From an optimization exercise on the open Yosys and OpenROAD flow, aimed at small area; shortcuts taken in it are not production practice. The RTL was checked by simulation tests, not by an equivalence proof against the original design. Not every run is shown, and edits may drop behaviour that the tests do not exercise. Power figures rest on the tool's default switching activity, not on a simulated workload.

**flow/run.sh**
```bash
#!/bin/bash
# synth_recipe.tcl (not shown) runs the flow's synth.tcl, then flattens the netlist and writes it again
# the make line also repeats each setting of config.mk as NAME=value (left out here)
make -C /OpenROAD-flow-scripts/flow DESIGN_CONFIG=/design/flow/config.mk WORK_HOME=/design/flow/orfs CLKGATE_MAP_FILE= SYNTH_SCRIPT=/design/flow/synth_recipe.tcl finish
```
**flow/config.mk**
```make
export PLATFORM = sky130hd
export DESIGN_NAME = Single_cycle_CPU
export DESIGN_NICKNAME = Single_cycle_CPU
export VERILOG_FILES = /design/flow/design.v
export SDC_FILE = /design/flow/constraint.sdc
export NUM_CORES = 4
export LEC_CHECK = 0
export CAP_MARGIN = 20
export CORE_MARGIN = 2
export CORE_UTILIZATION = 30
export SETUP_SLACK_MARGIN = 0.3
export SLEW_MARGIN = 20
```
**flow/constraint.sdc**
```tcl
create_clock -name core_clock -period 13.0 [get_ports {Clk}]
set_input_delay 2.6000 -clock core_clock [delete_from_list [all_inputs] [get_ports {Clk}]]
set_output_delay 2.6000 -clock core_clock [all_outputs]
set_load 0.01 [all_outputs]
```
**flow/design.v**
```verilog
`timescale 1ns / 1ps
module Extend(immediate,Se,out);
    input [15:0]immediate;
    input Se;
    output [31:0]out;
    assign out[15:0] = immediate;
    assign out[31:16] = Se ?(immediate[15] ? 16'hffff : 16'h0000) : 16'h0000;
endmodule
`timescale 1ns / 1ps
module SHIFTER_32(X,Sa,Arith,Right,Sh);
    input [31:0]X;
    input [4:0]Sa;
    input Arith,Right;
    output [31:0]Sh;
    wire [31:0]T4,S4,T3,S3,T2,S2,T1,S1,T0;
    wire a = X[31] & Arith;
    wire [15:0]e = {16{a}};
    parameter z = 16'b0;
    wire [31:0]L1u,L1d,L2u,L2d,L3u,L3d,L4u,L4d,L5u,L5d;
    assign L1u = {X[15:0],z};
    assign L1d = {e,X[31:16]};
    MUX2X32 M1l(L1u,L1d,Right,T4);
    MUX2X32 M1r(X,T4,Sa[4],S4);
    assign L2u = {S4[23:0],z[7:0]};
    assign L2d = {e[7:0],S4[31:8]};
    MUX2X32 M2l(L2u,L2d,Right,T3);
    MUX2X32 M2r(S4,T3,Sa[3],S3);
    assign L3u = {S3[27:0],z[3:0]};
    assign L3d = {e[3:0],S3[31:4]};
    MUX2X32 M3l(L3u,L3d,Right,T2);
    MUX2X32 M3r(S3,T2,Sa[2],S2);
    assign L4u = {S2[29:0],z[1:0]};
    assign L4d = {e[1:0],S2[31:2]};
    MUX2X32 M4l(L4u,L4d,Right,T1);
    MUX2X32 M4r(S2,T1,Sa[1],S1);
    assign L5u = {S1[30:0],z[0]};
    assign L5d = {e[0],S1[31:1]};
    MUX2X32 M5l(L5u,L5d,Right,T0);
    MUX2X32 M5r(S1,T0,Sa[0],Sh);
endmodule
`timescale 1ns / 1ps
module controlUnit(Op,Func,Z,Regrt,Se,Wreg,Aluqb,Aluc,Wmem,Pcsrc,Reg2reg);
    input [5:0]Op,Func;
    input Z;
    output Regrt,Se,Wreg,Aluqb,Wmem,Reg2reg;
    output [1:0]Pcsrc,Aluc;
    wire R_type = ~|Op;
    wire I_add = R_type & Func[5] & ~Func[4] & ~Func[3] & ~Func[2] & ~Func[1] & ~Func[0];
    wire I_sub = R_type & Func[5] & ~Func[4] & ~Func[3] & ~Func[2] &  Func[1] & ~Func[0];
    wire I_and = R_type & Func[5] & ~Func[4] & ~Func[3] &  Func[2] & ~Func[1] & ~Func[0];
    wire I_or  = R_type & Func[5] & ~Func[4] & ~Func[3] &  Func[2] & ~Func[1] &  Func[0];
    wire I_addi = ~Op[5] & ~Op[4] &  Op[3] & ~Op[2] & ~Op[1] & ~Op[0];
    wire I_andi = ~Op[5] & ~Op[4] &  Op[3] &  Op[2] & ~Op[1] & ~Op[0];
    wire I_ori  = ~Op[5] & ~Op[4] &  Op[3] &  Op[2] & ~Op[1] &  Op[0];
    wire I_lw   =  Op[5] & ~Op[4] & ~Op[3] & ~Op[2] &  Op[1] &  Op[0];
    wire I_sw   =  Op[5] & ~Op[4] &  Op[3] & ~Op[2] &  Op[1] &  Op[0];
    wire I_beq  = ~Op[5] & ~Op[4] & ~Op[3] &  Op[2] & ~Op[1] & ~Op[0];
    wire I_bne  = ~Op[5] & ~Op[4] & ~Op[3] &  Op[2] & ~Op[1] &  Op[0];
    wire I_J = ~Op[5] & ~Op[4] & ~Op[3] & ~Op[2] &  Op[1] & ~Op[0];
    assign Regrt = I_addi | I_andi | I_ori | I_lw | I_sw | I_beq | I_bne | I_J;
    assign Se = I_addi |  I_lw | I_sw | I_beq | I_bne;
    assign Wreg = I_add | I_sub | I_or | I_and | I_addi | I_andi | I_ori | I_lw ;
    assign Aluqb = I_addi | I_andi | I_ori |  I_J | I_lw | I_sw;
    assign Wmem = I_sw;
    assign Reg2reg = I_and | I_add | I_sub | I_addi | I_andi | I_ori | I_sw | I_beq | I_bne | I_J | I_or;
    assign Pcsrc[1] = I_beq & Z | I_bne & ~Z | I_J;
    assign Pcsrc[0] = I_J;
    assign Aluc[1] = I_and | I_or | I_andi | I_ori;
    assign Aluc[0] = I_sub | I_or | I_ori | I_beq | I_bne;
endmodule
`timescale 1ns / 1ps
module MUX2X5(A0,A1,S,Y);
    input [4:0]A0,A1;
    input S;
    output [4:0]Y;
    assign Y=S?A1:A0;
endmodule
`timescale 1ns / 1ps
module MUX2X32(a0,a1,s,y);
    input [31:0]a0,a1;
    input s;
    output [31:0]y;
    assign y = s ? a1:a0;
endmodule
`timescale 1ns / 1ps
module MUX4X32_D(A0,A1,A2,A3,S,Y);
input [31:0]A0,A1,A2,A3;
input [1:0] S;
output [31:0] Y;
function [31:0] select;    
    input [31:0] A0,A1,A2,A3;
    input [1:0] S;
    case (S)
        2'b00:select=A0;
        2'b01:select=A1;
        2'b10:select=A2;
        2'b11:select=A3;
        endcase
 endfunction
 assign Y=select(A0,A1,A2,A3,S);   
endmodule
`timescale 1ns / 1ps
module CLA32(X,Y,Sub,S);
    input [31:0]X,Y;
    input Sub;
    output [31:0]S;
    assign S = X + Y + Sub;
endmodule
`timescale 1ns / 1ps
module ADDSUB_32(X,Y,Sub,S);
    input [31:0]X,Y;
    input Sub;
    output [31:0]S;
    CLA32 as32(X,Y^{32{Sub}},Sub,S);
endmodule
`timescale 1ns / 1ps
module ALU(X,Y,Aluc,R,Z);
    input [31:0]X,Y;
    input [1:0]Aluc;
    output [31:0]R;
    output Z;
    wire [31:0]d_as,d_and,d_or,d_and_or;
    ADDSUB_32 addsub0(X,Y,Aluc[0],d_as);
    assign d_and = X & Y;
    assign d_or = X | Y;
    MUX2X32 select1(d_and,d_or,Aluc[0],d_and_or);
    MUX2X32 select2(d_as,d_and_or,Aluc[1],R);
    assign Z = ~| R;
endmodule
`timescale 1ns / 1ps
module DEC5T32E(I,En,Y);
input [4:0] I;
input En;
output [31:0] Y;
function [31:0] select;
    input [4:0] I;
    input En;
    if(En==1'b0)
    select=32'h00000000;
    else 
    begin
    case (I)
       5'b00000:select = 32'h00000001;
       5'b00001:select = 32'h00000002;
       5'b00010:select = 32'h00000004;
       5'b00011:select = 32'h00000008;
       5'b00100:select = 32'h00000010;
       5'b00101:select = 32'h00000020;
       5'b00110:select = 32'h00000040;
       5'b00111:select = 32'h00000080;
       5'b01000:select = 32'h00000100;
       5'b01001:select = 32'h00000200;
       5'b01010:select = 32'h00000400;
       5'b01011:select = 32'h00000800;
       5'b01100:select = 32'h00001000;
       5'b01101:select = 32'h00002000;
       5'b01110:select = 32'h00004000;
       5'b01111:select = 32'h00008000;
       5'b10000:select = 32'h00010000;
       5'b10001:select = 32'h00020000;
       5'b10010:select = 32'h00040000;
       5'b10011:select = 32'h00080000;
       5'b10100:select = 32'h00100000;
       5'b10101:select = 32'h00200000;
       5'b10110:select = 32'h00400000;
       5'b10111:select = 32'h00800000;
       5'b11000:select = 32'h01000000;
       5'b11001:select = 32'h02000000;
       5'b11010:select = 32'h04000000;
       5'b11011:select = 32'h08000000;
       5'b11100:select = 32'h10000000;
       5'b11101:select = 32'h20000000;
       5'b11110:select = 32'h40000000;
       5'b11111:select = 32'h80000000;
    endcase
    end
  endfunction
  assign Y=select(I,En);
endmodule
`timescale 1ns / 1ps
module dffe32(D,Clk,Clrn,e,q);
    input [31:0]D;
    input Clk,Clrn,e;
    output [31:0]q;
    reg[31:0]q;
    always @(negedge Clrn or posedge Clk)
        if (Clrn ==0)
        begin 
            q<= 0;
        end
        else begin 
        if(e) q <= D;
        end
endmodule
`timescale 1ns / 1ps
module Dff_32(Inst_addr,Clk,Clrn,laddr);
    input [31:0]Inst_addr;
    input   Clk,Clrn;
    output  reg[31:0]laddr;
    always @ (negedge Clrn or posedge Clk)
    begin
        if (Clrn == 0) 
        begin 
            laddr <= 0;
        end 
        else 
        begin
            laddr <= Inst_addr;
        end
    end
endmodule
`timescale 1ns / 1ps
module Regfilee(Ra,Rb,D,Wr,We,Clk,Clrn,Qa,Qb);
    input [4:0]Ra,Rb,Wr;
    input [31:0]D;
    input We,Clk,Clrn;
    output [31:0]Qa,Qb;
    wire [31:0]e;
    wire [31:0]r00,r01,r02,r03,r04,r05,r06,r07;
    wire [31:0]r08,r09,r10,r11,r12,r13,r14,r15;
    wire [31:0]r16,r17,r18,r19,r20,r21,r22,r23;
    wire [31:0]r24,r25,r26,r27,r28,r29,r30,r31;
    DEC5T32E decoder(Wr,We,e);
    assign r00 = 0;
    dffe32 reg01(D,Clk,Clrn,e[01],r01);
    dffe32 reg02(D,Clk,Clrn,e[02],r02);
    dffe32 reg03(D,Clk,Clrn,e[03],r03);
    dffe32 reg04(D,Clk,Clrn,e[04],r04);
    dffe32 reg05(D,Clk,Clrn,e[05],r05);
    dffe32 reg06(D,Clk,Clrn,e[06],r06);
    dffe32 reg07(D,Clk,Clrn,e[07],r07);
    dffe32 reg08(D,Clk,Clrn,e[08],r08);
    dffe32 reg09(D,Clk,Clrn,e[09],r09);
    dffe32 reg10(D,Clk,Clrn,e[10],r10);
    dffe32 reg11(D,Clk,Clrn,e[11],r11);
    dffe32 reg12(D,Clk,Clrn,e[12],r12);
    dffe32 reg13(D,Clk,Clrn,e[13],r13);
    dffe32 reg14(D,Clk,Clrn,e[14],r14);
    dffe32 reg15(D,Clk,Clrn,e[15],r15);
    dffe32 reg16(D,Clk,Clrn,e[16],r16);
    dffe32 reg17(D,Clk,Clrn,e[17],r17);
    dffe32 reg18(D,Clk,Clrn,e[18],r18);
    dffe32 reg19(D,Clk,Clrn,e[19],r19);
    dffe32 reg20(D,Clk,Clrn,e[20],r20);
    dffe32 reg21(D,Clk,Clrn,e[21],r21);
    dffe32 reg22(D,Clk,Clrn,e[22],r22);
    dffe32 reg23(D,Clk,Clrn,e[23],r23);
    dffe32 reg24(D,Clk,Clrn,e[24],r24);
    dffe32 reg25(D,Clk,Clrn,e[25],r25);
    dffe32 reg26(D,Clk,Clrn,e[26],r26);
    dffe32 reg27(D,Clk,Clrn,e[27],r27);
    dffe32 reg28(D,Clk,Clrn,e[28],r28);
    dffe32 reg29(D,Clk,Clrn,e[29],r29);
    dffe32 reg30(D,Clk,Clrn,e[30],r30);
    dffe32 reg31(D,Clk,Clrn,e[31],r31);
    assign Qa = select(r00,r01,r02,r03,r04,r05,r06,r07,r08,r09,r10,r11,r12,r13,r14,r15,r16,r17,r18,r19,r20,r21,r22,r23,r24,r25,r26,r27,r28,r29,r30,r31,Ra);
    assign Qb = select(r00,r01,r02,r03,r04,r05,r06,r07,r08,r09,r10,r11,r12,r13,r14,r15,r16,r17,r18,r19,r20,r21,r22,r23,r24,r25,r26,r27,r28,r29,r30,r31,Rb);
    function [31:0]select;
        input [31:0]r00,r01,r02,r03,r04,r05,r06,r07,
                    r08,r09,r10,r11,r12,r13,r14,r15,
                    r16,r17,r18,r19,r20,r21,r22,r23,
                    r24,r25,r26,r27,r28,r29,r30,r31;
        input [4:0] s;
        case (s)
            5'd00:select = r00;
            5'd01:select = r01;
            5'd02:select = r02;
            5'd03:select = r03;
            5'd04:select = r04;
            5'd05:select = r05;
            5'd06:select = r06;
            5'd07:select = r07;
            5'd08:select = r08;
            5'd09:select = r09;
            5'd10:select = r10;
            5'd11:select = r11;
            5'd12:select = r12;
            5'd13:select = r13;
            5'd14:select = r14;
            5'd15:select = r15;
            5'd16:select = r16;
            5'd17:select = r17;
            5'd18:select = r18;
            5'd19:select = r19;
            5'd20:select = r20;
            5'd21:select = r21;
            5'd22:select = r22;
            5'd23:select = r23;
            5'd24:select = r24;
            5'd25:select = r25;
            5'd26:select = r26;
            5'd27:select = r27;
            5'd28:select = r28;
            5'd29:select = r29;
            5'd30:select = r30;
            5'd31:select = r31;
        endcase
    endfunction
endmodule
`timescale 1ns / 1ps
module Single_cycle_CPU(Clk,Clrn,Inst,Date_out,PC,We,R,Date_in,X,Y);
    input [31:0]Inst,Date_out;
    input Clk,Clrn;
    output We;
    output [31:0]R ,Date_in ,PC,X,Y;
    wire  [31:0] PC_plus4 , Next_PC , address ,Qa,Qb,Alu_a , Alu_b ,D;
    wire  [1:0] Aluc;
    wire  [4:0] Wr;
    wire  [1:0] Pcsrc;
    wire  Z, Wmem, Wreg, Regrt, Reg2reg, Aluqb, Se; 
    wire [15:0]immediate = {Inst[15:0]};
    wire [31:0]ExtL_immediate;
    wire [31:0] Ext_immediate;
    Extend EX1(Inst[15:0],Se,Ext_immediate);
    SHIFTER_32 Shifter_imm0(Ext_immediate,5'b00010,1'b1,1'b0,ExtL_immediate);
    controlUnit ctrl1(Inst[31:26] , Inst[5:0] ,Z, Regrt, Se , Wreg ,Aluqb, Aluc, Wmem ,Pcsrc, Reg2reg);
    assign We = Wmem; 
    MUX2X5 Reg_Wr(Inst[15:11],Inst[20:16],Regrt,Wr); 
    MUX2X32 ALU2(Qb,Ext_immediate,Aluqb,Alu_b); 
    assign Alu_a = Qa; 
    ALU Alu0(Alu_a,Alu_b,Aluc,R,Z); 
    MUX2X32 Result0(Date_out,R,Reg2reg,D); 
    Regfilee Regfile0(Inst[25:21],Inst[20:16],D,Wr,Wreg,Clk,Clrn,Qa,Qb);
    Dff_32 PC0(Next_PC,Clk,Clrn,PC); 
    CLA32 PC_plus(PC,32'h4,1'b0,PC_plus4); 
    CLA32 Addr1(PC_plus4,ExtL_immediate,1'b0,address); 
    wire [31:0]J_PC = {PC_plus4[31:28],Inst[25:0],2'b00}; 
    MUX4X32_D NextPC(PC_plus4,32'h00000000,address,J_PC,Pcsrc,Next_PC); 
    assign Date_in = Qb; 
    assign X=Alu_a;
    assign Y=Alu_b;
endmodule
```
### Ports around the boundary, run 1

Drawn at 1 px/µm. Pins as bars across the die edge, other pins in gray.
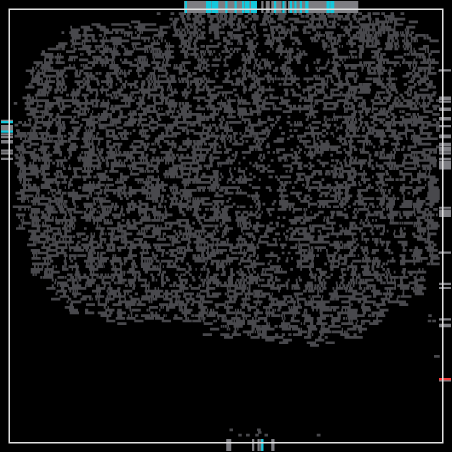
| color | port | pins | direction | edge |
|---|---|---|---|---|
| red | Clrn | 1 | input | right |
| cyan | Y | 32 | output | 29 top, 2 left, 1 bottom |
all pins by edge: 166 top, 38 right, 14 left, 9 bottom
Port Buf Inserts: 224
Die W: 432 µm
Die H: 432 µm

### Worst path highlighted, run 1

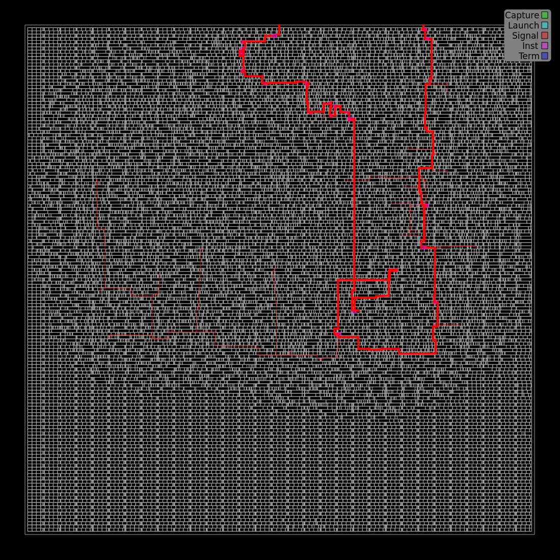
setup TNS: 0 ps
Post-Layout Cell Count: 8,931
Post-Route Utilization: 0.357
Setup WS post-layout: 401 ps
clock period minus worst slack: 12,600 ps

==> impl_metrics.toml, run 1 <==
[status]
outcome = "complete, no violations"

[synthesis]
synth_seq_cells = 1022
synth_ff_type = "dfrtp_1"
synth_cell_types = 95
yosysWarnings = 5
syn_area_per_cell_um2 = 8.61
async_reset_ff_frac = 1.00
synth_area_um2 = 55000
synth_fa_ha_area_frac = 0.0190
synth-compound-area-share = 0.243
synth_top_family_by_area = "compound AO/OA/AOI/OAI gates"
synth_edf_count = 0
muxShareOfSynthArea = 0.00938
synthSimpleGateAreaFrac = 0.201
synth_cells = 6383
synthXorXnorAreaFrac = 0.0156
ys_seq_area_frac = 0.465

[power]
switching_share = 0.321
p_per_area_nw_per_um2 = 135
p_seq_frac = 0.421
switching_power_mw = 2.82
p_comb_mw = 1.65
p_int_mw = 5.97
powerSeq_mw = 3.70
ir_worst_vdd_mv = 0.138
leakage_nw = 28.2
comb_power_share = 0.188
power.group.top = "registers"
clockPowerShare = 0.391
powerClk_mw = 3.43

[hold_path]
hold_start = "Regfile0.reg04.q[12]$_DFFE_PN0P_"
hold_end = "Regfile0.reg04.q[12]$_DFFE_PN0P_"
hp-class = "register to register"
worstHoldPathCells = 2

[sta]
relSlewSlack = 0.113
period_share = 0.969
fin_worst_skew_ps = 55.9
rsz0062_at_grt = "no"
final-hold-violation-count = 0
setup_viol = 0
maxClockFrequency_mhz = 79.4
maxSlewViolCount = 0
worst_slew_pin_slew_ps = 1330

[place]
hpwl_um = 210000
gp_congestion = 1.04

[global_routing]
grt-ovfl-total = 0
track_usage = 0.335
antenna_found_initial = 27
grt_pass1_wl_um = 440000
grt_pass1_vias = 53700
grt_max_degree = 181

[worst_setup_path]
cp-start-kind = "input pin"
worstSetupStartpoint = "Inst[25]"
crit_family = "compound AO/OA/AOI/OAI gates"
cp.required_ps = 10400
crit_chain = "clkdlybuf4s50_1 -> buf_4 -> nand2b_2 -> nor2_4 -> buf_4 -> a222oi_1 -> o21ai_0 -> or4_1 -> ha_1 -> a21oi_1 -> o21bai_1 -> a21oi_1 -> o21ai_0 -> a31o_2 -> a41o_1 -> a211oi_1 -> o31ai_1 -> or4_1 -> o311ai_0 -> xor2_1 -> a21oi_1 -> clkdlybuf4s50_1"
cpMostUsedCell = "a21oi_1"
slowest_stage = "a222oi_1"
worstPathMaxFanout = 21
cp-end-kind = "primary output"
path_buf_inv = 4
arrival_ps = 10000
r2r_start = "Regfile0.reg06.q[0]$_DFFE_PN0P_"
r2r_slack_ps = 4790
endpoint = "R[30]"
r2r_end = "PC0.laddr[26]$_DFF_PN0_"
worstSetupPathType = "input pin to primary output"
cp.depth = 22
max_stage_delay_ps = 810
worst-r2r-cell-count = 23

[cells_and_area]
areaGrowthSynthToFinish_pct = 18.5
drive_above_1_share = 0.106
fillers = 18600
fin_nets = 6570

[die]
rows = 157
pin_count = 227
coreArea_um2 = 182000
initial_core_util = 0.301

[drt]
routed_wl_um = 322000
drc = 0
wl_met1_um = 121000
routedWlPerCell_um = 36.0
vias = 57700
first_iter_violations = 11000
met3_length_um = 44800
top_layer_used = "met5"
wl_met2_um = 127000
vias_per_cell = 6.46
drt-pass1-iter-count = 13
drtAntennaViolNets = 0

[cts]
clk_latency_ps = 800
tritoncts = "yes"
cts_repair_resize_count = 0
path_clk_slew_ps = 60
tritoncts.num_buffers = 109
cts.htree.levels = 3
post_cts_buffers = 0
max-clock-path-buffers = 3
cts_sinks = 1022
ctsHoldBuffers = 0
cts_root_buf = "clkbuf_16"

[job]
cap_violations = 0
### Hierarchy map of the flops, run 1

Drawn at 1 px/µm.
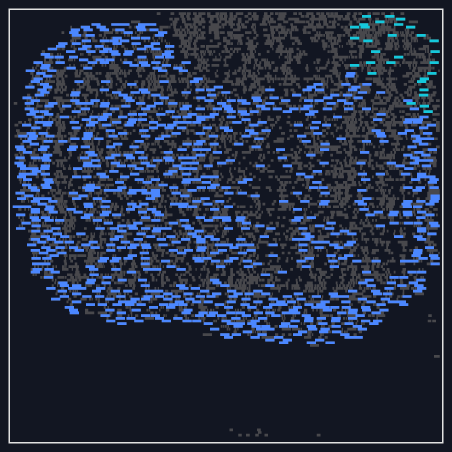
| color | scope | flops |
|---|---|---|
| blue | Regfile0 | 992 |
| cyan | PC0 | 30 |
die area: 187,000 µm²

run 1: layer usage:
layer,up-vias,track usage
met4,18,0.240
met1,28000,0.432
li1,23500,-
met5,-,0
met3,1395,0.119
met2,4848,0.460
run 1: Yosys cell counts, types with 20 or more instances:
library cell,n,share of area
a2111oi_0,22,0.0035
a21o_1,25,0.0034
a21oi_1,91,0.0083
a221oi_1,27,0.0043
a222oi_1,41,0.0075
a22o_1,37,0.0059
a22oi_1,654,0.089
a31oi_1,20,0.0023
and2_1,29,0.0033
and3_1,121,0.014
buf_1,46,0.0031
buf_2,38,0.0035
clkbuf_1,482,0.033
dfrtp_1,1022,0.47
ha_1,60,0.014
inv_1,52,0.0036
maj3_1,23,0.0042
mux2i_1,38,0.0069
nand2_1,1249,0.085
nand3_1,359,0.033
nand4_1,166,0.019
nor2_1,180,0.012
nor2b_1,22,0.0025
nor3_1,59,0.0054
nor4_1,39,0.0044
o21ai_0,1033,0.094
or3_1,20,0.0023
or4_1,27,0.0037
xnor2_1,77,0.012
xor2_1,21,0.0033
run 1: logic make-up (layout without fill, tap and decap cells):
family,Yosys count,count (layout)
simple gates,2384,2384
flops,1022,1022
fa+ha+maj,87,87
xor+xnor,98,98
compound gates,2104,2104
buf+inv,638,789
mux,49,49
other cells,1,13
run 1: area by class of cell:
cell class                 instances  area (µm²)  area share
inverter                          52         195     0.00300
clock buffer                     144        3020      0.0464
tap                             2385        2980      0.0458
sequential                      1022       25600       0.393
multi-input combinational       4724       27700       0.426
clock inverter                    60         833      0.0128
timing repair buffer             533        4770      0.0732
antenna                           11        27.5    0.000423
run 1: metrics by stage:
stage / setup slack [ps] / area (µm²) / hold slack, ps / cells / power, mW
global placement: 336 / 61000 / 462 / 8706 / 5.33
global route: 408 / 65100 / 522 / 8922 / 9.06
detailed placement: 394 / 61100 / 483 / 8706 / 5.35
CTS: 361 / 64900 / 496 / 8910 / 8.74
floorplan: 2650 / 55000 / 450 / 6384 / 4.51
finish: 401 / 65100 / 500 / 8931 / 8.78
run 1: layout by cell type (no fill, tap or decap), types with 41 or more instances in the layout:
cell type and instances:
ha_1 60, a222oi_1 41, inv_1 52, dfrtp_1 1022, xnor2_1 77, o21ai_0 1028, nand3_1 359, a22oi_1 654
clkbuf_16 109, nor2_4 41, nand4_1 166, nor2_1 136, clkdlybuf4s50_1 214, and3_1 120, a21oi_1 83, nand2_1 1218
nor3_1 53, buf_4 292
### Wiring by layer, run 1

Drawn at 1.5 px/µm. Two of the layers only.
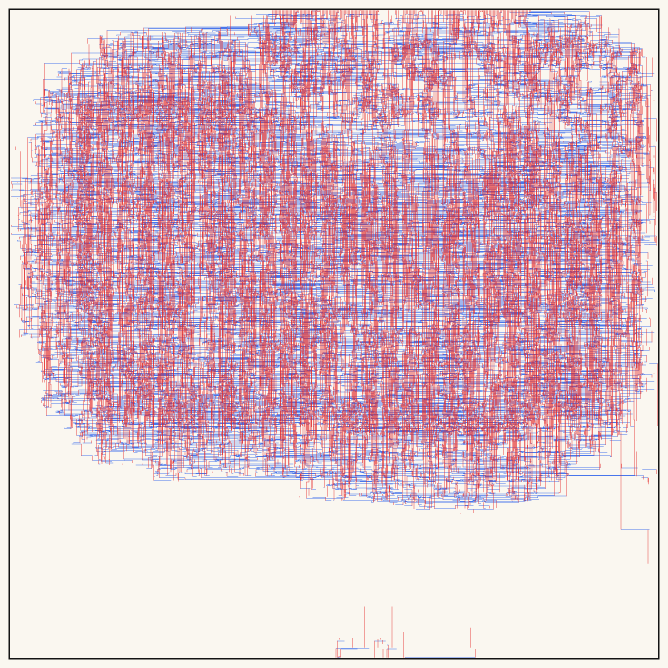

==> run 2, diff against run 1 <==
==> flow/design.v (replaced) <==
module AOI222(a0,s0,a1,s1,a2,s2,y);
    input  a0,s0,a1,s1,a2,s2;
    output y;
    assign y = ~((a0 & s0) | (a1 & s1) | (a2 & s2));
endmodule
module dffe32(D,Clk,e,e_n,q);
    input  [31:0] D;
    input         Clk,e,e_n;
    output reg [31:0] q;
    always @(posedge Clk)
        q <= ({32{e}} & D) | ({32{e_n}} & q);
endmodule
module Regfilee(Ra,Rb,D,Wr,We,Clk,Clrn,Qa,Qb);
    input  [4:0]  Ra,Rb,Wr;
    input  [31:0] D;
    input         We,Clk,Clrn;
    output [31:0] Qa,Qb;
    wire [31:0] r [1:31];
    reg  [31:1] valid;
    wire [31:1] wen;
    wire [31:1] sa, sb;
    genvar i, b;
    generate
        for (i = 1; i < 32; i = i + 1) begin : g
            assign wen[i] = We & (Wr == i);
            assign sa[i]  = valid[i] & (Ra == i);
            assign sb[i]  = valid[i] & (Rb == i);
            dffe32 w(D, Clk, wen[i], ~wen[i], r[i]);
        end
    endgenerate
    always @(posedge Clk or negedge Clrn)
        if (!Clrn) valid <= 31'b0;
        else       valid <= valid | wen;
    generate
        for (b = 0; b < 32; b = b + 1) begin : rb
            wire [10:0] ta, tb;
            for (i = 0; i < 10; i = i + 1) begin : t
                AOI222 ua(r[3*i+1][b], sa[3*i+1], r[3*i+2][b], sa[3*i+2], r[3*i+3][b], sa[3*i+3], ta[i]);
                AOI222 ub(r[3*i+1][b], sb[3*i+1], r[3*i+2][b], sb[3*i+2], r[3*i+3][b], sb[3*i+3], tb[i]);
            end
            assign ta[10] = ~(r[31][b] & sa[31]);
            assign tb[10] = ~(r[31][b] & sb[31]);
            assign Qa[b] = ~&ta;
            assign Qb[b] = ~&tb;
        end
    endgenerate
endmodule
module Single_cycle_CPU(Clk,Clrn,Inst,Date_out,PC,We,R,Date_in,X,Y);
    input  [31:0] Inst,Date_out;
    input         Clk,Clrn;
    output        We;
    output [31:0] R,Date_in,PC,X,Y;
    wire [5:0] op = Inst[31:26];
    wire [5:0] fn = Inst[5:0];
    wire is_R   = ~op[5] & ~op[3] & ~op[2] & ~op[1];
    wire is_br  = ~op[3] & op[2];                   
    wire is_j   = ~op[5] & op[1];
    wire logi   = op[3] & op[2];                    
    wire aluqb  = op[5] | op[3] | op[1];            
    wire se     = op[5] | ~op[2] & ~op[1];          
    wire wreg   = ~op[5] & ~op[1] & ~(op[2] & ~op[3]) | op[5] & ~op[3];
    wire regrt  = op[5] | op[3];
    wire do_sub = is_R & fn[1] | is_br;
    wire do_log = is_R & fn[2] | logi;
    wire do_or  = is_R ? fn[0] : op[0];
    wire [31:0] qa, qb;
    wire [31:0] imm = {{16{se & Inst[15]}}, Inst[15:0]};
    wire [31:0] y   = aluqb ? imm : qb;
    wire [31:0] as  = do_sub ? qa - y : qa + y;
    wire [31:0] lg  = do_or ? (qa | y) : (qa & y);
    wire [31:0] r   = do_log ? lg : as;
    wire        z   = ~|r;
    wire [31:0] d   = op[5] ? Date_out : r;
    wire [4:0]  wr  = regrt ? Inst[20:16] : Inst[15:11];
    Regfilee rf(Inst[25:21], Inst[20:16], d, wr, wreg, Clk, Clrn, qa, qb);
    reg  [31:2] pc;
    wire [31:2] pc4   = pc + 30'd1;
    wire [31:2] btgt  = pc4 + {{14{Inst[15]}}, Inst[15:0]};
    wire        taken = is_br & (z ^ op[0]);
    wire [31:2] npc   = is_j ? {pc4[31:28], Inst[25:0]} : taken ? btgt : pc4;
    always @(posedge Clk or negedge Clrn)
        if (!Clrn) pc <= 30'b0;
        else       pc <= npc;
    assign PC      = {pc, 2'b00};
    assign We      = op[5] & op[3];
    assign R       = r;
    assign X       = qa;
    assign Y       = y;
    assign Date_in = qb;
endmodule
--- a/flow/config.mk
+++ b/flow/config.mk
@@ -10,3 +10,4 @@
 export CORE_UTILIZATION = 30
 export SETUP_SLACK_MARGIN = 0.3
 export SLEW_MARGIN = 20
+export SYNTH_HIERARCHICAL = 1
### Wiring by layer, run 2

Drawn at 1.5 px/µm. Two of the layers only.
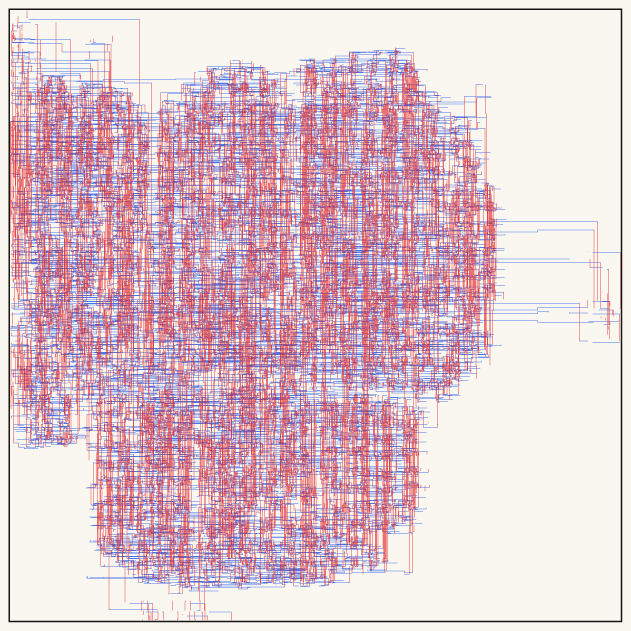
| color | layer | wire length |
|---|---|---|
| red | metal 2 | 97.5 mm |
| blue | metal 1 | 88.8 mm |
gr usage total: 0.271
Total Routed Length: 239,000 µm
WL/cell: 34.0 µm

### Register map, names as in the netlist, run 2

Drawn at 1 px/µm.
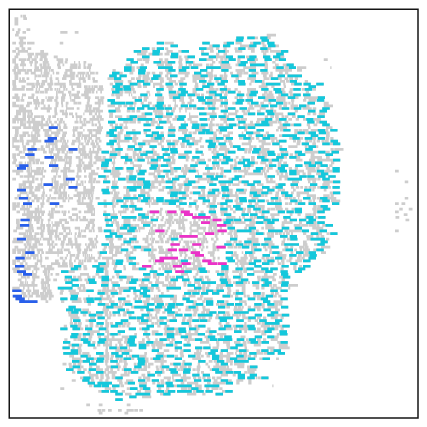
| color | name in the netlist | flops |
|---|---|---|
| cyan | rf.g.w.q | 992 |
| magenta | rf.valid | 31 |
| blue | pc | 30 |
Seq area share: 0.370
register area: 21,400 µm²
Post-Route Utilization: 0.359

==> run 2 against run 1 <==
Net effect:
- maximum frequency increased by 0.59%
- core utilization increased by 0.25 points
- design area decreased by 11%
- flip-flop and latch count increased by 31
- critical path depth increased by 8
- final cell count decreased by 21%
- via count decreased by 17%
- power increased by 35%
- area after synthesis decreased by 11%
- die area decreased by 11%
- sequential share of layout area decreased by 2.3 points
- clock power decreased by 4%
- critical path type unchanged
- largest power group unchanged
- highest routed layer unchanged
==> impl_metrics.toml, run 2 <==
[status]
outcome = "complete, no violations"

[sta]
maxClockFrequency_mhz = 79.8
maxSlewViolCount = 0
fin_worst_skew_ps = 54.2
worst_slew_pin_slew_ps = 1240
relSlewSlack = 0.167
rsz0062_at_grt = "no"
final-hold-violation-count = 0
finalSetupTns_ps = 0
min_period_ps = 12530
setup_viol = 0
setup_slack_ps = 475

[power]
ir_worst_vdd_mv = 0.134
leakage_nw = 23.9
p_per_area_nw_per_um2 = 205
finalPower_mw = 11.9

[cells_and_area]
areaGrowthSynthToFinish_pct = 18.6
mostFrequentLayoutCells = "dfxtp_1 (992), a22o_1 (933), a222oi_1 (640), buf_4 (309), clkdlybuf4s50_1 (216)"
stdcell_count = 7044
fin_nets = 4924
multiInputGateArea_um2 = 25000
drive_above_1_share = 0.155

[die]
coreArea_um2 = 161000
initial_core_util = 0.303
rows = 147
dieArea_um2 = 166000

[hold_path]
hold_start = "rf.valid[7]$_DFF_PN0_"
worstHoldPathCells = 1

[synthesis]
synth_edf_count = 0
synthTopCellsByCount = "dfxtp_1 (992), a22o_1 (933), a222oi_1 (640)"
synthSimpleGateAreaFrac = 0.0795
muxShareOfSynthArea = 0.0127
synth_top_cell_area_share = 0.407
synth_fa_ha_area_frac = 0.0205
synth_area_um2 = 48800
ys_seq_area_frac = 0.438
synth_top_family_by_area = "compound AO/OA/AOI/OAI gates"
synthXorXnorAreaFrac = 0.0180
synth.most_common_cell = "dfxtp_1"
synth-compound-area-share = 0.374
yosysWarnings = 9
synth_cells = 4389
synthTopCellsByArea = "dfxtp_1 (41%), a22o_1 (17%), a222oi_1 (13%)"
synth_seq_cells = 1053

[worst_setup_path]
cp-start-kind = "input pin"
r2r_slack_ps = 4550
slowest_stage = "dlygate4sd2_1"
worstSetupPathType = "input pin to primary output"
worstPathMaxFanout = 13
arrival_ps = 9930
r2r_start = "rf.valid[10]$_DFF_PN0_"
r2r_end = "pc[2]$_DFF_PN0_"
worst-r2r-cell-count = 32
cp-end-kind = "primary output"

[drt]
drtAntennaViolNets = 0
vias_per_cell = 6.81
first_iter_violations = 10500
drc = 0
drt-pass1-iter-count = 13

[place]
placed_cells = 6828
hpwl_um = 159000
pre_cts_slack_ps = -306

[cts]
max-clock-path-buffers = 3
ctsHoldBuffers = 0
tritoncts = "yes"
path_clk_slew_ps = 60
cts_sinks = 1053
cts.htree.levels = 3
tritoncts.num_buffers = 110

[global_routing]
grt_pass1_vias = 45600
antenna_found_initial = 12
grt_max_degree = 62
grt_pass1_wl_um = 334000
### Ports around the boundary, run 2

Drawn at 1 px/µm. Pins as bars across the die edge, other pins in gray.
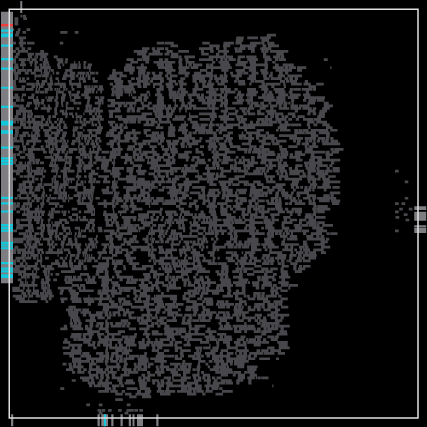
| color | port | pins | direction | edge |
|---|---|---|---|---|
| red | Clrn | 1 | input | left |
| cyan | Y | 32 | output | 31 left, 1 bottom |
Die H: 407 µm
Die W: 407 µm
Port Buf Inserts: 223

[run 2: layout make-up]
class	count	area share
flip-flops and latches	1053	0.370
clock inverters	36	0.00709
inverters	81	0.00526
multi-input cells	3006	0.432
well taps	2160	0.0467
repair buffers	540	0.0813
clock buffers	164	0.0574
diodes	4	0.000173
[run 2: repair_timing]
item	in CTS	in global routing
setup endpoints to repair	7	6
gates cloned	0	1
resized for setup	20	34
pin swaps	3	27
setup buffers	0	10
[run 2: worst max-delay path, delay by kind of cell]
family                     cells  cell delay, ps
and+or+nand+nor               10            2290
muxes                          1             140
AOI/OAI and AO/OA             12            2870
adders and majority gates      1             280
buffers and inverters          6            1700
[run 2: kinds of logic after synthesis]
logic type / count (synthesis)
AOI/OAI and AO/OA: 2035
DFF: 1053
and+or+nand+nor: 732
buffers and inverters: 332
xor gates and xnor gates: 100
adders and majority gates: 82
muxes: 54
other: 1
[run 2: report_power, final]
group | total (mW) | switching [mW] | internal [mW]
Combinational | 3.38 | 1.89 | 1.49
Sequential | 5.21 | 0.894 | 4.32
Clock | 3.28 | 1.43 | 1.85
[run 2: how the worst max path moves through the flow]
stage / depth (start not counted) / from / endpoint / slack [ps]
3_5_place_dp: 30 / Inst[19] / R[30] / -310
5_1_grt: 33 / Inst[18] / R[29] / 290
3_3_place_gp: 29 / Inst[19] / R[30] / -350
4_1_cts: 31 / Inst[18] / R[30] / 260
6_report: 30 / Inst[19] / R[29] / 470
2_1_floorplan: 28 / Inst[17] / R[30] / 2190
[run 2: per-stage QoR]
| step | cell area, µm² | hold slack, ps |
|---|---|---|
| global placement | 53800 | 455 |
| finish | 57800 | 480 |
| floorplan | 48800 | 440 |
| CTS | 57600 | 475 |
| global route | 57800 | 491 |
| detailed placement | 53800 | 458 |
[run 2: per-module statistics from Yosys, one instance, submodules excluded]
module | flip-flops and latches | copies in the design | area (µm²) | cells inside
AOI222 | 0 | 640 | 10.0 | 1
Regfilee | 31 | 1 | 3820 | 499
dffe32 | 32 | 31 | 991 | 70
Single_cycle_CPU | 30 | 1 | 7830 | 1080
[run 2: metal layers]
| layer | vias to the layer above | GRT usage | part of all wire |
|---|---|---|---|
| li1 | 19800 | - | - |
| met1 | 23400 | 0.336 | 0.37 |
| met2 | 3999 | 0.389 | 0.41 |
| met3 | 757 | 0.100 | 0.14 |
| met4 | 10 | 0.189 | 0.078 |
| met5 | - | 0 | 0.00027 |
### Worst path highlighted, run 2

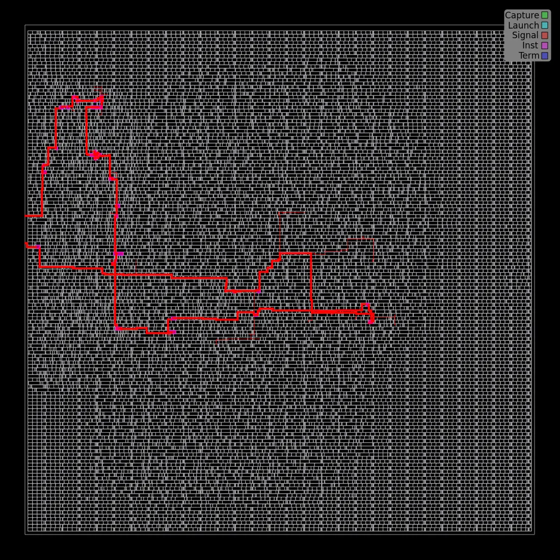

--- run 3 (changed files replaced; the others as in run 2) ---
==> flow/design.v <==
module controlUnit(op,fn,aluqb,se,wreg,regrt,wmem,lw,sub,lg,lgo,j,br,bne);
    input  [5:0] op,fn;
    output aluqb,se,wreg,regrt,wmem,lw,sub,lg,lgo,j,br,bne;
    wire is_R = ~op[5] & ~op[3] & ~op[2] & ~op[1];
    assign br    = ~op[3] & op[2];                  
    assign bne   = op[0];
    assign j     = ~op[5] & op[1];
    assign aluqb = op[5] | op[3] | op[1];           
    assign se    = op[5] | ~op[2] & ~op[1];         
    assign wreg  = ~op[5] & ~op[1] & ~(op[2] & ~op[3]) | op[5] & ~op[3];
    assign regrt = op[5] | op[3];
    assign wmem  = op[5] & op[3];
    assign lw    = op[5];                           
    assign sub   = is_R & fn[1] | br;
    assign lg    = is_R & fn[2] | op[3] & op[2];
    assign lgo   = is_R & fn[2] & fn[0] | op[3] & op[2] & op[0];
endmodule
module G_INV(a,y);          input a; output y; assign y = ~a; endmodule
module G_NAND2(a,b,y);      input a,b; output y; assign y = ~(a & b); endmodule
module G_NOR2(a,b,y);       input a,b; output y; assign y = ~(a | b); endmodule
module G_AND3(a,b,c,y);     input a,b,c; output y; assign y = a & b & c; endmodule
module G_NAND3(a,b,c,y);    input a,b,c; output y; assign y = ~(a & b & c); endmodule
module G_NAND4(a,b,c,d,y);  input a,b,c,d; output y; assign y = ~(a & b & c & d); endmodule
module G_NOR4(a,b,c,d,y);   input a,b,c,d; output y; assign y = ~(a | b | c | d); endmodule
module G_OR3(a,b,c,y);      input a,b,c; output y; assign y = a | b | c; endmodule
module G_XOR2(a,b,y);       input a,b; output y; assign y = a ^ b; endmodule
module G_XNOR2(a,b,y);      input a,b; output y; assign y = ~(a ^ b); endmodule
module G_A21O(a1,a2,b1,y);  input a1,a2,b1; output y; assign y = (a1 & a2) | b1; endmodule
module G_O21AI(a1,a2,b1,y); input a1,a2,b1; output y; assign y = ~((a1 | a2) & b1); endmodule
module G_A22O(a1,a2,b1,b2,y);  input a1,a2,b1,b2; output y; assign y = (a1 & a2) | (b1 & b2); endmodule
module G_A22OI(a1,a2,b1,b2,y); input a1,a2,b1,b2; output y; assign y = ~((a1 & a2) | (b1 & b2)); endmodule
module G_A221OI(a1,a2,b1,b2,c1,y); input a1,a2,b1,b2,c1; output y; assign y = ~((a1 & a2) | (b1 & b2) | c1); endmodule
module G_A222OI(a1,a2,b1,b2,c1,c2,y); input a1,a2,b1,b2,c1,c2; output y; assign y = ~((a1 & a2) | (b1 & b2) | (c1 & c2)); endmodule
module G_MUX2(a0,a1,s,y);   input a0,a1,s; output y; assign y = s ? a1 : a0; endmodule
module G_HA(a,b,s,co);      input a,b; output s,co; assign s = a ^ b; assign co = a & b; endmodule
module G_FA(a,b,c,s,co);    input a,b,c; output s,co; assign s = a ^ b ^ c; assign co = (a & b) | (c & (a ^ b)); endmodule
module G_A211O(a1,a2,b1,c1,y); input a1,a2,b1,c1; output y; assign y = (a1 & a2) | b1 | c1; endmodule
module G_A221O(a1,a2,b1,b2,c1,y); input a1,a2,b1,b2,c1; output y; assign y = (a1 & a2) | (b1 & b2) | c1; endmodule
module G_OR2(a,b,y);       input a,b; output y; assign y = a | b; endmodule
module G_A21OI(a1,a2,b1,y); input a1,a2,b1; output y; assign y = ~((a1 & a2) | b1); endmodule
module CLA4P(a,b,G,P);
    input [3:0] a,b; output G,P;
    wire [3:0] g = a & b, t = a | b;
    assign G = g[3] | t[3] & (g[2] | t[2] & (g[1] | t[1] & g[0]));
    assign P = &t;
endmodule
module CLA4N(a,b,Gn,Pn);
    input [3:0] a,b; output Gn,Pn;
    wire [3:0] g = a & b, t = a | b;
    assign Gn = ~(g[3] | t[3] & (g[2] | t[2] & (g[1] | t[1] & g[0])));
    assign Pn = ~&t;
endmodule
module RDBIT(d,s,y);
    input  [31:1] d,s;
    output y;
    wire [10:0] t;
    genvar i;
    generate
        for (i = 0; i < 10; i = i + 1) begin : a
            G_A222OI u(d[3*i+1], s[3*i+1], d[3*i+2], s[3*i+2], d[3*i+3], s[3*i+3], t[i]);
        end
    endgenerate
    G_NAND2 u10(d[31], s[31], t[10]);
    wire o0, o1, o2;
    G_NAND4 n0(t[0], t[1], t[2], t[3], o0);
    G_NAND4 n1(t[4], t[5], t[6], t[7], o1);
    G_NAND3 n2(t[8], t[9], t[10], o2);
    G_OR3   n3(o0, o1, o2, y);
endmodule
module NPC(pc,imm,ji,j,taken,npc);
    input  [29:0] pc;
    input  [15:0] imm;
    input  [25:0] ji;
    input         j,taken;
    output [29:0] npc;
    wire [29:0] p4;
    wire [30:0] ci;
    G_INV u0(pc[0], p4[0]);
    assign ci[1] = pc[0];
    genvar k;
    generate
        for (k = 1; k < 30; k = k + 1) begin : inc
            G_HA u(pc[k], ci[k], p4[k], ci[k+1]);
        end
    endgenerate
    wire [15:0] bt;
    wire [16:0] bc;
    G_HA b0(p4[0], imm[0], bt[0], bc[1]);
    generate
        for (k = 1; k < 16; k = k + 1) begin : lo
            G_FA u(p4[k], imm[k], bc[k], bt[k], bc[k+1]);
        end
    endgenerate
    wire [29:16] hi_inc, hi_dec;
    wire [30:16] ic, nb;      
    assign ic[16] = 1'b1;
    G_INV ui(p4[16], hi_inc[16]);
    assign ic[17] = p4[16];
    G_INV ud(p4[16], hi_dec[16]);
    assign nb[17] = p4[16];
    generate
        for (k = 17; k < 30; k = k + 1) begin : hi
            G_HA   u(p4[k], ic[k], hi_inc[k], ic[k+1]);
            G_XNOR2 d(p4[k], nb[k], hi_dec[k]);
            if (k < 29) begin : o
                G_OR2 b(p4[k], nb[k], nb[k+1]);
            end
        end
    endgenerate
    wire s_inc = bc[16] & ~imm[15];
    wire s_dec = ~bc[16] & imm[15];
    wire s_same = ~(bc[16] ^ imm[15]);
    wire ntj = ~j & ~taken;
    generate
        for (k = 0; k < 16; k = k + 1) begin : nlo
            wire t;
            G_A222OI u(ji[k], j, bt[k], taken, p4[k], ntj, t);
            G_INV    v(t, npc[k]);
        end
        for (k = 16; k < 30; k = k + 1) begin : nhi
            wire t, up;
            G_A222OI u(hi_inc[k], s_inc, hi_dec[k], s_dec, p4[k], s_same, t);
            G_INV    w(t, up);
            if (k < 26) begin : jj
                wire t2;
                G_A222OI x(ji[k], j, up, taken, p4[k], ntj, t2);
                G_INV    v(t2, npc[k]);
            end else begin : nj
                G_MUX2   x(p4[k], up, taken, npc[k]);
            end
        end
    endgenerate
endmodule
module ALU(a,b,sub,lg,lgn,lgo,lgon,r,z);
    input  [31:0] a,b;
    input         sub,lg,lgn,lgo,lgon;
    output [31:0] r;
    output        z;
    wire [31:0] bb, s;
    wire [8:0]  cb;       
    assign cb[0] = sub;
    genvar i, k;
    generate
        for (i = 0; i < 32; i = i + 1) begin : x
            G_XOR2 ub(b[i], sub, bb[i]);
        end
        for (k = 0; k < 8; k = k + 1) begin : blk
            wire [3:0] ci;
            assign ci[0] = cb[k];
            for (i = 0; i < 4; i = i + 1) begin : bt
                localparam integer n = 4*k + i;
                if ((k + i) % 2 == 0) begin : t
                    wire p, gl;
                    G_XOR2 up(a[n], bb[n], p);
                    if (i < 3) begin : c
                        G_A22OI uc(a[n], bb[n], p, ci[i], ci[i+1]);
                    end
                    G_XOR2  us(p, ci[i], s[n]);
                    G_AND3  ug(a[n], bb[n], lg, gl);
                    G_A221O ur(s[n], lgn, p, lgo, gl, r[n]);
                end else begin : f
                    wire pn, gn, gl, po;
                    G_XNOR2 up(a[n], bb[n], pn);
                    G_NAND2 ug(a[n], bb[n], gn);
                    if (i < 3) begin : c
                        G_O21AI uc(pn, ci[i], gn, ci[i+1]);
                    end
                    G_XOR2  us(pn, ci[i], s[n]);
                    G_NOR2  ul(gn, lgn, gl);
                    G_NOR2  uo(pn, lgon, po);
                    G_A211O ur(s[n], lgn, po, gl, r[n]);
                end
            end
            if (k < 7) begin : la
                if (k % 2 == 0) begin : e
                    wire G, P;
                    CLA4P  u(a[4*k+3:4*k], bb[4*k+3:4*k], G, P);
                    G_A21OI c(P, cb[k], G, cb[k+1]);
                end else begin : o
                    wire Gn, Pn;
                    CLA4N  u(a[4*k+3:4*k], bb[4*k+3:4*k], Gn, Pn);
                    G_O21AI c(Pn, cb[k], Gn, cb[k+1]);
                end
            end
        end
    endgenerate
    wire [7:0] n;
    generate
        for (i = 0; i < 8; i = i + 1) begin : zt
            G_NOR4 u(r[4*i], r[4*i+1], r[4*i+2], r[4*i+3], n[i]);
        end
    endgenerate
    wire z0, z1;
    G_NAND4 uz0(n[0], n[1], n[2], n[3], z0);
    G_NAND4 uz1(n[4], n[5], n[6], n[7], z1);
    G_NOR2  uz2(z0, z1, z);
endmodule
module dffe32(D,Clk,e,e_n,q);
    input  [31:0] D;
    input         Clk,e,e_n;
    output reg [31:0] q;
    always @(posedge Clk)
        q <= ({32{e}} & D) | ({32{e_n}} & q);
endmodule
module Regfilee(Ra,Rb,D,Wr,We,Clk,Clrn,Qa,Qb);
    input  [4:0]  Ra,Rb,Wr;
    input  [31:0] D;
    input         We,Clk,Clrn;
    output [31:0] Qa,Qb;
    wire [31:0] r [1:31];
    reg  [31:1] valid;
    wire [31:1] wen;
    wire [31:1] sa, sb;
    genvar i, b;
    generate
        for (i = 1; i < 32; i = i + 1) begin : g
            assign wen[i] = We & (Wr == i);
            assign sa[i]  = valid[i] & (Ra == i);
            assign sb[i]  = valid[i] & (Rb == i);
            dffe32 w(D, Clk, wen[i], ~wen[i], r[i]);
        end
    endgenerate
    always @(posedge Clk or negedge Clrn)
        if (!Clrn) valid <= 31'b0;
        else       valid <= valid | wen;
    generate
        for (b = 0; b < 32; b = b + 1) begin : rb
            wire [31:1] col;
            for (i = 1; i < 32; i = i + 1) begin : c
                assign col[i] = r[i][b];
            end
            RDBIT pa(col, sa, Qa[b]);
            RDBIT pb(col, sb, Qb[b]);
        end
    endgenerate
endmodule
module Single_cycle_CPU(Clk,Clrn,Inst,Date_out,PC,We,R,Date_in,X,Y);
    input  [31:0] Inst,Date_out;
    input         Clk,Clrn;
    output        We;
    output [31:0] R,Date_in,PC,X,Y;
    wire aluqb, se, wreg, regrt, wmem, lw, sub, lg, lgo, j, br, bne;
    controlUnit cu(Inst[31:26], Inst[5:0], aluqb, se, wreg, regrt, wmem, lw, sub, lg, lgo, j, br, bne);
    wire [31:0] qa, qb, y, r, d;
    wire        z;
    wire aluqbn = ~aluqb;
    wire sx = aluqb & se & Inst[15];
    genvar k;
    generate
        for (k = 0; k < 16; k = k + 1) begin : ylo
            G_A22O u(Inst[k], aluqb, qb[k], aluqbn, y[k]);
        end
        for (k = 16; k < 32; k = k + 1) begin : yhi
            G_A21O u(qb[k], aluqbn, sx, y[k]);
        end
    endgenerate
    ALU alu(qa, y, sub, lg, ~lg, lgo, ~lgo, r, z);
    wire lwn = ~lw;
    generate
        for (k = 0; k < 32; k = k + 1) begin : dm
            G_A22O u(Date_out[k], lw, r[k], lwn, d[k]);
        end
    endgenerate
    wire [4:0] wr = regrt ? Inst[20:16] : Inst[15:11];
    Regfilee rf(Inst[25:21], Inst[20:16], d, wr, wreg, Clk, Clrn, qa, qb);
    reg  [31:2] pc;
    wire [31:2] npc;
    wire taken = br & (z ^ bne);
    NPC un(pc, Inst[15:0], Inst[25:0], j, taken, npc);
    always @(posedge Clk or negedge Clrn)
        if (!Clrn) pc <= 30'b0;
        else       pc <= npc;
    assign PC      = {pc, 2'b00};
    assign We      = wmem;
    assign R       = r;
    assign X       = qa;
    assign Y       = y;
    assign Date_in = qb;
endmodule
### Worst path highlighted, run 3

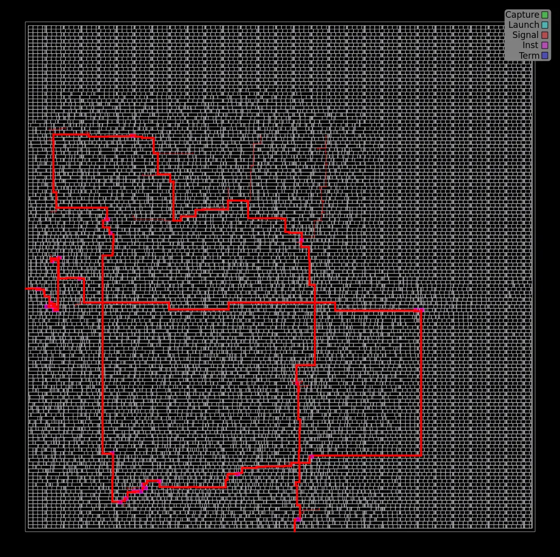
clock period minus worst slack: 12,670 ps
Post-Layout Cell Count: 6,450

### Wiring by layer, run 3

Drawn at 1.5 px/µm. Two of the layers only.
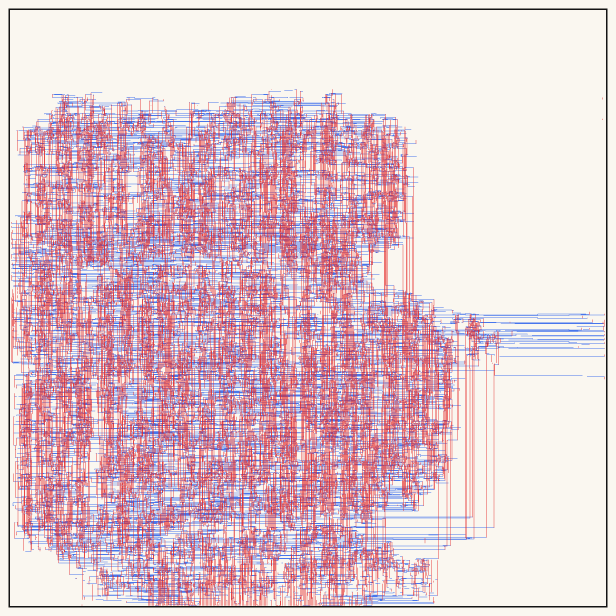
| color | layer | wire length |
|---|---|---|
| red | metal 2 | 92.1 mm |
| blue | metal 1 | 81.9 mm |
Vias: 45,200
WL/cell: 34.1 µm
Total Routed Length: 220,000 µm
gr usage total: 0.263

==> run 3 against run 2 <==
Net effect:
- global-route usage decreased by 0.89 points
- via count decreased by 5.8%
- flip-flop and latch count did not move
- non-clock buffer count shrank 109
- core utilization is 0.38 points lower
- critical path depth fell by 4
- routed wire length fell by 8.0%
- hold slack worse by 18 ps
- die area shrank 4.8%
- largest cell class unchanged
- clock-buffer cell count fell by 2
==> impl_metrics.toml, run 3 <==
[place]
placed_cells = 6232
io_buffer_count = 223
hpwl_um = 135000
gp_congestion = 0.974

[synthesis]
synth_edf_count = 0
synthTopCellsByArea = "dfxtp_1 (43%), a22o_1 (18%), a222oi_1 (15%)"
synth-compound-area-share = 0.372
synthXorXnorAreaFrac = 0.0208
synth_area_um2 = 46400
synth_top_family_by_area = "compound AO/OA/AOI/OAI gates"
synth.most_common_cell = "dfxtp_1"
synth_top_cell_area_share = 0.428
yosysTopAreaCell = "dfxtp_1"
ys_seq_area_frac = 0.461
async_reset_ff_frac = 0.0579
synthTopCellsByCount = "dfxtp_1 (992), a22o_1 (978), a222oi_1 (680)"
synth_seq_cells = 1053
muxShareOfSynthArea = 0.00251
yosysWarnings = 9
synthSimpleGateAreaFrac = 0.0725
synth_cells = 3976
synth_ff_type = "dfxtp_1"
synth_fa_ha_area_frac = 0.0186
synth_cell_types = 62
syn_area_per_cell_um2 = 11.7

[die]
dieArea_um2 = 158000
pin_count = 227
die_y_um = 397
dieWidth_um = 397
initial_core_util = 0.302
rows = 144
coreArea_um2 = 154000

[drt]
drt-pass1-iter-count = 13
drtAntennaViolNets = 0
first_iter_violations = 10300
vias_per_cell = 7.01
drc = 0

[cells_and_area]
top_register = "rf.g.w.q"
fillers = 15200
areaGrowthSynthToFinish_pct = 17.9
final_common_cell = "dfxtp_1"
reg_top3 = "rf.g.w.q (992), rf.valid (31), pc (30)"
fin_nets = 4431
mostFrequentLayoutCells = "dfxtp_1 (992), a22o_1 (975), a222oi_1 (680), clkdlybuf4s50_1 (221), buf_4 (198)"
multiInputGateArea_um2 = 23000
drive_above_1_share = 0.139
largest_reg_flops = 992
seq_area_um2 = 21400

[cts]
tritoncts = "yes"
max-clock-path-buffers = 3
cts.htree.levels = 3
cts_sinks = 1053
cts_root_buf = "clkbuf_16"
clk_latency_ps = 720
tritoncts.num_buffers = 109
path_clk_slew_ps = 60

[global_routing]
antenna_found_initial = 7
grt_max_degree = 62
grt_pass1_vias = 42600
grt-ovfl-total = 0
grt_pass1_wl_um = 309000

[sta]
maxSlewViolCount = 0
maxClockFrequency_mhz = 78.9
rsz0062_at_grt = "no"
period_share = 0.975
relSlewSlack = 0.169
setup_viol = 0
fin_worst_skew_ps = 32.7
finalSetupTns_ps = 0
worst_slew_pin_slew_ps = 1240
final-hold-violation-count = 0

[worst_setup_path]
worst-r2r-cell-count = 32
cp-start-kind = "input pin"
r2r_end = "pc[23]$_DFF_PN0_"
worstSetupPathType = "input pin to primary output"
arrival_ps = 10070
cp-end-kind = "primary output"
r2r_start = "rf.valid[1]$_DFF_PN0_"
r2r_slack_ps = 4350
worstPathMaxFanout = 19
cp.required_ps = 10400

[status]
outcome = "complete, no violations"

[hold_path]
hp-class = "register to register"
worstHoldPathCells = 1
hold_start = "rf.valid[24]$_DFF_PN0_"
hold_end = "rf.valid[24]$_DFF_PN0_"

[job]
cap_violations = 0

[power]
ir_worst_vdd_mv = 0.127
p_per_area_nw_per_um2 = 198
leakage_nw = 22.2
### Register map, names as in the netlist, run 3

Drawn at 1 px/µm.
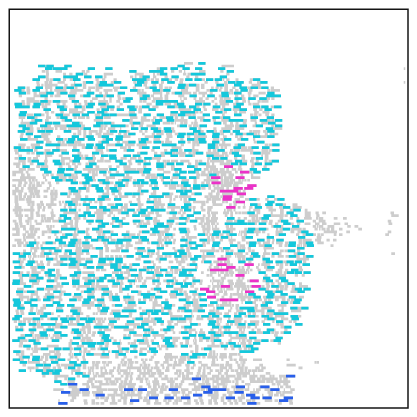
| color | name in the netlist | flops |
|---|---|---|
| blue | pc | 30 |
| magenta | rf.valid | 31 |
| cyan | rf.g.w.q | 992 |
Seq area share: 0.391
Post-Route Utilization: 0.356
seq pwr: 5.04 mW

run 3: timing repair:
action | in CTS | in global routing
gates resized for setup | 0 | 2
buffers inserted | 0 | 0
setup endpoints to repair | 0 | 6
hold buffers | 0 | 0
run 3: final cells by class:
cell class | count | share of cell area
well taps | 2044 | 0.0467
diodes | 11 | 0.000503
inverters | 50 | 0.00343
flip-flops and latches | 1053 | 0.391
multi-input cells | 2660 | 0.421
clock inverters | 39 | 0.00702
clock buffers | 162 | 0.0589
repair buffers | 431 | 0.0720
run 3: critical path, stage by stage:
cell and delay (ps):
clkdlybuf4s50_1 610, and2_0 470, and3_2 590, buf_4 320, a222oi_1 350, nand4_1 430, or3_1 540, a22o_1 240
xor2_1 190, o211a_1 210, a221o_1 260, a22oi_2 140, o21ai_1 100, buf_4 170, a21oi_2 300, o21ai_2 230
a21oi_2 160, buf_4 240, o21ai_1 160, a21oi_2 190, o21ai_1 170, a22oi_2 180, o21ai_1 110, xor2_1 170
a221o_1 390, clkdlybuf4s50_1 490
run 3: logic make-up (layout without fill, tap and decap cells):
family / after synthesis / count (layout)
other: 1 / 13
XOR/XNOR: 110 / 110
adder cells (fa/ha/maj): 60 / 60
flip-flops: 1053 / 1053
multiplexers: 9 / 9
AND/OR/NAND/NOR: 605 / 605
buffers and inverters: 264 / 682
AO/OA/AOI/OAI: 1874 / 1874
run 3: how the worst max path moves through the flow:
stage / slack [ps] / startpoint / endpoint
after global placement: 330 / Inst[19] / R[30]
after global routing: 310 / Inst[19] / R[31]
after detailed placement: 350 / Inst[19] / R[30]
after floorplan: 1970 / Inst[22] / R[31]
final: 330 / Inst[19] / R[31]
after CTS: 300 / Inst[19] / R[30]
run 3: per-layer routing:
metal,GRT usage,vias to the layer above,share of wire
met5,0.00151,-,0
li1,-,18200,-
met1,0.331,22300,0.37
met3,0.0817,750,0.13
met4,0.183,0,0.075
met2,0.380,3975,0.42
run 3: report_power, final:
part	switching, mW	internal, mW	total [mW]
clock network	1.41	1.80	3.20
logic	1.36	1.21	2.57
registers	0.797	4.24	5.04
total	3.56	7.25	10.8
run 3: stage by stage:
stage	cell area, µm²	utilization	setup WS, ps	hold WS [ps]	power, mW
final	54700	0.356	328	462	10.8
after global placement	50900	0.331	326	448	7.45
after detailed placement	50900	0.331	346	449	7.53
after global routing	54700	0.355	314	472	11.2
after CTS	54500	0.354	305	463	10.7
after floorplan	46400	-	1970	433	6.44
### Ports around the boundary, run 3

Drawn at 1 px/µm. Pins as bars across the die edge, other pins in gray.
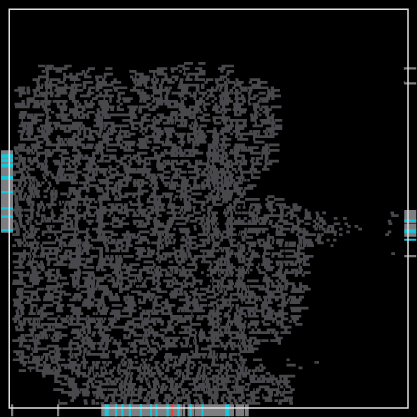

==> run 4, diff against run 3 <==
--- a/flow/design.v
+++ b/flow/design.v
@@ -195,20 +195,21 @@
     G_NAND4 uz1(n[4], n[5], n[6], n[7], z1);
     G_NOR2  uz2(z0, z1, z);
 endmodule
-module dffe32(D,Clk,e,e_n,q);
-    input  [31:0] D;
+module dffe32(Dn,Clk,e,e_n,q);
+    input  [31:0] Dn;
     input         Clk,e,e_n;
     output reg [31:0] q;
     always @(posedge Clk)
-        q <= ({32{e}} & D) | ({32{e_n}} & q);
-endmodule
-module Regfilee(Ra,Rb,D,Wr,We,Clk,Clrn,Qa,Qb);
+        q <= ~(({32{e}} | q) & ({32{e_n}} | Dn));
+endmodule
+module Regfilee(Ra,Rb,Dn,Wr,We,Clk,Clrn,Qa,Qb);
     input  [4:0]  Ra,Rb,Wr;
-    input  [31:0] D;
+    input  [31:0] Dn;       
     input         We,Clk,Clrn;
     output [31:0] Qa,Qb;
     wire [31:0] r [1:31];
     reg  [31:1] valid;
+    reg  [31:1] pol;
     wire [31:1] wen;
     wire [31:1] sa, sb;
     genvar i, b;
@@ -217,20 +218,28 @@
             assign wen[i] = We & (Wr == i);
             assign sa[i]  = valid[i] & (Ra == i);
             assign sb[i]  = valid[i] & (Rb == i);
-            dffe32 w(D, Clk, wen[i], ~wen[i], r[i]);
+            dffe32 w(Dn, Clk, wen[i], ~wen[i], r[i]);
         end
     endgenerate
     always @(posedge Clk or negedge Clrn)
         if (!Clrn) valid <= 31'b0;
         else       valid <= valid | wen;
+    always @(posedge Clk)
+        pol <= ~(pol | wen);
+    wire pa, pb;
+    RDBIT ppa(pol, sa, pa);
+    RDBIT ppb(pol, sb, pb);
+    wire [31:0] ra, rbv;
     generate
         for (b = 0; b < 32; b = b + 1) begin : rb
             wire [31:1] col;
             for (i = 1; i < 32; i = i + 1) begin : c
                 assign col[i] = r[i][b];
             end
-            RDBIT pa(col, sa, Qa[b]);
-            RDBIT pb(col, sb, Qb[b]);
+            RDBIT ua(col, sa, ra[b]);
+            RDBIT ub(col, sb, rbv[b]);
+            G_XOR2 xa(ra[b], pa, Qa[b]);
+            G_XOR2 xb(rbv[b], pb, Qb[b]);
         end
     endgenerate
 endmodule
@@ -241,7 +250,7 @@
     output [31:0] R,Date_in,PC,X,Y;
     wire aluqb, se, wreg, regrt, wmem, lw, sub, lg, lgo, j, br, bne;
     controlUnit cu(Inst[31:26], Inst[5:0], aluqb, se, wreg, regrt, wmem, lw, sub, lg, lgo, j, br, bne);
-    wire [31:0] qa, qb, y, r, d;
+    wire [31:0] qa, qb, y, r;
     wire        z;
     wire aluqbn = ~aluqb;
     wire sx = aluqb & se & Inst[15];
@@ -256,13 +265,14 @@
     endgenerate
     ALU alu(qa, y, sub, lg, ~lg, lgo, ~lgo, r, z);
     wire lwn = ~lw;
+    wire [31:0] dn;
     generate
         for (k = 0; k < 32; k = k + 1) begin : dm
-            G_A22O u(Date_out[k], lw, r[k], lwn, d[k]);
+            G_A22OI u(Date_out[k], lw, r[k], lwn, dn[k]);
         end
     endgenerate
     wire [4:0] wr = regrt ? Inst[20:16] : Inst[15:11];
-    Regfilee rf(Inst[25:21], Inst[20:16], d, wr, wreg, Clk, Clrn, qa, qb);
+    Regfilee rf(Inst[25:21], Inst[20:16], dn, wr, wreg, Clk, Clrn, qa, qb);
     reg  [31:2] pc;
     wire [31:2] npc;
     wire taken = br & (z ^ bne);
--- a/flow/config.mk
+++ b/flow/config.mk
@@ -7,7 +7,9 @@
 export LEC_CHECK = 0
 export CAP_MARGIN = 20
 export CORE_MARGIN = 2
-export CORE_UTILIZATION = 30
+export CORE_UTILIZATION = 40
+export CTS_CLUSTER_DIAMETER = 150
+export CTS_CLUSTER_SIZE = 20
 export SETUP_SLACK_MARGIN = 0.3
 export SLEW_MARGIN = 20
 export SYNTH_HIERARCHICAL = 1
### Ports around the boundary, run 4

Drawn at 1.5 px/µm. Pins as bars across the die edge, other pins in gray.
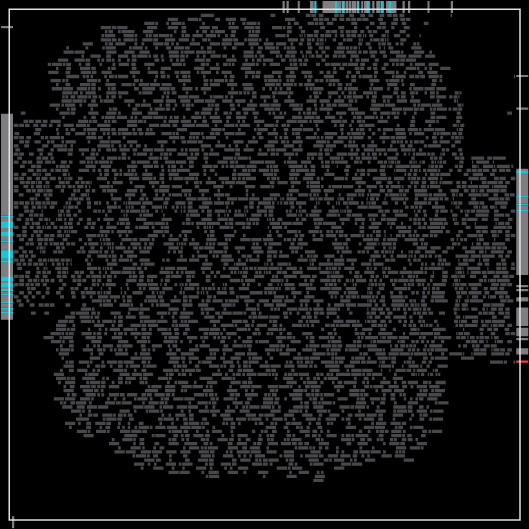
| color | port | pins | direction | edge |
|---|---|---|---|---|
| cyan | Y | 32 | output | 21 left, 7 top, 4 right |
| red | Clrn | 1 | input | right |
all pins by edge: 102 left, 76 right, 48 top, 1 bottom

### Worst path highlighted, run 4

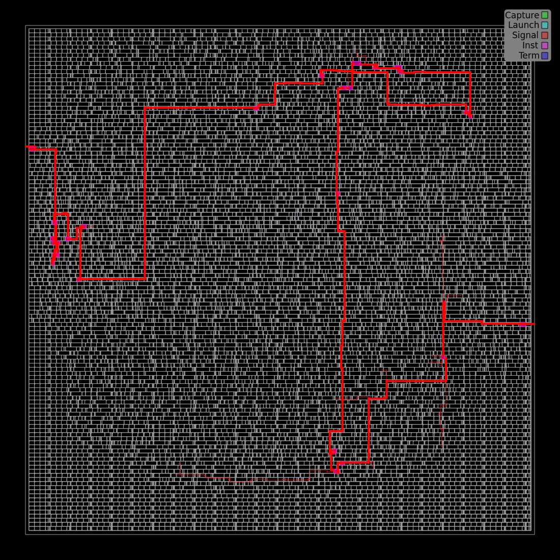
Setup WS post-layout: 507 ps
Post-Route Utilization: 0.458
Post-Layout Cell Count: 5,933
clock period minus worst slack: 12,490 ps

### Register map, names as in the netlist, run 4

Drawn at 1.5 px/µm.
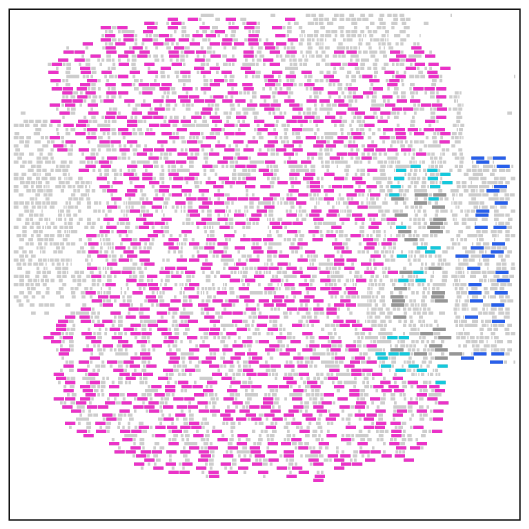
| color | name in the netlist | flops |
|---|---|---|
| magenta | rf.g.w.q | 992 |
| cyan | rf.pol | 31 |
| blue | pc | 30 |
seq pwr: 5.98 mW
Seq area share: 0.429
register area: 22,000 µm²

==> run 4 against run 3 <==
Net effect:
- power is 15% higher
- flip-flop and latch count increased by 31
- register-to-register slack worse by 320 ps
- clock power down 38%
- routed wire length shrank 5.6%
- sequential power rose by 19%
- maximum frequency grew 1.4%
- core utilization rose by 10 points
- clock skew shrank 0.61 ps
- largest power group unchanged
==> impl_metrics.toml, run 4 <==
[sta]
final-hold-violation-count = 0
rsz0062_at_grt = "no"
worst_slew_pin_slew_ps = 1200
maxClockFrequency_mhz = 80.0
period_share = 0.961
maxSlewViolCount = 0
finalSetupTns_ps = 0
fin_worst_skew_ps = 32.1

[cells_and_area]
multiInputGateArea_um2 = 21500
largest_reg_flops = 992
fin_area_um2 = 51300
fin_nets = 4553
areaGrowthSynthToFinish_pct = 13.9
final_common_cell = "dfxtp_1"
fillers = 10600
top_register = "rf.g.w.q"

[worst_setup_path]
worstSetupPathType = "input pin to primary output"
arrival_ps = 9890
worstPathMaxFanout = 10
cp-end-kind = "primary output"
cp-start-kind = "input pin"

[synthesis]
async_reset_ff_frac = 0.0563
synth_top_family_by_area = "compound AO/OA/AOI/OAI gates"
ys_seq_area_frac = 0.489
yosysTopAreaCell = "dfxtp_1"
yosysWarnings = 9
synthTopCellsByCount = "dfxtp_1 (1,023), o22ai_1 (992), a222oi_1 (700)"
synth-compound-area-share = 0.338
synth_cell_types = 60
synth_cells = 4134
muxShareOfSynthArea = 0.00259
syn_area_per_cell_um2 = 10.9

[place]
gp_congestion = 0.983
hpwl_um = 128000
pre_cts_slack_ps = 286
placed_cells = 5857

[drt]
drc = 0
first_iter_violations = 10900
vias_per_cell = 7.74
drt-pass1-iter-count = 16

[global_routing]
grt_max_degree = 62
grt-ovfl-total = 0
track_usage = 0.339

[cts]
tritoncts = "yes"
ctsHoldBuffers = 0
max-clock-path-buffers = 3
cts_sinks = 1084
post_cts_buffers = 0

[power]
p_per_area_nw_per_um2 = 242
finalPower_mw = 12.4
leakage_nw = 19.2

[die]
rows = 123
pin_count = 227
dieArea_um2 = 115000

[status]
outcome = "complete, no violations"
==> run 4: worst paths after layout <==
check	slack, ps	end	cells past startpoint	startpoint
worst max-delay path	510	R[31]	27	Inst[19]
min in group asynchronous	2080	pc[26]$_DFF_PN0_	2	Clrn
worst min-delay path	440	rf.pol[31]$_DFF_P_	1	rf.pol[31]$_DFF_P_
worst max register to register	4030	pc[22]$_DFF_PN0_	34	rf.valid[16]$_DFF_PN0_
worst min register to register	440	rf.pol[31]$_DFF_P_	1	rf.pol[31]$_DFF_P_
max in group asynchronous	10360	rf.valid[9]$_DFF_PN0_	2	Clrn
==> run 4: modules after synthesis (local to each module, per instance), excerpt <==
module,cell area [µm²],cells inside,flops+latches
Single_cycle_CPU,862,45,30
G_NOR4,12.5,1,0
G_A211O,8.76,1,0
Regfilee,2950,325,62
G_FA,20.0,1,0
G_XNOR2,8.76,1,0
G_OR2,6.26,1,0
G_A22O,8.76,1,0
dffe32,890,70,32
G_OR3,6.26,1,0
G_AND3,6.26,1,0
G_A21OI,8.76,1,0
==> run 4: area by class of cell <==
class,instances,share of cell area
inverters,50,0.00366
clock buffers,65,0.0297
multi-input cells,2784,0.418
repair buffers,447,0.0816
flip-flops and latches,1084,0.429
well taps,1500,0.0366
clock inverters,3,0.000805
==> run 4: timing repair <==
item                       in CTS  in global routing
gates resized for setup         1                 13
setup endpoints to repair       1                  4
pin swaps                       0                  3
==> run 4: per-layer routing <==
layer	wire length [µm]	global-route usage
met1	78000	0.453
met5	13	0.000817
met4	14800	0.202
met3	31400	0.107
met2	83500	0.477
==> run 4: worst max-delay path, stage by stage <==
cell	delay [ps]
clkdlybuf4s50_1	620
nor2_1	200
and3_1	440
buf_4	290
a222oi_1	380
nand4_1	430
or3_1	590
xor2_1	190
a22o_1	260
xor2_2	200
a22oi_1	260
o22ai_2	110
a21oi_2	260
o21ai_1	120
buf_4	180
a21oi_2	210
buf_4	240
o21ai_1	150
a21oi_2	250
o21ai_2	140
a21oi_2	200
o21ai_1	140
a22oi_2	190
o21ai_1	120
xor2_1	170
a221o_1	430
clkdlybuf4s50_1	510
==> run 4: report_power, final <==
part | switching [mW] | internal (mW)
Clock | 1.14 | 0.830
Combinational | 2.51 | 1.92
Sequential | 1.15 | 4.84
### Wiring by layer, run 4

Drawn at 1.5 px/µm. Two of the layers only.
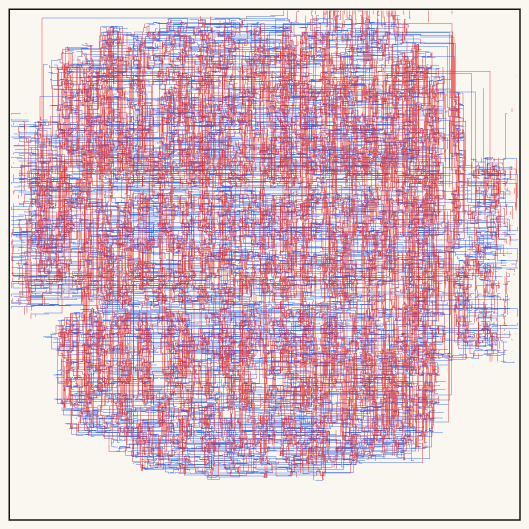

==> run 5, diff against run 4 <==
--- a/flow/design.v
+++ b/flow/design.v
@@ -202,17 +202,25 @@
     always @(posedge Clk)
         q <= ~(({32{e}} | q) & ({32{e_n}} | Dn));
 endmodule
-module Regfilee(Ra,Rb,Dn,Wr,We,Clk,Clrn,Qa,Qb);
+module Regfilee(Ra,Rb,D,Wr,We,Clk,Clrn,Qa,Qb);
     input  [4:0]  Ra,Rb,Wr;
-    input  [31:0] Dn;       
+    input  [31:0] D;
     input         We,Clk,Clrn;
     output [31:0] Qa,Qb;
     wire [31:0] r [1:31];
     reg  [31:1] valid;
-    reg  [31:1] pol;
+    reg         ph;
+    always @(posedge Clk)
+        ph <= ~ph;
+    wire [31:0] Dn;
+    genvar i, b;
+    generate
+        for (b = 0; b < 32; b = b + 1) begin : wd
+            G_XOR2 u(D[b], ph, Dn[b]);
+        end
+    endgenerate
     wire [31:1] wen;
     wire [31:1] sa, sb;
-    genvar i, b;
     generate
         for (i = 1; i < 32; i = i + 1) begin : g
             assign wen[i] = We & (Wr == i);
@@ -224,22 +232,19 @@
     always @(posedge Clk or negedge Clrn)
         if (!Clrn) valid <= 31'b0;
         else       valid <= valid | wen;
-    always @(posedge Clk)
-        pol <= ~(pol | wen);
-    wire pa, pb;
-    RDBIT ppa(pol, sa, pa);
-    RDBIT ppb(pol, sb, pb);
-    wire [31:0] ra, rbv;
+    wire sela = |sa, selb = |sb;
+    wire pa = ph & sela, pb = ph & selb;
     generate
         for (b = 0; b < 32; b = b + 1) begin : rb
             wire [31:1] col;
+            wire ra, rbv;
             for (i = 1; i < 32; i = i + 1) begin : c
                 assign col[i] = r[i][b];
             end
-            RDBIT ua(col, sa, ra[b]);
-            RDBIT ub(col, sb, rbv[b]);
-            G_XOR2 xa(ra[b], pa, Qa[b]);
-            G_XOR2 xb(rbv[b], pb, Qb[b]);
+            RDBIT ua(col, sa, ra);
+            RDBIT ub(col, sb, rbv);
+            G_XOR2 xa(ra, pa, Qa[b]);
+            G_XOR2 xb(rbv, pb, Qb[b]);
         end
     endgenerate
 endmodule
@@ -265,14 +270,14 @@
     endgenerate
     ALU alu(qa, y, sub, lg, ~lg, lgo, ~lgo, r, z);
     wire lwn = ~lw;
-    wire [31:0] dn;
+    wire [31:0] d;
     generate
         for (k = 0; k < 32; k = k + 1) begin : dm
-            G_A22OI u(Date_out[k], lw, r[k], lwn, dn[k]);
+            G_A22O u(Date_out[k], lw, r[k], lwn, d[k]);
         end
     endgenerate
     wire [4:0] wr = regrt ? Inst[20:16] : Inst[15:11];
-    Regfilee rf(Inst[25:21], Inst[20:16], dn, wr, wreg, Clk, Clrn, qa, qb);
+    Regfilee rf(Inst[25:21], Inst[20:16], d, wr, wreg, Clk, Clrn, qa, qb);
     reg  [31:2] pc;
     wire [31:2] npc;
     wire taken = br & (z ^ bne);
==> flow/flow/run.sh (new file) <==
#!/bin/bash
# Layout flow: the standard flow (standard synthesis included), with
#  - one sky130_fd_sc_hd__buf_1 on each input and output port instead of the
#    default port buffer cell;
#  - clock tree synthesis without dummy loads, with sinks clustered in
#    groups of up to 20 within 150 um.
# make's full output goes to make_finish.log in the work folder; ORFS keeps
# each step's log under orfs/logs/.
set -euo pipefail
bash standard.sh \
  'BUFFER_PORTS_ARGS=-buffer_cell sky130_fd_sc_hd__buf_1' \
  'CTS_ARGS=-sink_clustering_enable -repair_clock_nets -dont_use_dummy_load -sink_clustering_size 20 -sink_clustering_max_diameter 150' \
  finish > make_finish.log 2>&1
==> flow/standard.sh (new file) <==
#!/bin/bash
# synth_recipe.tcl (not shown) runs the flow's synth.tcl, then flattens the netlist and writes it again
# the make line also repeats each setting of config.mk as NAME=value (left out here)
make -C /OpenROAD-flow-scripts/flow DESIGN_CONFIG=/design/flow/config.mk WORK_HOME=/design/flow/orfs CLKGATE_MAP_FILE= SYNTH_SCRIPT=/design/flow/synth_recipe.tcl "${@:-finish}"
--- a/flow/config.mk
+++ b/flow/config.mk
@@ -7,9 +7,7 @@
 export LEC_CHECK = 0
 export CAP_MARGIN = 20
 export CORE_MARGIN = 2
-export CORE_UTILIZATION = 40
-export CTS_CLUSTER_DIAMETER = 150
-export CTS_CLUSTER_SIZE = 20
+export CORE_UTILIZATION = 50
 export SETUP_SLACK_MARGIN = 0.3
 export SLEW_MARGIN = 20
 export SYNTH_HIERARCHICAL = 1
removed: flow/run.sh
### Wiring by layer, run 5

Drawn at 2 px/µm. Two of the layers only.
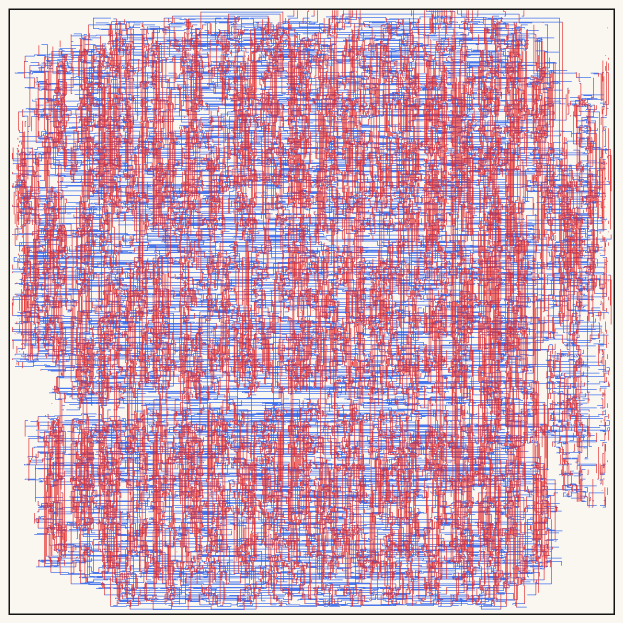
| color | layer | wire length |
|---|---|---|
| red | metal 2 | 80.6 mm |
| blue | metal 1 | 76.2 mm |

### Worst path highlighted, run 5

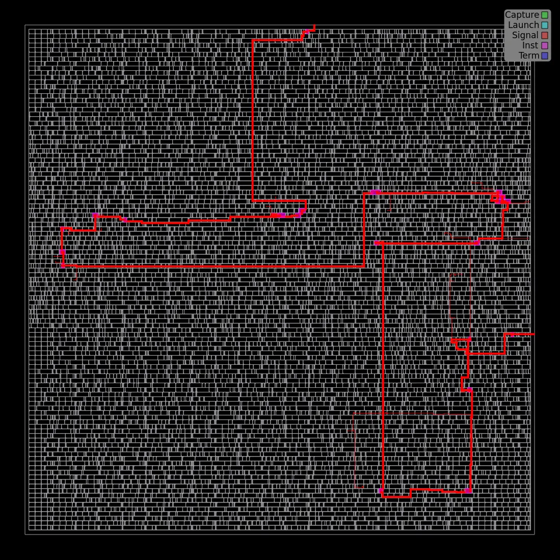
clock period minus worst slack: 12,620 ps
Setup WS post-layout: 377 ps
Post-Layout Cell Count: 5,566
Post-Route Utilization: 0.550

### Ports around the boundary, run 5

Drawn at 1.5 px/µm. Pins as bars across the die edge, other pins in gray.
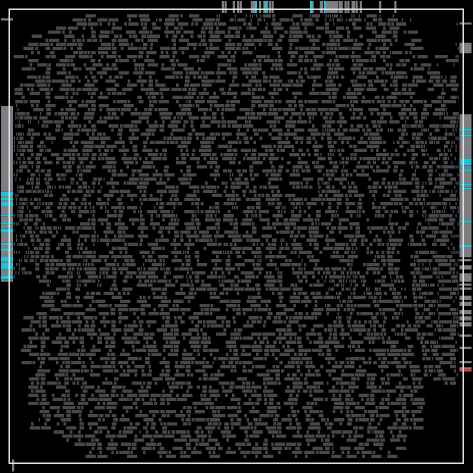
| color | port | pins | direction | edge |
|---|---|---|---|---|
| cyan | Y | 32 | output | 18 left, 10 right, 4 top |
| red | Clrn | 1 | input | right |
Die W: 302 µm
Die H: 302 µm

==> run 5 against run 4 <==
Net effect:
- power decreased by 12%
- core utilization increased by 9.3 points
- global-route usage increased by 7.9 points
- critical endpoint unchanged
- sequential power decreased by 4.3%
- via count decreased by 2.5%
- combinational power decreased by 26%
==> impl_metrics.toml, run 5 <==
[synthesis]
synthTopCellsByCount = "dfxtp_1 (993), o22ai_1 (992), a222oi_1 (680)"
ys_seq_area_frac = 0.483
synth_ff_type = "dfxtp_1"
synth_top_cell_area_share = 0.449
synthSimpleGateAreaFrac = 0.0784
synth_cell_types = 67
synth_cells = 4116
synth_seq_cells = 1054
syn_area_per_cell_um2 = 10.8
synth_fa_ha_area_frac = 0.0195
async_reset_ff_frac = 0.0579
yosysWarnings = 9
synthTopCellsByArea = "dfxtp_1 (45%), a222oi_1 (15%), o22ai_1 (14%)"
muxShareOfSynthArea = 0.00407
synth-compound-area-share = 0.331
synth_top_family_by_area = "compound AO/OA/AOI/OAI gates"
yosysTopAreaCell = "dfxtp_1"

[power]
switching_power_mw = 4.14
ir_worst_vdd_mv = 0.138
power.group.top = "registers"
p_seq_frac = 0.526
leakage_nw = 18.7
powerClk_mw = 1.87
comb_power_share = 0.303
p_int_mw = 6.74
p_comb_mw = 3.30
powerSeq_mw = 5.72
clockPowerShare = 0.171
switching_share = 0.381
p_per_area_nw_per_um2 = 225
finalPower_mw = 10.9

[worst_setup_path]
arrival_ps = 10020
crit_chain = "buf_1 -> nor2_1 -> and3_1 -> a222oi_1 -> nand4_1 -> or3_1 -> xor2_1 -> a22o_1 -> xor2_1 -> o221ai_1 -> o21ai_2 -> a21oi_4 -> o21ai_1 -> a21oi_2 -> o21ai_1 -> a21oi_2 -> o21ai_1 -> a22oi_2 -> o21ai_1 -> xor2_1 -> a221o_1 -> buf_1"
cp.required_ps = 10400
worstPathMaxFanout = 13
worstSetupPathType = "input pin to primary output"
cp-end-kind = "primary output"
slowest_stage = "a222oi_1"
max_stage_delay_ps = 650
cpMostUsedCell = "o21ai_1"
cp-start-kind = "input pin"

[cts]
cts_root_buf = "clkbuf_16"
tritoncts = "yes"
clk_latency_ps = 680
max-clock-path-buffers = 3
path_clk_slew_ps = 80
cts.htree.levels = 2
cts_sinks = 1054
post_cts_buffers = 0

[sta]
maxClockFrequency_mhz = 79.2
worst_slew_pin_slew_ps = 1250
rsz0062_at_grt = "no"
finalSetupTns_ps = 0
period_share = 0.971
fin_worst_skew_ps = 39.7
final-hold-violation-count = 0
relSlewSlack = 0.164
maxSlewViolCount = 0
setup_viol = 0

[drt]
drt-pass1-iter-count = 12
vias = 44800
drc = 0
drtAntennaViolNets = 0
first_iter_violations = 10500
vias_per_cell = 8.05
routed_wl_um = 200000

[global_routing]
grt-ovfl-total = 0
grt_max_degree = 62
grt_pass1_vias = 40900
track_usage = 0.419

[place]
placed_cells = 5501
pre_cts_slack_ps = 563
gp_congestion = 1.02
hpwl_um = 126000

[cells_and_area]
mostFrequentLayoutCells = "o22ai_1 (992), dfxtp_1 (992), a222oi_1 (680), buf_1 (220), buf_4 (202)"
areaGrowthSynthToFinish_pct = 9.36
fin_area_um2 = 48500
largest_reg_flops = 992
fin_nets = 4523
top_register = "rf.g.w.q"
reg_top3 = "rf.g.w.q (992), rf.valid (31), pc (30)"

[die]
rows = 109
pin_count = 227
dieArea_um2 = 91000
coreArea_um2 = 88100

[job]
cap_violations = 0

[status]
outcome = "complete, no violations"
==> run 5: critical path: cells and delay by family <==
family | cells | cell delay, ps
buf+inv | 2 | 620
xor+xnor | 3 | 860
compound gates | 13 | 4130
simple gates | 4 | 1810
==> run 5: cell type report <==
type / count / area [µm²]
multi-input combinational: 2775 / 21400
clock buffer: 58 / 1450
antenna: 6 / 15.0
inverter: 82 / 308
fill: 8028 / 39600
tap: 1165 / 1460
timing repair buffer: 426 / 2380
sequential: 1054 / 21400
==> run 5: path summary, 6_finish.rpt <==
path                                              start  slack [ps]                       to  cells past startpoint
worst max-delay path                           Inst[20]         380                    R[31]                     22
max in group asynchronous                          Clrn       10290    rf.valid[8]$_DFF_PN0_                      2
worst max register to register   rf.valid[16]$_DFF_PN0_        3210          pc[3]$_DFF_PN0_                     31
worst min register to register  rf.g[31].w.q[3]$_DFF_P_         470  rf.g[31].w.q[3]$_DFF_P_                      1
min in group asynchronous                          Clrn        2110         pc[31]$_DFF_PN0_                      2
worst min-delay path            rf.g[31].w.q[3]$_DFF_P_         470  rf.g[31].w.q[3]$_DFF_P_                      1
==> run 5: per-module statistics from Yosys (local to each module, per instance), excerpt <==
| module | times used | cells | area, µm² |
|---|---|---|---|
| G_A221O | 16 | 1 | 10.0 |
| G_A21O | 16 | 1 | 7.51 |
| G_OR2 | 12 | 1 | 6.26 |
| G_NAND4 | 130 | 1 | 6.26 |
| G_OR3 | 64 | 1 | 6.26 |
| G_NAND2 | 80 | 1 | 3.75 |
| G_NOR2 | 33 | 1 | 3.75 |
==> run 5: layer usage <==
layer / track usage / routed length [µm]
met4: 0.278 / 15500
met5: 0 / 0
met1: 0.572 / 76200
met3: 0.0985 / 27800
met2: 0.589 / 80600
==> run 5: logic make-up (layout without fill, tap and decap cells) <==
group | count (synthesis) | in the layout
multiplexers | 15 | 15
adder cells (fa/ha/maj) | 60 | 60
other | 1 | 8
XOR/XNOR | 206 | 206
flip-flops | 1054 | 1054
AND/OR/NAND/NOR | 629 | 629
AO/OA/AOI/OAI | 1863 | 1863
buffers and inverters | 288 | 566
==> run 5: timing repair <==
item,CTS,global route
hold buffers,0,0
endpoints found under the setup margin,0,3
resized for setup,0,5
### Register map, names as in the netlist, run 5

Drawn at 1.5 px/µm.
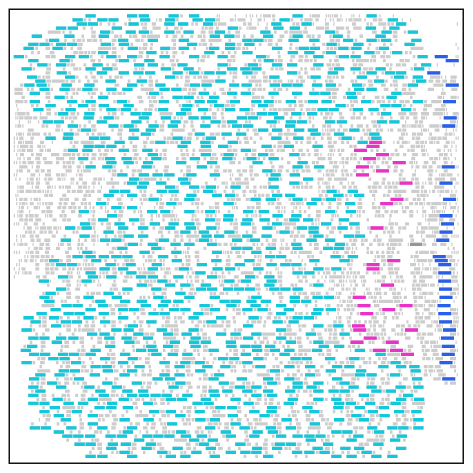

==> run 6, diff against run 5 <==
--- a/flow/design.v
+++ b/flow/design.v
@@ -73,13 +73,13 @@
     input  [25:0] ji;
     input         j,taken;
     output [29:0] npc;
-    wire [29:0] p4;
-    wire [30:0] ci;
+    genvar k;
+    wire [15:0] p4;
+    wire [16:0] ci;
     G_INV u0(pc[0], p4[0]);
     assign ci[1] = pc[0];
-    genvar k;
-    generate
-        for (k = 1; k < 30; k = k + 1) begin : inc
+    generate
+        for (k = 1; k < 16; k = k + 1) begin : inc
             G_HA u(pc[k], ci[k], p4[k], ci[k+1]);
         end
     endgenerate
@@ -93,24 +93,28 @@
     endgenerate
     wire [29:16] hi_inc, hi_dec;
     wire [30:16] ic, nb;      
-    assign ic[16] = 1'b1;
-    G_INV ui(p4[16], hi_inc[16]);
-    assign ic[17] = p4[16];
-    G_INV ud(p4[16], hi_dec[16]);
-    assign nb[17] = p4[16];
+    G_INV ui(pc[16], hi_inc[16]);
+    assign hi_dec[16] = hi_inc[16];
+    assign ic[17] = pc[16];
+    assign nb[17] = pc[16];
     generate
         for (k = 17; k < 30; k = k + 1) begin : hi
-            G_HA   u(p4[k], ic[k], hi_inc[k], ic[k+1]);
-            G_XNOR2 d(p4[k], nb[k], hi_dec[k]);
+            G_HA    u(pc[k], ic[k], hi_inc[k], ic[k+1]);
+            G_XNOR2 d(pc[k], nb[k], hi_dec[k]);
             if (k < 29) begin : o
-                G_OR2 b(p4[k], nb[k], nb[k+1]);
-            end
-        end
-    endgenerate
-    wire s_inc = bc[16] & ~imm[15];
-    wire s_dec = ~bc[16] & imm[15];
-    wire s_same = ~(bc[16] ^ imm[15]);
-    wire ntj = ~j & ~taken;
+                G_OR2 b(pc[k], nb[k], nb[k+1]);
+            end
+        end
+    endgenerate
+    wire cy    = ci[16] | bc[16];
+    wire b_inc = cy & ~imm[15];
+    wire b_dec = ~cy & imm[15];
+    wire s_inc = taken ? b_inc : ci[16];     
+    wire s_dec = taken & b_dec;
+    wire s_pc  = ~(s_inc | s_dec);
+    wire t_inc = ~j & s_inc;                 
+    wire t_pc  = ~j & s_pc;
+    wire ntj   = ~j & ~taken;
     generate
         for (k = 0; k < 16; k = k + 1) begin : nlo
             wire t;
@@ -118,15 +122,15 @@
             G_INV    v(t, npc[k]);
         end
         for (k = 16; k < 30; k = k + 1) begin : nhi
-            wire t, up;
-            G_A222OI u(hi_inc[k], s_inc, hi_dec[k], s_dec, p4[k], s_same, t);
-            G_INV    w(t, up);
+            wire t;
             if (k < 26) begin : jj
                 wire t2;
-                G_A222OI x(ji[k], j, up, taken, p4[k], ntj, t2);
-                G_INV    v(t2, npc[k]);
+                G_A222OI u(hi_inc[k], t_inc, hi_dec[k], s_dec, pc[k], t_pc, t);
+                G_NAND2  w(ji[k], j, t2);
+                G_NAND2  v(t, t2, npc[k]);
             end else begin : nj
-                G_MUX2   x(p4[k], up, taken, npc[k]);
+                G_A222OI u(hi_inc[k], s_inc, hi_dec[k], s_dec, pc[k], s_pc, t);
+                G_INV    v(t, npc[k]);
             end
         end
     endgenerate
### Register map, names as in the netlist, run 6

Drawn at 1.5 px/µm.
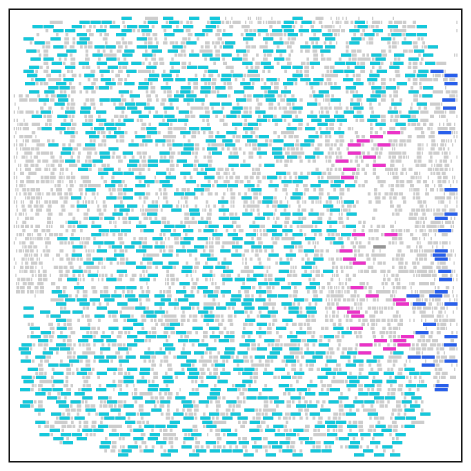
| color | name in the netlist | flops |
|---|---|---|
| cyan | rf.g.w.q | 992 |
| magenta | rf.valid | 31 |
| blue | pc | 30 |
not colored: 1
seq pwr: 5.73 mW
Seq area share: 0.445
Post-Route Utilization: 0.553

### Worst path highlighted, run 6

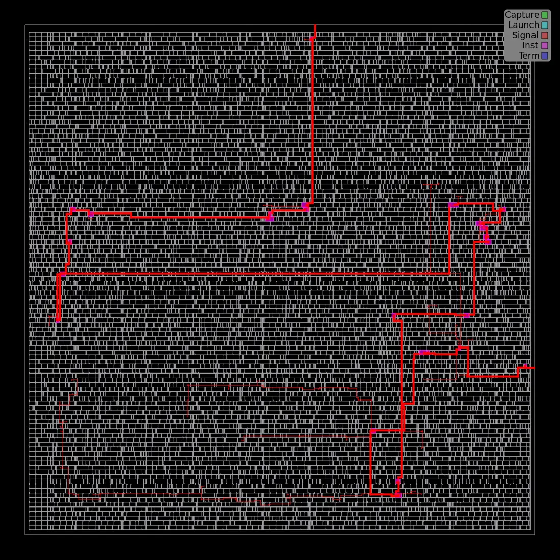
Post-Layout Cell Count: 5,527
clock period minus worst slack: 12,340 ps
Setup WS post-layout: 656 ps

### Wiring by layer, run 6

Drawn at 2 px/µm. Two of the layers only.
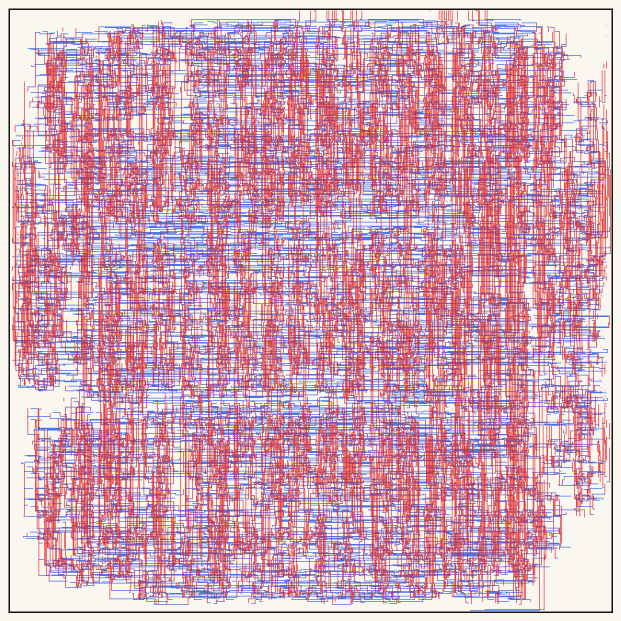
| color | layer | wire length |
|---|---|---|
| blue | metal 1 | 74.4 mm |
| red | metal 2 | 81.5 mm |

==> run 6 against run 5 <==
Net effect:
- die area down 0.67%
- flip-flop and latch count unchanged
- critical endpoint unchanged
- largest power group unchanged
- design area down 0.69%
- synthesized cell count down 0.61%
- sequential share of layout area up 0.31 points
- worst setup slack better by 280 ps
- highest routed layer is now met5
- sequential power about the same
- register-to-register slack better by 140 ps
- clock power about the same
- final cell count down 0.70%
- critical path depth up 3
==> impl_metrics.toml, run 6 <==
[status]
outcome = "complete, no violations"

[synthesis]
synth_top_cell_area_share = 0.452
synth_ff_type = "dfxtp_1"
synthTopCellsByArea = "dfxtp_1 (45%), a222oi_1 (15%), o22ai_1 (14%)"
synth_cell_types = 69
async_reset_ff_frac = 0.0579
synth_cells = 4091
yosysTopAreaCell = "dfxtp_1"
synthTopCellsByCount = "dfxtp_1 (993), o22ai_1 (992), a222oi_1 (670)"
ys_seq_area_frac = 0.486
syn_area_per_cell_um2 = 10.8

[die]
coreArea_um2 = 87000
pin_count = 227
dieArea_um2 = 90400
rows = 108
dieWidth_um = 301

[place]
gp_congestion = 0.974

[sta]
rsz0062_at_grt = "no"
maxClockFrequency_mhz = 81.0
finalSetupTns_ps = 0
relSlewSlack = 0.240
worst_slew_pin_slew_ps = 1140
period_share = 0.950

[cells_and_area]
areaGrowthSynthToFinish_pct = 9.35
top_register = "rf.g.w.q"
reg_top3 = "rf.g.w.q (992), rf.valid (31), pc (30)"
mostFrequentLayoutCells = "o22ai_1 (992), dfxtp_1 (992), a222oi_1 (670), buf_1 (219), buf_4 (195)"
fin_nets = 4477
largest_reg_flops = 992

[worst_setup_path]
endpoint = "R[31]"
r2r_start = "rf.valid[16]$_DFF_PN0_"
cp.depth = 25
worst-r2r-cell-count = 32
cp-start-kind = "input pin"
r2r_slack_ps = 3350
cp-end-kind = "primary output"
r2r_end = "pc[25]$_DFF_PN0_"
max_stage_delay_ps = 740
worstSetupPathType = "input pin to primary output"
path_buf_inv = 3
cp.required_ps = 10400
worstSetupStartpoint = "Inst[22]"
crit_family = "compound AO/OA/AOI/OAI gates"

[global_routing]
busiest_layer = "met2"
grt-ovfl-total = 0
use_met1 = 0.557
grt_util_met2 = 0.598

[job]
cap_violations = 0

[power]
switching_power_mw = 4.12
clockPowerShare = 0.171
leakage_nw = 18.3
switching_share = 0.380
p_seq_frac = 0.529
ir_worst_vdd_mv = 0.159
comb_power_share = 0.300
finalPower_mw = 10.8
p_per_area_nw_per_um2 = 225
p_int_mw = 6.72

[drt]
drc = 0
drt-pass1-iter-count = 12
first_iter_violations = 10600
drtAntennaViolNets = 0
routed_wl_um = 200000
vias = 44500

[cts]
tritoncts = "yes"
cts_sinks = 1054
path_clk_slew_ps = 80
cts_root_buf = "clkbuf_16"
cts.htree.levels = 2
clk_latency_ps = 690

[hold_path]
worstHoldPathCells = 1
hold_end = "rf.g[31].w.q[7]$_DFF_P_"
run 6: cell count changes after synthesis, sizes merged, moves of 4 or more:
cell | before | now
mux2 | 12 | 8
ha | 45 | 29
nand2 | 128 | 149
a222oi | 680 | 670
inv | 82 | 59
run 6: final cells by class:
cell class / instances / area (µm²)
Antenna cell: 7 / 17.5
Clock buffer: 58 / 1450
Fill cell: 7952 / 38900
Inverter: 59 / 221
Multi-Input combinational cell: 2775 / 21300
Sequential cell: 1054 / 21400
Tap cell: 1155 / 1450
Timing Repair Buffer: 419 / 2330
run 6: repair_timing:
| item | 4_1_cts | 5_1_grt |
|---|---|---|
| setup buffers | 0 | 2 |
| hold buffers | 0 | 0 |
| gates resized for setup | 0 | 8 |
| endpoints found under the setup margin | 0 | 11 |
run 6: modules after synthesis, one instance, submodules excluded, excerpt:
module | cells inside | flops+latches
G_A21O | 1 | 0
G_AND3 | 1 | 0
controlUnit | 20 | 0
G_HA | 1 | 0
G_NOR2 | 1 | 0
G_OR3 | 1 | 0
G_A222OI | 1 | 0
G_NAND2 | 1 | 0
Single_cycle_CPU | 45 | 30
G_NAND3 | 1 | 0
G_A21OI | 1 | 0
G_A22O | 1 | 0
G_NAND4 | 1 | 0
run 6: stage by stage:
stage / cell area, µm² / hold slack, ps / util / instances
2_1_floorplan: 44000 / 440 / - / 4092
3_5_place_dp: 46600 / 459 / 0.535 / 5458
3_3_place_gp: 46600 / 451 / 0.535 / 5458
4_1_cts: 48000 / 471 / 0.552 / 5516
6_report: 48100 / 470 / 0.553 / 5527
5_1_grt: 48100 / 482 / 0.553 / 5520
run 6: kinds of logic after synthesis:
family                     synth area share
xor gates and xnor gates             0.0410
and+or+nand+nor                      0.0813
AOI/OAI and AO/OA                     0.332
muxes                               0.00273
buffers and inverters                0.0419
DFF                                   0.486
other                             0.0000852
adders and majority gates            0.0151
run 6: routing by layer:
metal	routed length, µm	vias up
met5	113	-
met4	13800	8
met3	30000	671
met2	81500	3827
met1	74400	21600
li1	-	18300
run 6: power groups by stage:
| stage | clock network, mW | registers, mW | logic, mW |
|---|---|---|---|
| 2_1_floorplan | 0 | 5.50 | 2.09 |
| 3_3_place_gp | 0 | 5.69 | 3.08 |
| 3_5_place_dp | 0 | 5.73 | 3.16 |
| 4_1_cts | 1.87 | 5.67 | 3.16 |
| 5_1_grt | 1.97 | 5.88 | 3.45 |
| 6_report | 1.86 | 5.73 | 3.25 |
### Ports around the boundary, run 6

Drawn at 1.5 px/µm. Pins as bars across the die edge, other pins in gray.
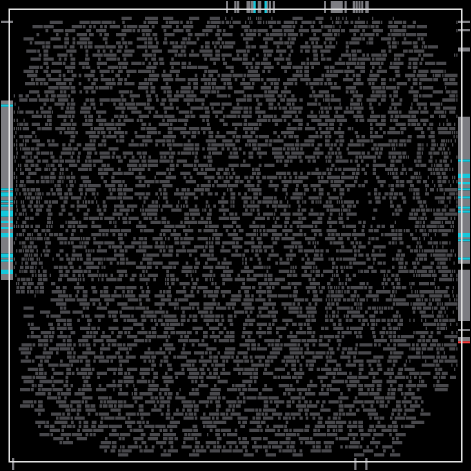

==> run 7, diff against run 6 <==
--- a/flow/design.v
+++ b/flow/design.v
@@ -214,8 +214,9 @@
     wire [31:0] r [1:31];
     reg  [31:1] valid;
     reg         ph;
-    always @(posedge Clk)
-        ph <= ~ph;
+    always @(posedge Clk or negedge Clrn)
+        if (!Clrn) ph <= 1'b0;
+        else       ph <= ~ph;
     wire [31:0] Dn;
     genvar i, b;
     generate
==> flow/flow/run.sh (replaced) <==
#!/bin/bash
# Layout flow: the standard flow (standard synthesis included), with
#  - one sky130_fd_sc_hd__buf_1 on each input and output port instead of the
#    default port buffer cell;
#  - clock tree synthesis without dummy loads, with sinks clustered in
#    groups of up to 24 within 150 um.
# make's full output goes to make_finish.log in the work folder; ORFS keeps
# each step's log under orfs/logs/.
set -euo pipefail
bash standard.sh \
  'BUFFER_PORTS_ARGS=-buffer_cell sky130_fd_sc_hd__buf_1' \
  'CTS_ARGS=-sink_clustering_enable -repair_clock_nets -dont_use_dummy_load -sink_clustering_size 24 -sink_clustering_max_diameter 150' \
  finish > make_finish.log 2>&1
### Ports around the boundary, run 7

Drawn at 1.5 px/µm. Pins as bars across the die edge, other pins in gray.
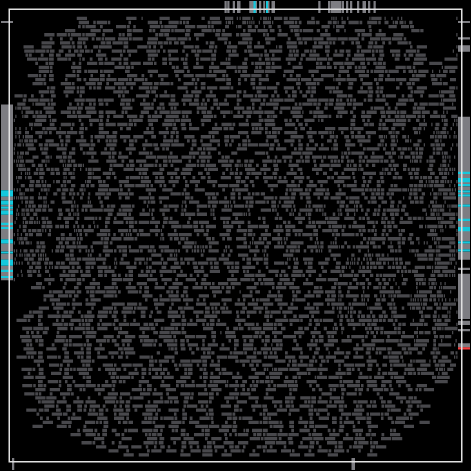
| color | port | pins | direction | edge |
|---|---|---|---|---|
| red | Clrn | 1 | input | right |
| cyan | Y | 32 | output | 18 left, 12 right, 2 top |
all pins by edge: 104 right, 87 left, 33 top, 3 bottom
Die H: 301 µm
Die W: 301 µm

### Worst path highlighted, run 7

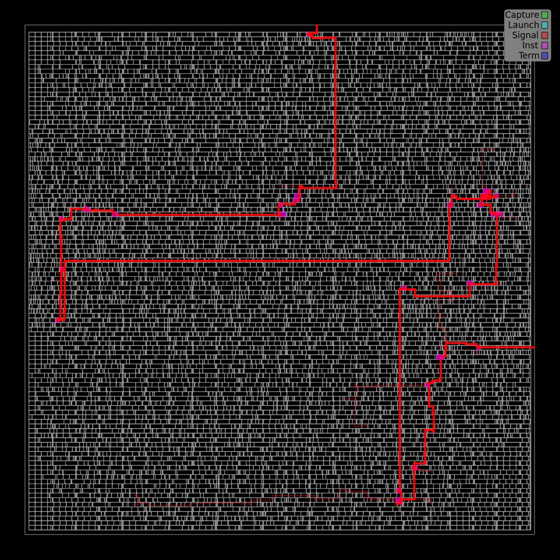
Post-Layout Cell Count: 5,516
clock period minus worst slack: 12,410 ps

### Register map, names as in the netlist, run 7

Drawn at 1.5 px/µm.
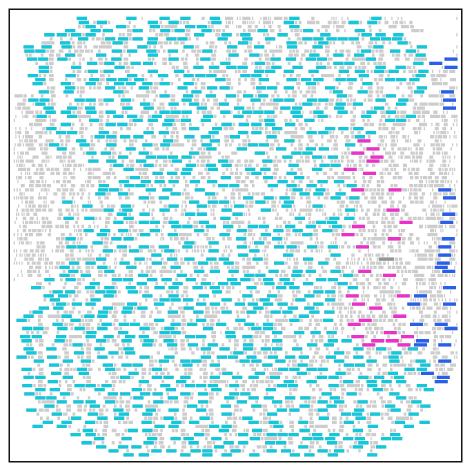
| color | name in the netlist | flops |
|---|---|---|
| cyan | rf.g.w.q | 992 |
| magenta | rf.valid | 31 |
| blue | pc | 30 |

==> run 7 against run 6 <==
Net effect:
- die area is essentially flat
- final cell count shrank 0.20%
- routed wire length shrank 1.6%
- clock power shrank 8%
- critical path depth is the same
- global-route usage shrank 0.39 points
- maximum frequency shrank 0.56%
- synthesized cell count is the same
- clock skew shrank 31 ps
- largest power group unchanged
- core utilization shrank 0.27 points
- combinational power grew 34%
- first-iteration DRC count shrank 2.2%
==> impl_metrics.toml, run 7 <==
[synthesis]
synth_area_um2 = 44000
synth_cell_types = 69
synthTopCellsByArea = "dfxtp_1 (45%), a222oi_1 (15%), o22ai_1 (14%)"
synth_cells = 4091
yosysTopAreaCell = "dfxtp_1"
ys_seq_area_frac = 0.486
synthTopCellsByCount = "dfxtp_1 (992), o22ai_1 (992), a222oi_1 (670)"
synth_edf_count = 0
synth_top_cell_area_share = 0.451
async_reset_ff_frac = 0.0588
synth_seq_cells = 1054
syn_area_per_cell_um2 = 10.8
yosysWarnings = 9
synth_ff_type = "dfxtp_1"

[drt]
routed_wl_um = 197000
vias_per_cell = 8.03
first_iter_violations = 10300
drtAntennaViolNets = 0
drt-pass1-iter-count = 14
routedWlPerCell_um = 35.6
vias = 44300
drc = 0

[die]
coreArea_um2 = 87000
dieArea_um2 = 90400
rows = 108
initial_core_util = 0.506
pin_count = 227

[sta]
finalSetupTns_ps = 0
fin_worst_skew_ps = 33.4
setup_viol = 0
maxClockFrequency_mhz = 80.6
rsz0062_at_grt = "no"
relSlewSlack = 0.206
final-hold-violation-count = 0
worst_hold_slack_ps = 475
worst_slew_pin_slew_ps = 1190
period_share = 0.955
maxSlewViolCount = 0

[place]
dpl-instance-area_um2 = 46600
hpwl_um = 126000
io_buffer_count = 223
gp_congestion = 1.07
placed_cells = 5460

[power]
switching_power_mw = 4.88
p_per_area_nw_per_um2 = 248
clockPowerShare = 0.145
comb_power_share = 0.368
leakage_nw = 18.0
p_seq_frac = 0.487
p_int_mw = 7.00
ir_worst_vdd_mv = 0.276
switching_share = 0.411

[cells_and_area]
areaGrowthSynthToFinish_pct = 8.80
top_register = "rf.g.w.q"
largest_reg_flops = 992
mostFrequentLayoutCells = "o22ai_1 (992), dfxtp_1 (992), a222oi_1 (670), buf_1 (220), buf_4 (196)"
fin_area_um2 = 47900
fillers = 7917
multiInputGateArea_um2 = 21200
reg_top3 = "rf.g.w.q (992), rf.valid (31), pc (30)"
fin_nets = 4467
seq_area_um2 = 21400
drive_above_1_share = 0.0969

[job]
cap_violations = 0

[worst_setup_path]
cp-end-kind = "primary output"
cp-start-kind = "input pin"
worstSetupPathType = "input pin to primary output"
crit_family = "compound AO/OA/AOI/OAI gates"
cp.required_ps = 10400
worstPathMaxFanout = 13
path_buf_inv = 3
slowest_stage = "or3_1"
arrival_ps = 9810
max_stage_delay_ps = 530

[global_routing]
antenna_found_initial = 8
grt-ovfl-total = 0
grt_pass1_wl_um = 280000
track_usage = 0.413
grt_max_degree = 63
grt_pass1_vias = 40600

[cts]
ctsHoldBuffers = 0
cts_repair_resize_count = 0
clk_latency_ps = 660
max-clock-path-buffers = 3
cts_sinks = 1054
tritoncts = "yes"
tritoncts.num_buffers = 49
post_cts_buffers = 0
cts.htree.levels = 2
cts_root_buf = "clkbuf_16"
path_clk_slew_ps = 110

[hold_path]
hp-class = "register to register"

[status]
outcome = "complete, no violations"
## run 7: layer usage
| layer | vias to the layer above | GRT usage | routed length, µm |
|---|---|---|---|
| met5 | - | 0 | 12 |
| met4 | 2 | 0.267 | 14600 |
| met3 | 636 | 0.123 | 28400 |
| met2 | 3701 | 0.578 | 79300 |
| met1 | 21600 | 0.553 | 74300 |
| li1 | 18300 | - | - |
## run 7: worst paths after layout
kind                                          start                  endpoint  slack (ps)  cells past startpoint
setup / recovery                           Inst[19]                     R[31]         590                     25
hold / removal             rf.g[31].w.q[22]$_DFF_P_  rf.g[31].w.q[22]$_DFF_P_         480                      1
setup reg to reg             rf.valid[13]$_DFF_PN0_          pc[18]$_DFF_PN0_        3230                     31
hold reg to reg            rf.g[31].w.q[22]$_DFF_P_  rf.g[31].w.q[22]$_DFF_P_         480                      1
max in group asynchronous                      Clrn           rf.ph$_DFF_PN0_       10170                      2
min in group asynchronous                      Clrn          pc[28]$_DFF_PN0_        2160                      2
## run 7: cell type report
cell class / instances / share of cell area
Antenna cell: 6 / 0.000313
Multi-Input combinational cell: 2773 / 0.444
Tap cell: 1155 / 0.0302
Inverter: 59 / 0.00462
Sequential cell: 1054 / 0.447
Clock buffer: 49 / 0.0256
Timing Repair Buffer: 420 / 0.0486
## run 7: power by group through the flow
| stage | Clock [mW] | Combinational [mW] | Sequential (mW) |
|---|---|---|---|
| final | 1.72 | 4.37 | 5.79 |
| after global routing | 1.83 | 4.62 | 5.95 |
| after CTS | 1.73 | 4.24 | 5.73 |
| after detailed placement | 0 | 4.24 | 5.79 |
| after global placement | 0 | 4.16 | 5.75 |
| after floorplan | 0 | 2.77 | 5.56 |
## run 7: cell families after synthesis
| kind of cell | count (synthesis) | share of synthesized area |
|---|---|---|
| multiplexers | 11 | 0.00273 |
| flip-flops | 1054 | 0.486 |
| AO/OA/AOI/OAI | 1858 | 0.332 |
| buffers and inverters | 265 | 0.0419 |
| XOR/XNOR | 206 | 0.0410 |
| AND/OR/NAND/NOR | 652 | 0.0813 |
| adder cells (fa/ha/maj) | 44 | 0.0151 |
| other | 1 | 0.0000852 |
## run 7: metrics by stage
step           setup slack [ps]  power [mW]  utilization
5_1_grt                     294        12.4        0.550
4_1_cts                     646        11.7        0.550
3_3_place_gp                678        9.91        0.536
2_1_floorplan              1160        8.33            -
3_5_place_dp                450        10.0        0.536
6_report                    587        11.9        0.550
### Wiring by layer, run 7

Drawn at 2 px/µm. Two of the layers only.
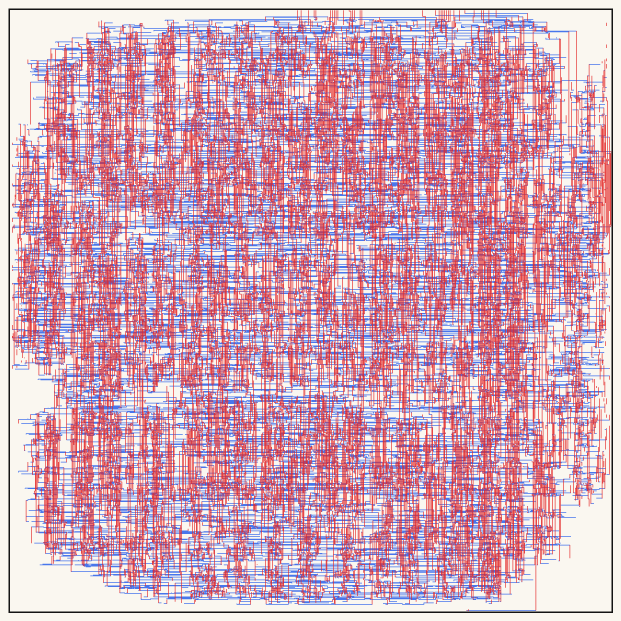

==> run 8, diff against run 7 <==
--- a/flow/design.v
+++ b/flow/design.v
@@ -50,6 +50,7 @@
     assign Gn = ~(g[3] | t[3] & (g[2] | t[2] & (g[1] | t[1] & g[0])));
     assign Pn = ~&t;
 endmodule
+module G_NOR3(a,b,c,y);     input a,b,c; output y; assign y = ~(a | b | c); endmodule
 module RDBIT(d,s,y);
     input  [31:1] d,s;
     output y;
@@ -150,12 +151,16 @@
         end
         for (k = 0; k < 8; k = k + 1) begin : blk
             wire [3:0] ci;
+            wire [3:0] bp, bpn, bgn;    
             assign ci[0] = cb[k];
             for (i = 0; i < 4; i = i + 1) begin : bt
                 localparam integer n = 4*k + i;
                 if ((k + i) % 2 == 0) begin : t
                     wire p, gl;
                     G_XOR2 up(a[n], bb[n], p);
+                    assign bp[i] = p;
+                    assign bpn[i] = 1'b0;   
+                    assign bgn[i] = 1'b0;   
                     if (i < 3) begin : c
                         G_A22OI uc(a[n], bb[n], p, ci[i], ci[i+1]);
                     end
@@ -166,6 +171,9 @@
                     wire pn, gn, gl, po;
                     G_XNOR2 up(a[n], bb[n], pn);
                     G_NAND2 ug(a[n], bb[n], gn);
+                    assign bp[i] = 1'b0;    
+                    assign bpn[i] = pn;
+                    assign bgn[i] = gn;
                     if (i < 3) begin : c
                         G_O21AI uc(pn, ci[i], gn, ci[i+1]);
                     end
@@ -177,12 +185,22 @@
             end
             if (k < 7) begin : la
                 if (k % 2 == 0) begin : e
-                    wire G, P;
-                    CLA4P  u(a[4*k+3:4*k], bb[4*k+3:4*k], G, P);
+                    wire g0n, x1, x2n, G, pp, P;
+                    G_NAND2 n0(a[4*k], bb[4*k], g0n);
+                    G_O21AI n1(bpn[1], g0n, bgn[1], x1);
+                    G_A22OI n2(a[4*k+2], bb[4*k+2], bp[2], x1, x2n);
+                    G_O21AI n3(bpn[3], x2n, bgn[3], G);
+                    G_NAND2 n4(bp[0], bp[2], pp);
+                    G_NOR3  n5(pp, bpn[1], bpn[3], P);
                     G_A21OI c(P, cb[k], G, cb[k+1]);
                 end else begin : o
-                    wire Gn, Pn;
-                    CLA4N  u(a[4*k+3:4*k], bb[4*k+3:4*k], Gn, Pn);
+                    wire g0, x1n, x2, Gn, pp, Pn;
+                    G_INV   n0(bgn[0], g0);
+                    G_A22OI n1(a[4*k+1], bb[4*k+1], bp[1], g0, x1n);
+                    G_O21AI n2(bpn[2], x1n, bgn[2], x2);
+                    G_A22OI n3(a[4*k+3], bb[4*k+3], bp[3], x2, Gn);
+                    G_NAND2 n4(bp[1], bp[3], pp);
+                    G_OR3   n5(bpn[0], bpn[2], pp, Pn);
                     G_O21AI c(Pn, cb[k], Gn, cb[k+1]);
                 end
             end
==> flow/flow/run.sh (replaced) <==
#!/bin/bash
# Layout flow: the standard flow (standard synthesis included), with
#  - one sky130_fd_sc_hd__buf_1 on each input and output port instead of the
#    default port buffer cell;
#  - clock tree synthesis without dummy loads, with sinks clustered in
#    groups of up to 20 within 150 um.
# make's full output goes to make_finish.log in the work folder; ORFS keeps
# each step's log under orfs/logs/.
set -euo pipefail
bash standard.sh \
  'BUFFER_PORTS_ARGS=-buffer_cell sky130_fd_sc_hd__buf_1' \
  'CTS_ARGS=-sink_clustering_enable -repair_clock_nets -dont_use_dummy_load -sink_clustering_size 20 -sink_clustering_max_diameter 150' \
  finish > make_finish.log 2>&1
### Wiring by layer, run 8

Drawn at 2 px/µm. Two of the layers only.
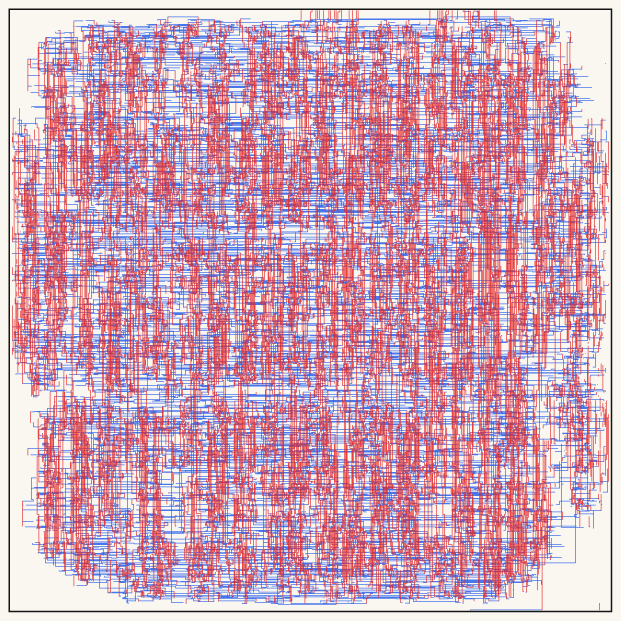
| color | layer | wire length |
|---|---|---|
| red | metal 2 | 80.0 mm |
| blue | metal 1 | 75.1 mm |

### Worst path highlighted, run 8

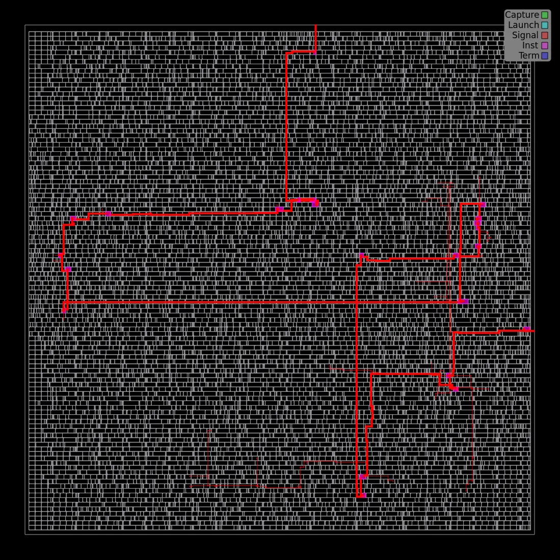
Post-Layout Cell Count: 5,537
clock period minus worst slack: 12,430 ps
Setup WS post-layout: 571 ps
Post-Route Utilization: 0.555

### Ports around the boundary, run 8

Drawn at 1.5 px/µm. Pins as bars across the die edge, other pins in gray.
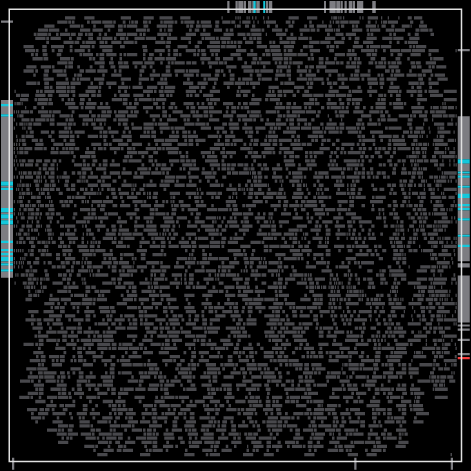
| color | port | pins | direction | edge |
|---|---|---|---|---|
| red | Clrn | 1 | input | right |
| cyan | Y | 32 | output | 18 left, 12 right, 2 top |

==> run 8 against run 7 <==
Net effect:
- worst setup slack lost 16 ps
- critical path depth shrank 2
- clock skew grew 26 ps
- core utilization grew 0.43 points
- via count grew 0.24%
- die area shrank 0.20%
- non-clock buffer count grew 20
- synthesized cell count shrank 0.12%
- first-iteration DRC count grew 1.7%
- maximum frequency shrank 0.13%
- hold slack lost 3.3 ps
- final cell count grew 0.38%
- highest routed layer unchanged
==> impl_metrics.toml, run 8 <==
[die]
pin_count = 227
rows = 108
coreArea_um2 = 86900
dieWidth_um = 300
die_y_um = 300
initial_core_util = 0.506
dieArea_um2 = 90300

[sta]
fin_worst_skew_ps = 59.6
maxClockFrequency_mhz = 80.5
maxSlewViolCount = 0
worst_slew_pin_slew_ps = 1240
rsz0062_at_grt = "no"
relSlewSlack = 0.172
worst_hold_slack_ps = 472
final-hold-violation-count = 0
period_share = 0.956
finalSetupTns_ps = 0
setup_viol = 0

[place]
hpwl_um = 127000
io_buffer_count = 223
placed_cells = 5476
pre_cts_slack_ps = -62.7
gp_congestion = 0.984
dpl-instance-area_um2 = 46700

[drt]
routedWlPerCell_um = 36.3
first_iter_violations = 10500
routed_wl_um = 201000
vias = 44400
drc = 0
vias_per_cell = 8.02
drtAntennaViolNets = 0
drt-pass1-iter-count = 13

[synthesis]
synth_cells = 4086
syn_area_per_cell_um2 = 10.8
synth_cell_types = 63
async_reset_ff_frac = 0.0588
synth_area_um2 = 43900
synthTopCellsByCount = "dfxtp_1 (992), o22ai_1 (992), a222oi_1 (670)"
synthTopCellsByArea = "dfxtp_1 (45%), a222oi_1 (15%), o22ai_1 (14%)"
ys_seq_area_frac = 0.487
synth_top_cell_area_share = 0.452
yosysWarnings = 9
synth_seq_cells = 1054
synth_ff_type = "dfxtp_1"
synth_edf_count = 0
yosysTopAreaCell = "dfxtp_1"

[worst_setup_path]
worst-r2r-cell-count = 33
path_buf_inv = 2
r2r_end = "pc[26]$_DFF_PN0_"
worstPathMaxFanout = 19
r2r_start = "rf.valid[24]$_DFF_PN0_"
cp.depth = 23
cp-end-kind = "primary output"
max_stage_delay_ps = 610
slowest_stage = "and2_0"
worstSetupPathType = "input pin to primary output"
endpoint = "R[31]"
crit_chain = "clkdlybuf4s15_1 -> and2_0 -> and3_2 -> a222oi_1 -> nand4_1 -> or3_1 -> xor2_1 -> xor2_1 -> nand2_1 -> nor3_2 -> a21oi_2 -> o21ai_2 -> a21oi_4 -> o21ai_1 -> a21oi_2 -> o21ai_1 -> a21oi_2 -> o21ai_2 -> a22oi_2 -> o21ai_1 -> xor2_1 -> a221o_1 -> buf_1"
arrival_ps = 9830
r2r_slack_ps = 3170
worstSetupStartpoint = "Inst[21]"
crit_family = "compound AO/OA/AOI/OAI gates"
cp-start-kind = "input pin"
cp.required_ps = 10400

[power]
p_per_area_nw_per_um2 = 250
finalPower_mw = 12.0
leakage_nw = 18.2
ir_worst_vdd_mv = 0.237

[cts]
max-clock-path-buffers = 3
tritoncts.num_buffers = 58
cts.htree.levels = 2
clk_latency_ps = 690
cts_root_buf = "clkbuf_16"
tritoncts = "yes"
path_clk_slew_ps = 90
cts_sinks = 1054

[cells_and_area]
fillers = 7877
top_register = "rf.g.w.q"
areaGrowthSynthToFinish_pct = 9.70
reg_top3 = "rf.g.w.q (992), rf.valid (31), pc (30)"
drive_above_1_share = 0.103
fin_area_um2 = 48200
fin_nets = 4491
mostFrequentLayoutCells = "o22ai_1 (992), dfxtp_1 (992), a222oi_1 (670), buf_1 (219), buf_4 (216)"
largest_reg_flops = 992

[global_routing]
antenna_found_initial = 6
grt-ovfl-total = 0
track_usage = 0.423
grt_pass1_vias = 40500
grt_max_degree = 63
grt_pass1_wl_um = 284000

[hold_path]
hold_start = "rf.g[31].w.q[31]$_DFF_P_"
hold_end = "rf.g[31].w.q[31]$_DFF_P_"
hp-class = "register to register"
worstHoldPathCells = 1

[job]
cap_violations = 0

[status]
outcome = "complete, no violations"
-- run 8: cell count changes after synthesis, sizes merged, moves of 4 or more --
cell   before  now
nand2     149  160
nor2       67   59
o21ai      25   32
o22a        7    0
a21oi      13    9
a31oi       6    2
nor3        6   10
o22ai     996  992
-- run 8: area by class of cell --
type                       count  area (µm²)  share of cell area
sequential                  1054       21400               0.444
multi-input combinational   2765       21200               0.439
timing repair buffer         440        2490              0.0516
clock buffer                  58        1450              0.0301
tap                         1155        1450              0.0300
inverter                      62         233             0.00483
antenna                        3        7.51            0.000156
-- run 8: repair_timing --
item,4_1_cts,5_1_grt
endpoints found under the setup margin,1,14
buffers inserted,0,0
hold buffers,0,0
gates resized for setup,2,7
-- run 8: per-module statistics from Yosys (local to each module, per instance), a selection --
module / copies in the design / cells inside / area (µm²)
G_INV: 25 / 1 / 3.75
Single_cycle_CPU: 1 / 45 / 862
NPC: 1 / 9 / 72.6
Regfilee: 1 / 305 / 2360
dffe32: 31 / 70 / 890
G_OR2: 12 / 1 / 6.26
G_XOR2: 176 / 1 / 8.76
G_NAND2: 111 / 1 / 3.75
G_AND3: 16 / 1 / 6.26
G_NOR4: 8 / 1 / 12.5
G_A211O: 16 / 1 / 8.76
-- run 8: cell families after synthesis --
family | count (synthesis) | share of synthesized area
buffers and inverters | 268 | 0.0423
multiplexers | 11 | 0.00273
adder cells (fa/ha/maj) | 44 | 0.0151
AO/OA/AOI/OAI | 1840 | 0.328
AND/OR/NAND/NOR | 662 | 0.0830
other | 1 | 0.0000854
flip-flops | 1054 | 0.487
XOR/XNOR | 206 | 0.0411
-- run 8: layer usage --
| metal | wire (µm) | GRT usage | part of all wire | vias to the layer above |
|---|---|---|---|---|
| met2 | 80000 | 0.587 | 0.40 | 3824 |
| met1 | 75100 | 0.565 | 0.37 | 21500 |
| met4 | 15500 | 0.281 | 0.077 | 4 |
| li1 | - | - | - | 18300 |
| met3 | 30300 | 0.128 | 0.15 | 730 |
| met5 | 53 | 0.00212 | 0.00026 | - |
-- run 8: power by group --
| part | total (mW) | switching [mW] | internal (mW) |
|---|---|---|---|
| Sequential | 5.80 | 1.12 | 4.68 |
| Clock | 1.87 | 1.08 | 0.790 |
| Combinational | 4.37 | 2.74 | 1.64 |

## port drivers added, routing unchanged
No port has a modelled driver above. Below, the same layouts with a new extraction and two added sets of constraints.
Step 1, drivers: a clkbuf_16 drives Clk and a buf_2 each remaining input, both assumed.
Step 2, shift: input delay + t, output delay - t, t = (earliest + latest rising clock arrival at the registers) / 2. This alone moves slack from input paths to output paths.
Three values: ideal ports, drivers, drivers and shift; two values: the first two.
run	t (ns)	setup WS [ns]	hold WS [ns]	worst register clock-pin slew, ns	cell pins on the clock port's net
run 1	0.867	0.401 / 0.378 / 0.378	0.500 / 0.500 / 0.500	0.07 / 0.07	1
run 2	0.828	0.475 / 0.439 / 0.439	0.480 / 0.480 / 0.480	0.07 / 0.07	1
run 3	0.776	0.328 / 0.304 / 0.304	0.462 / 0.462 / 0.462	0.07 / 0.07	1
run 4	0.775	0.507 / 0.479 / 0.479	0.442 / 0.442 / 0.442	0.10 / 0.10	1
run 5	0.730	0.377 / 0.345 / 0.250	0.472 / 0.472 / 0.472	0.09 / 0.09	1
run 6	0.732	0.656 / 0.628 / 0.419	0.470 / 0.470 / 0.470	0.11 / 0.11	1
run 7	0.716	0.587 / 0.525 / 0.241	0.475 / 0.475 / 0.475	0.11 / 0.11	1
run 8	0.738	0.571 / 0.545 / 0.158	0.472 / 0.472 / 0.472	0.10 / 0.10	1
After both steps setup and hold are still met in every run listed. The setup slack of run 8, which loses most, moves by -0.026 ns with the drivers and by -0.413 ns with both steps.
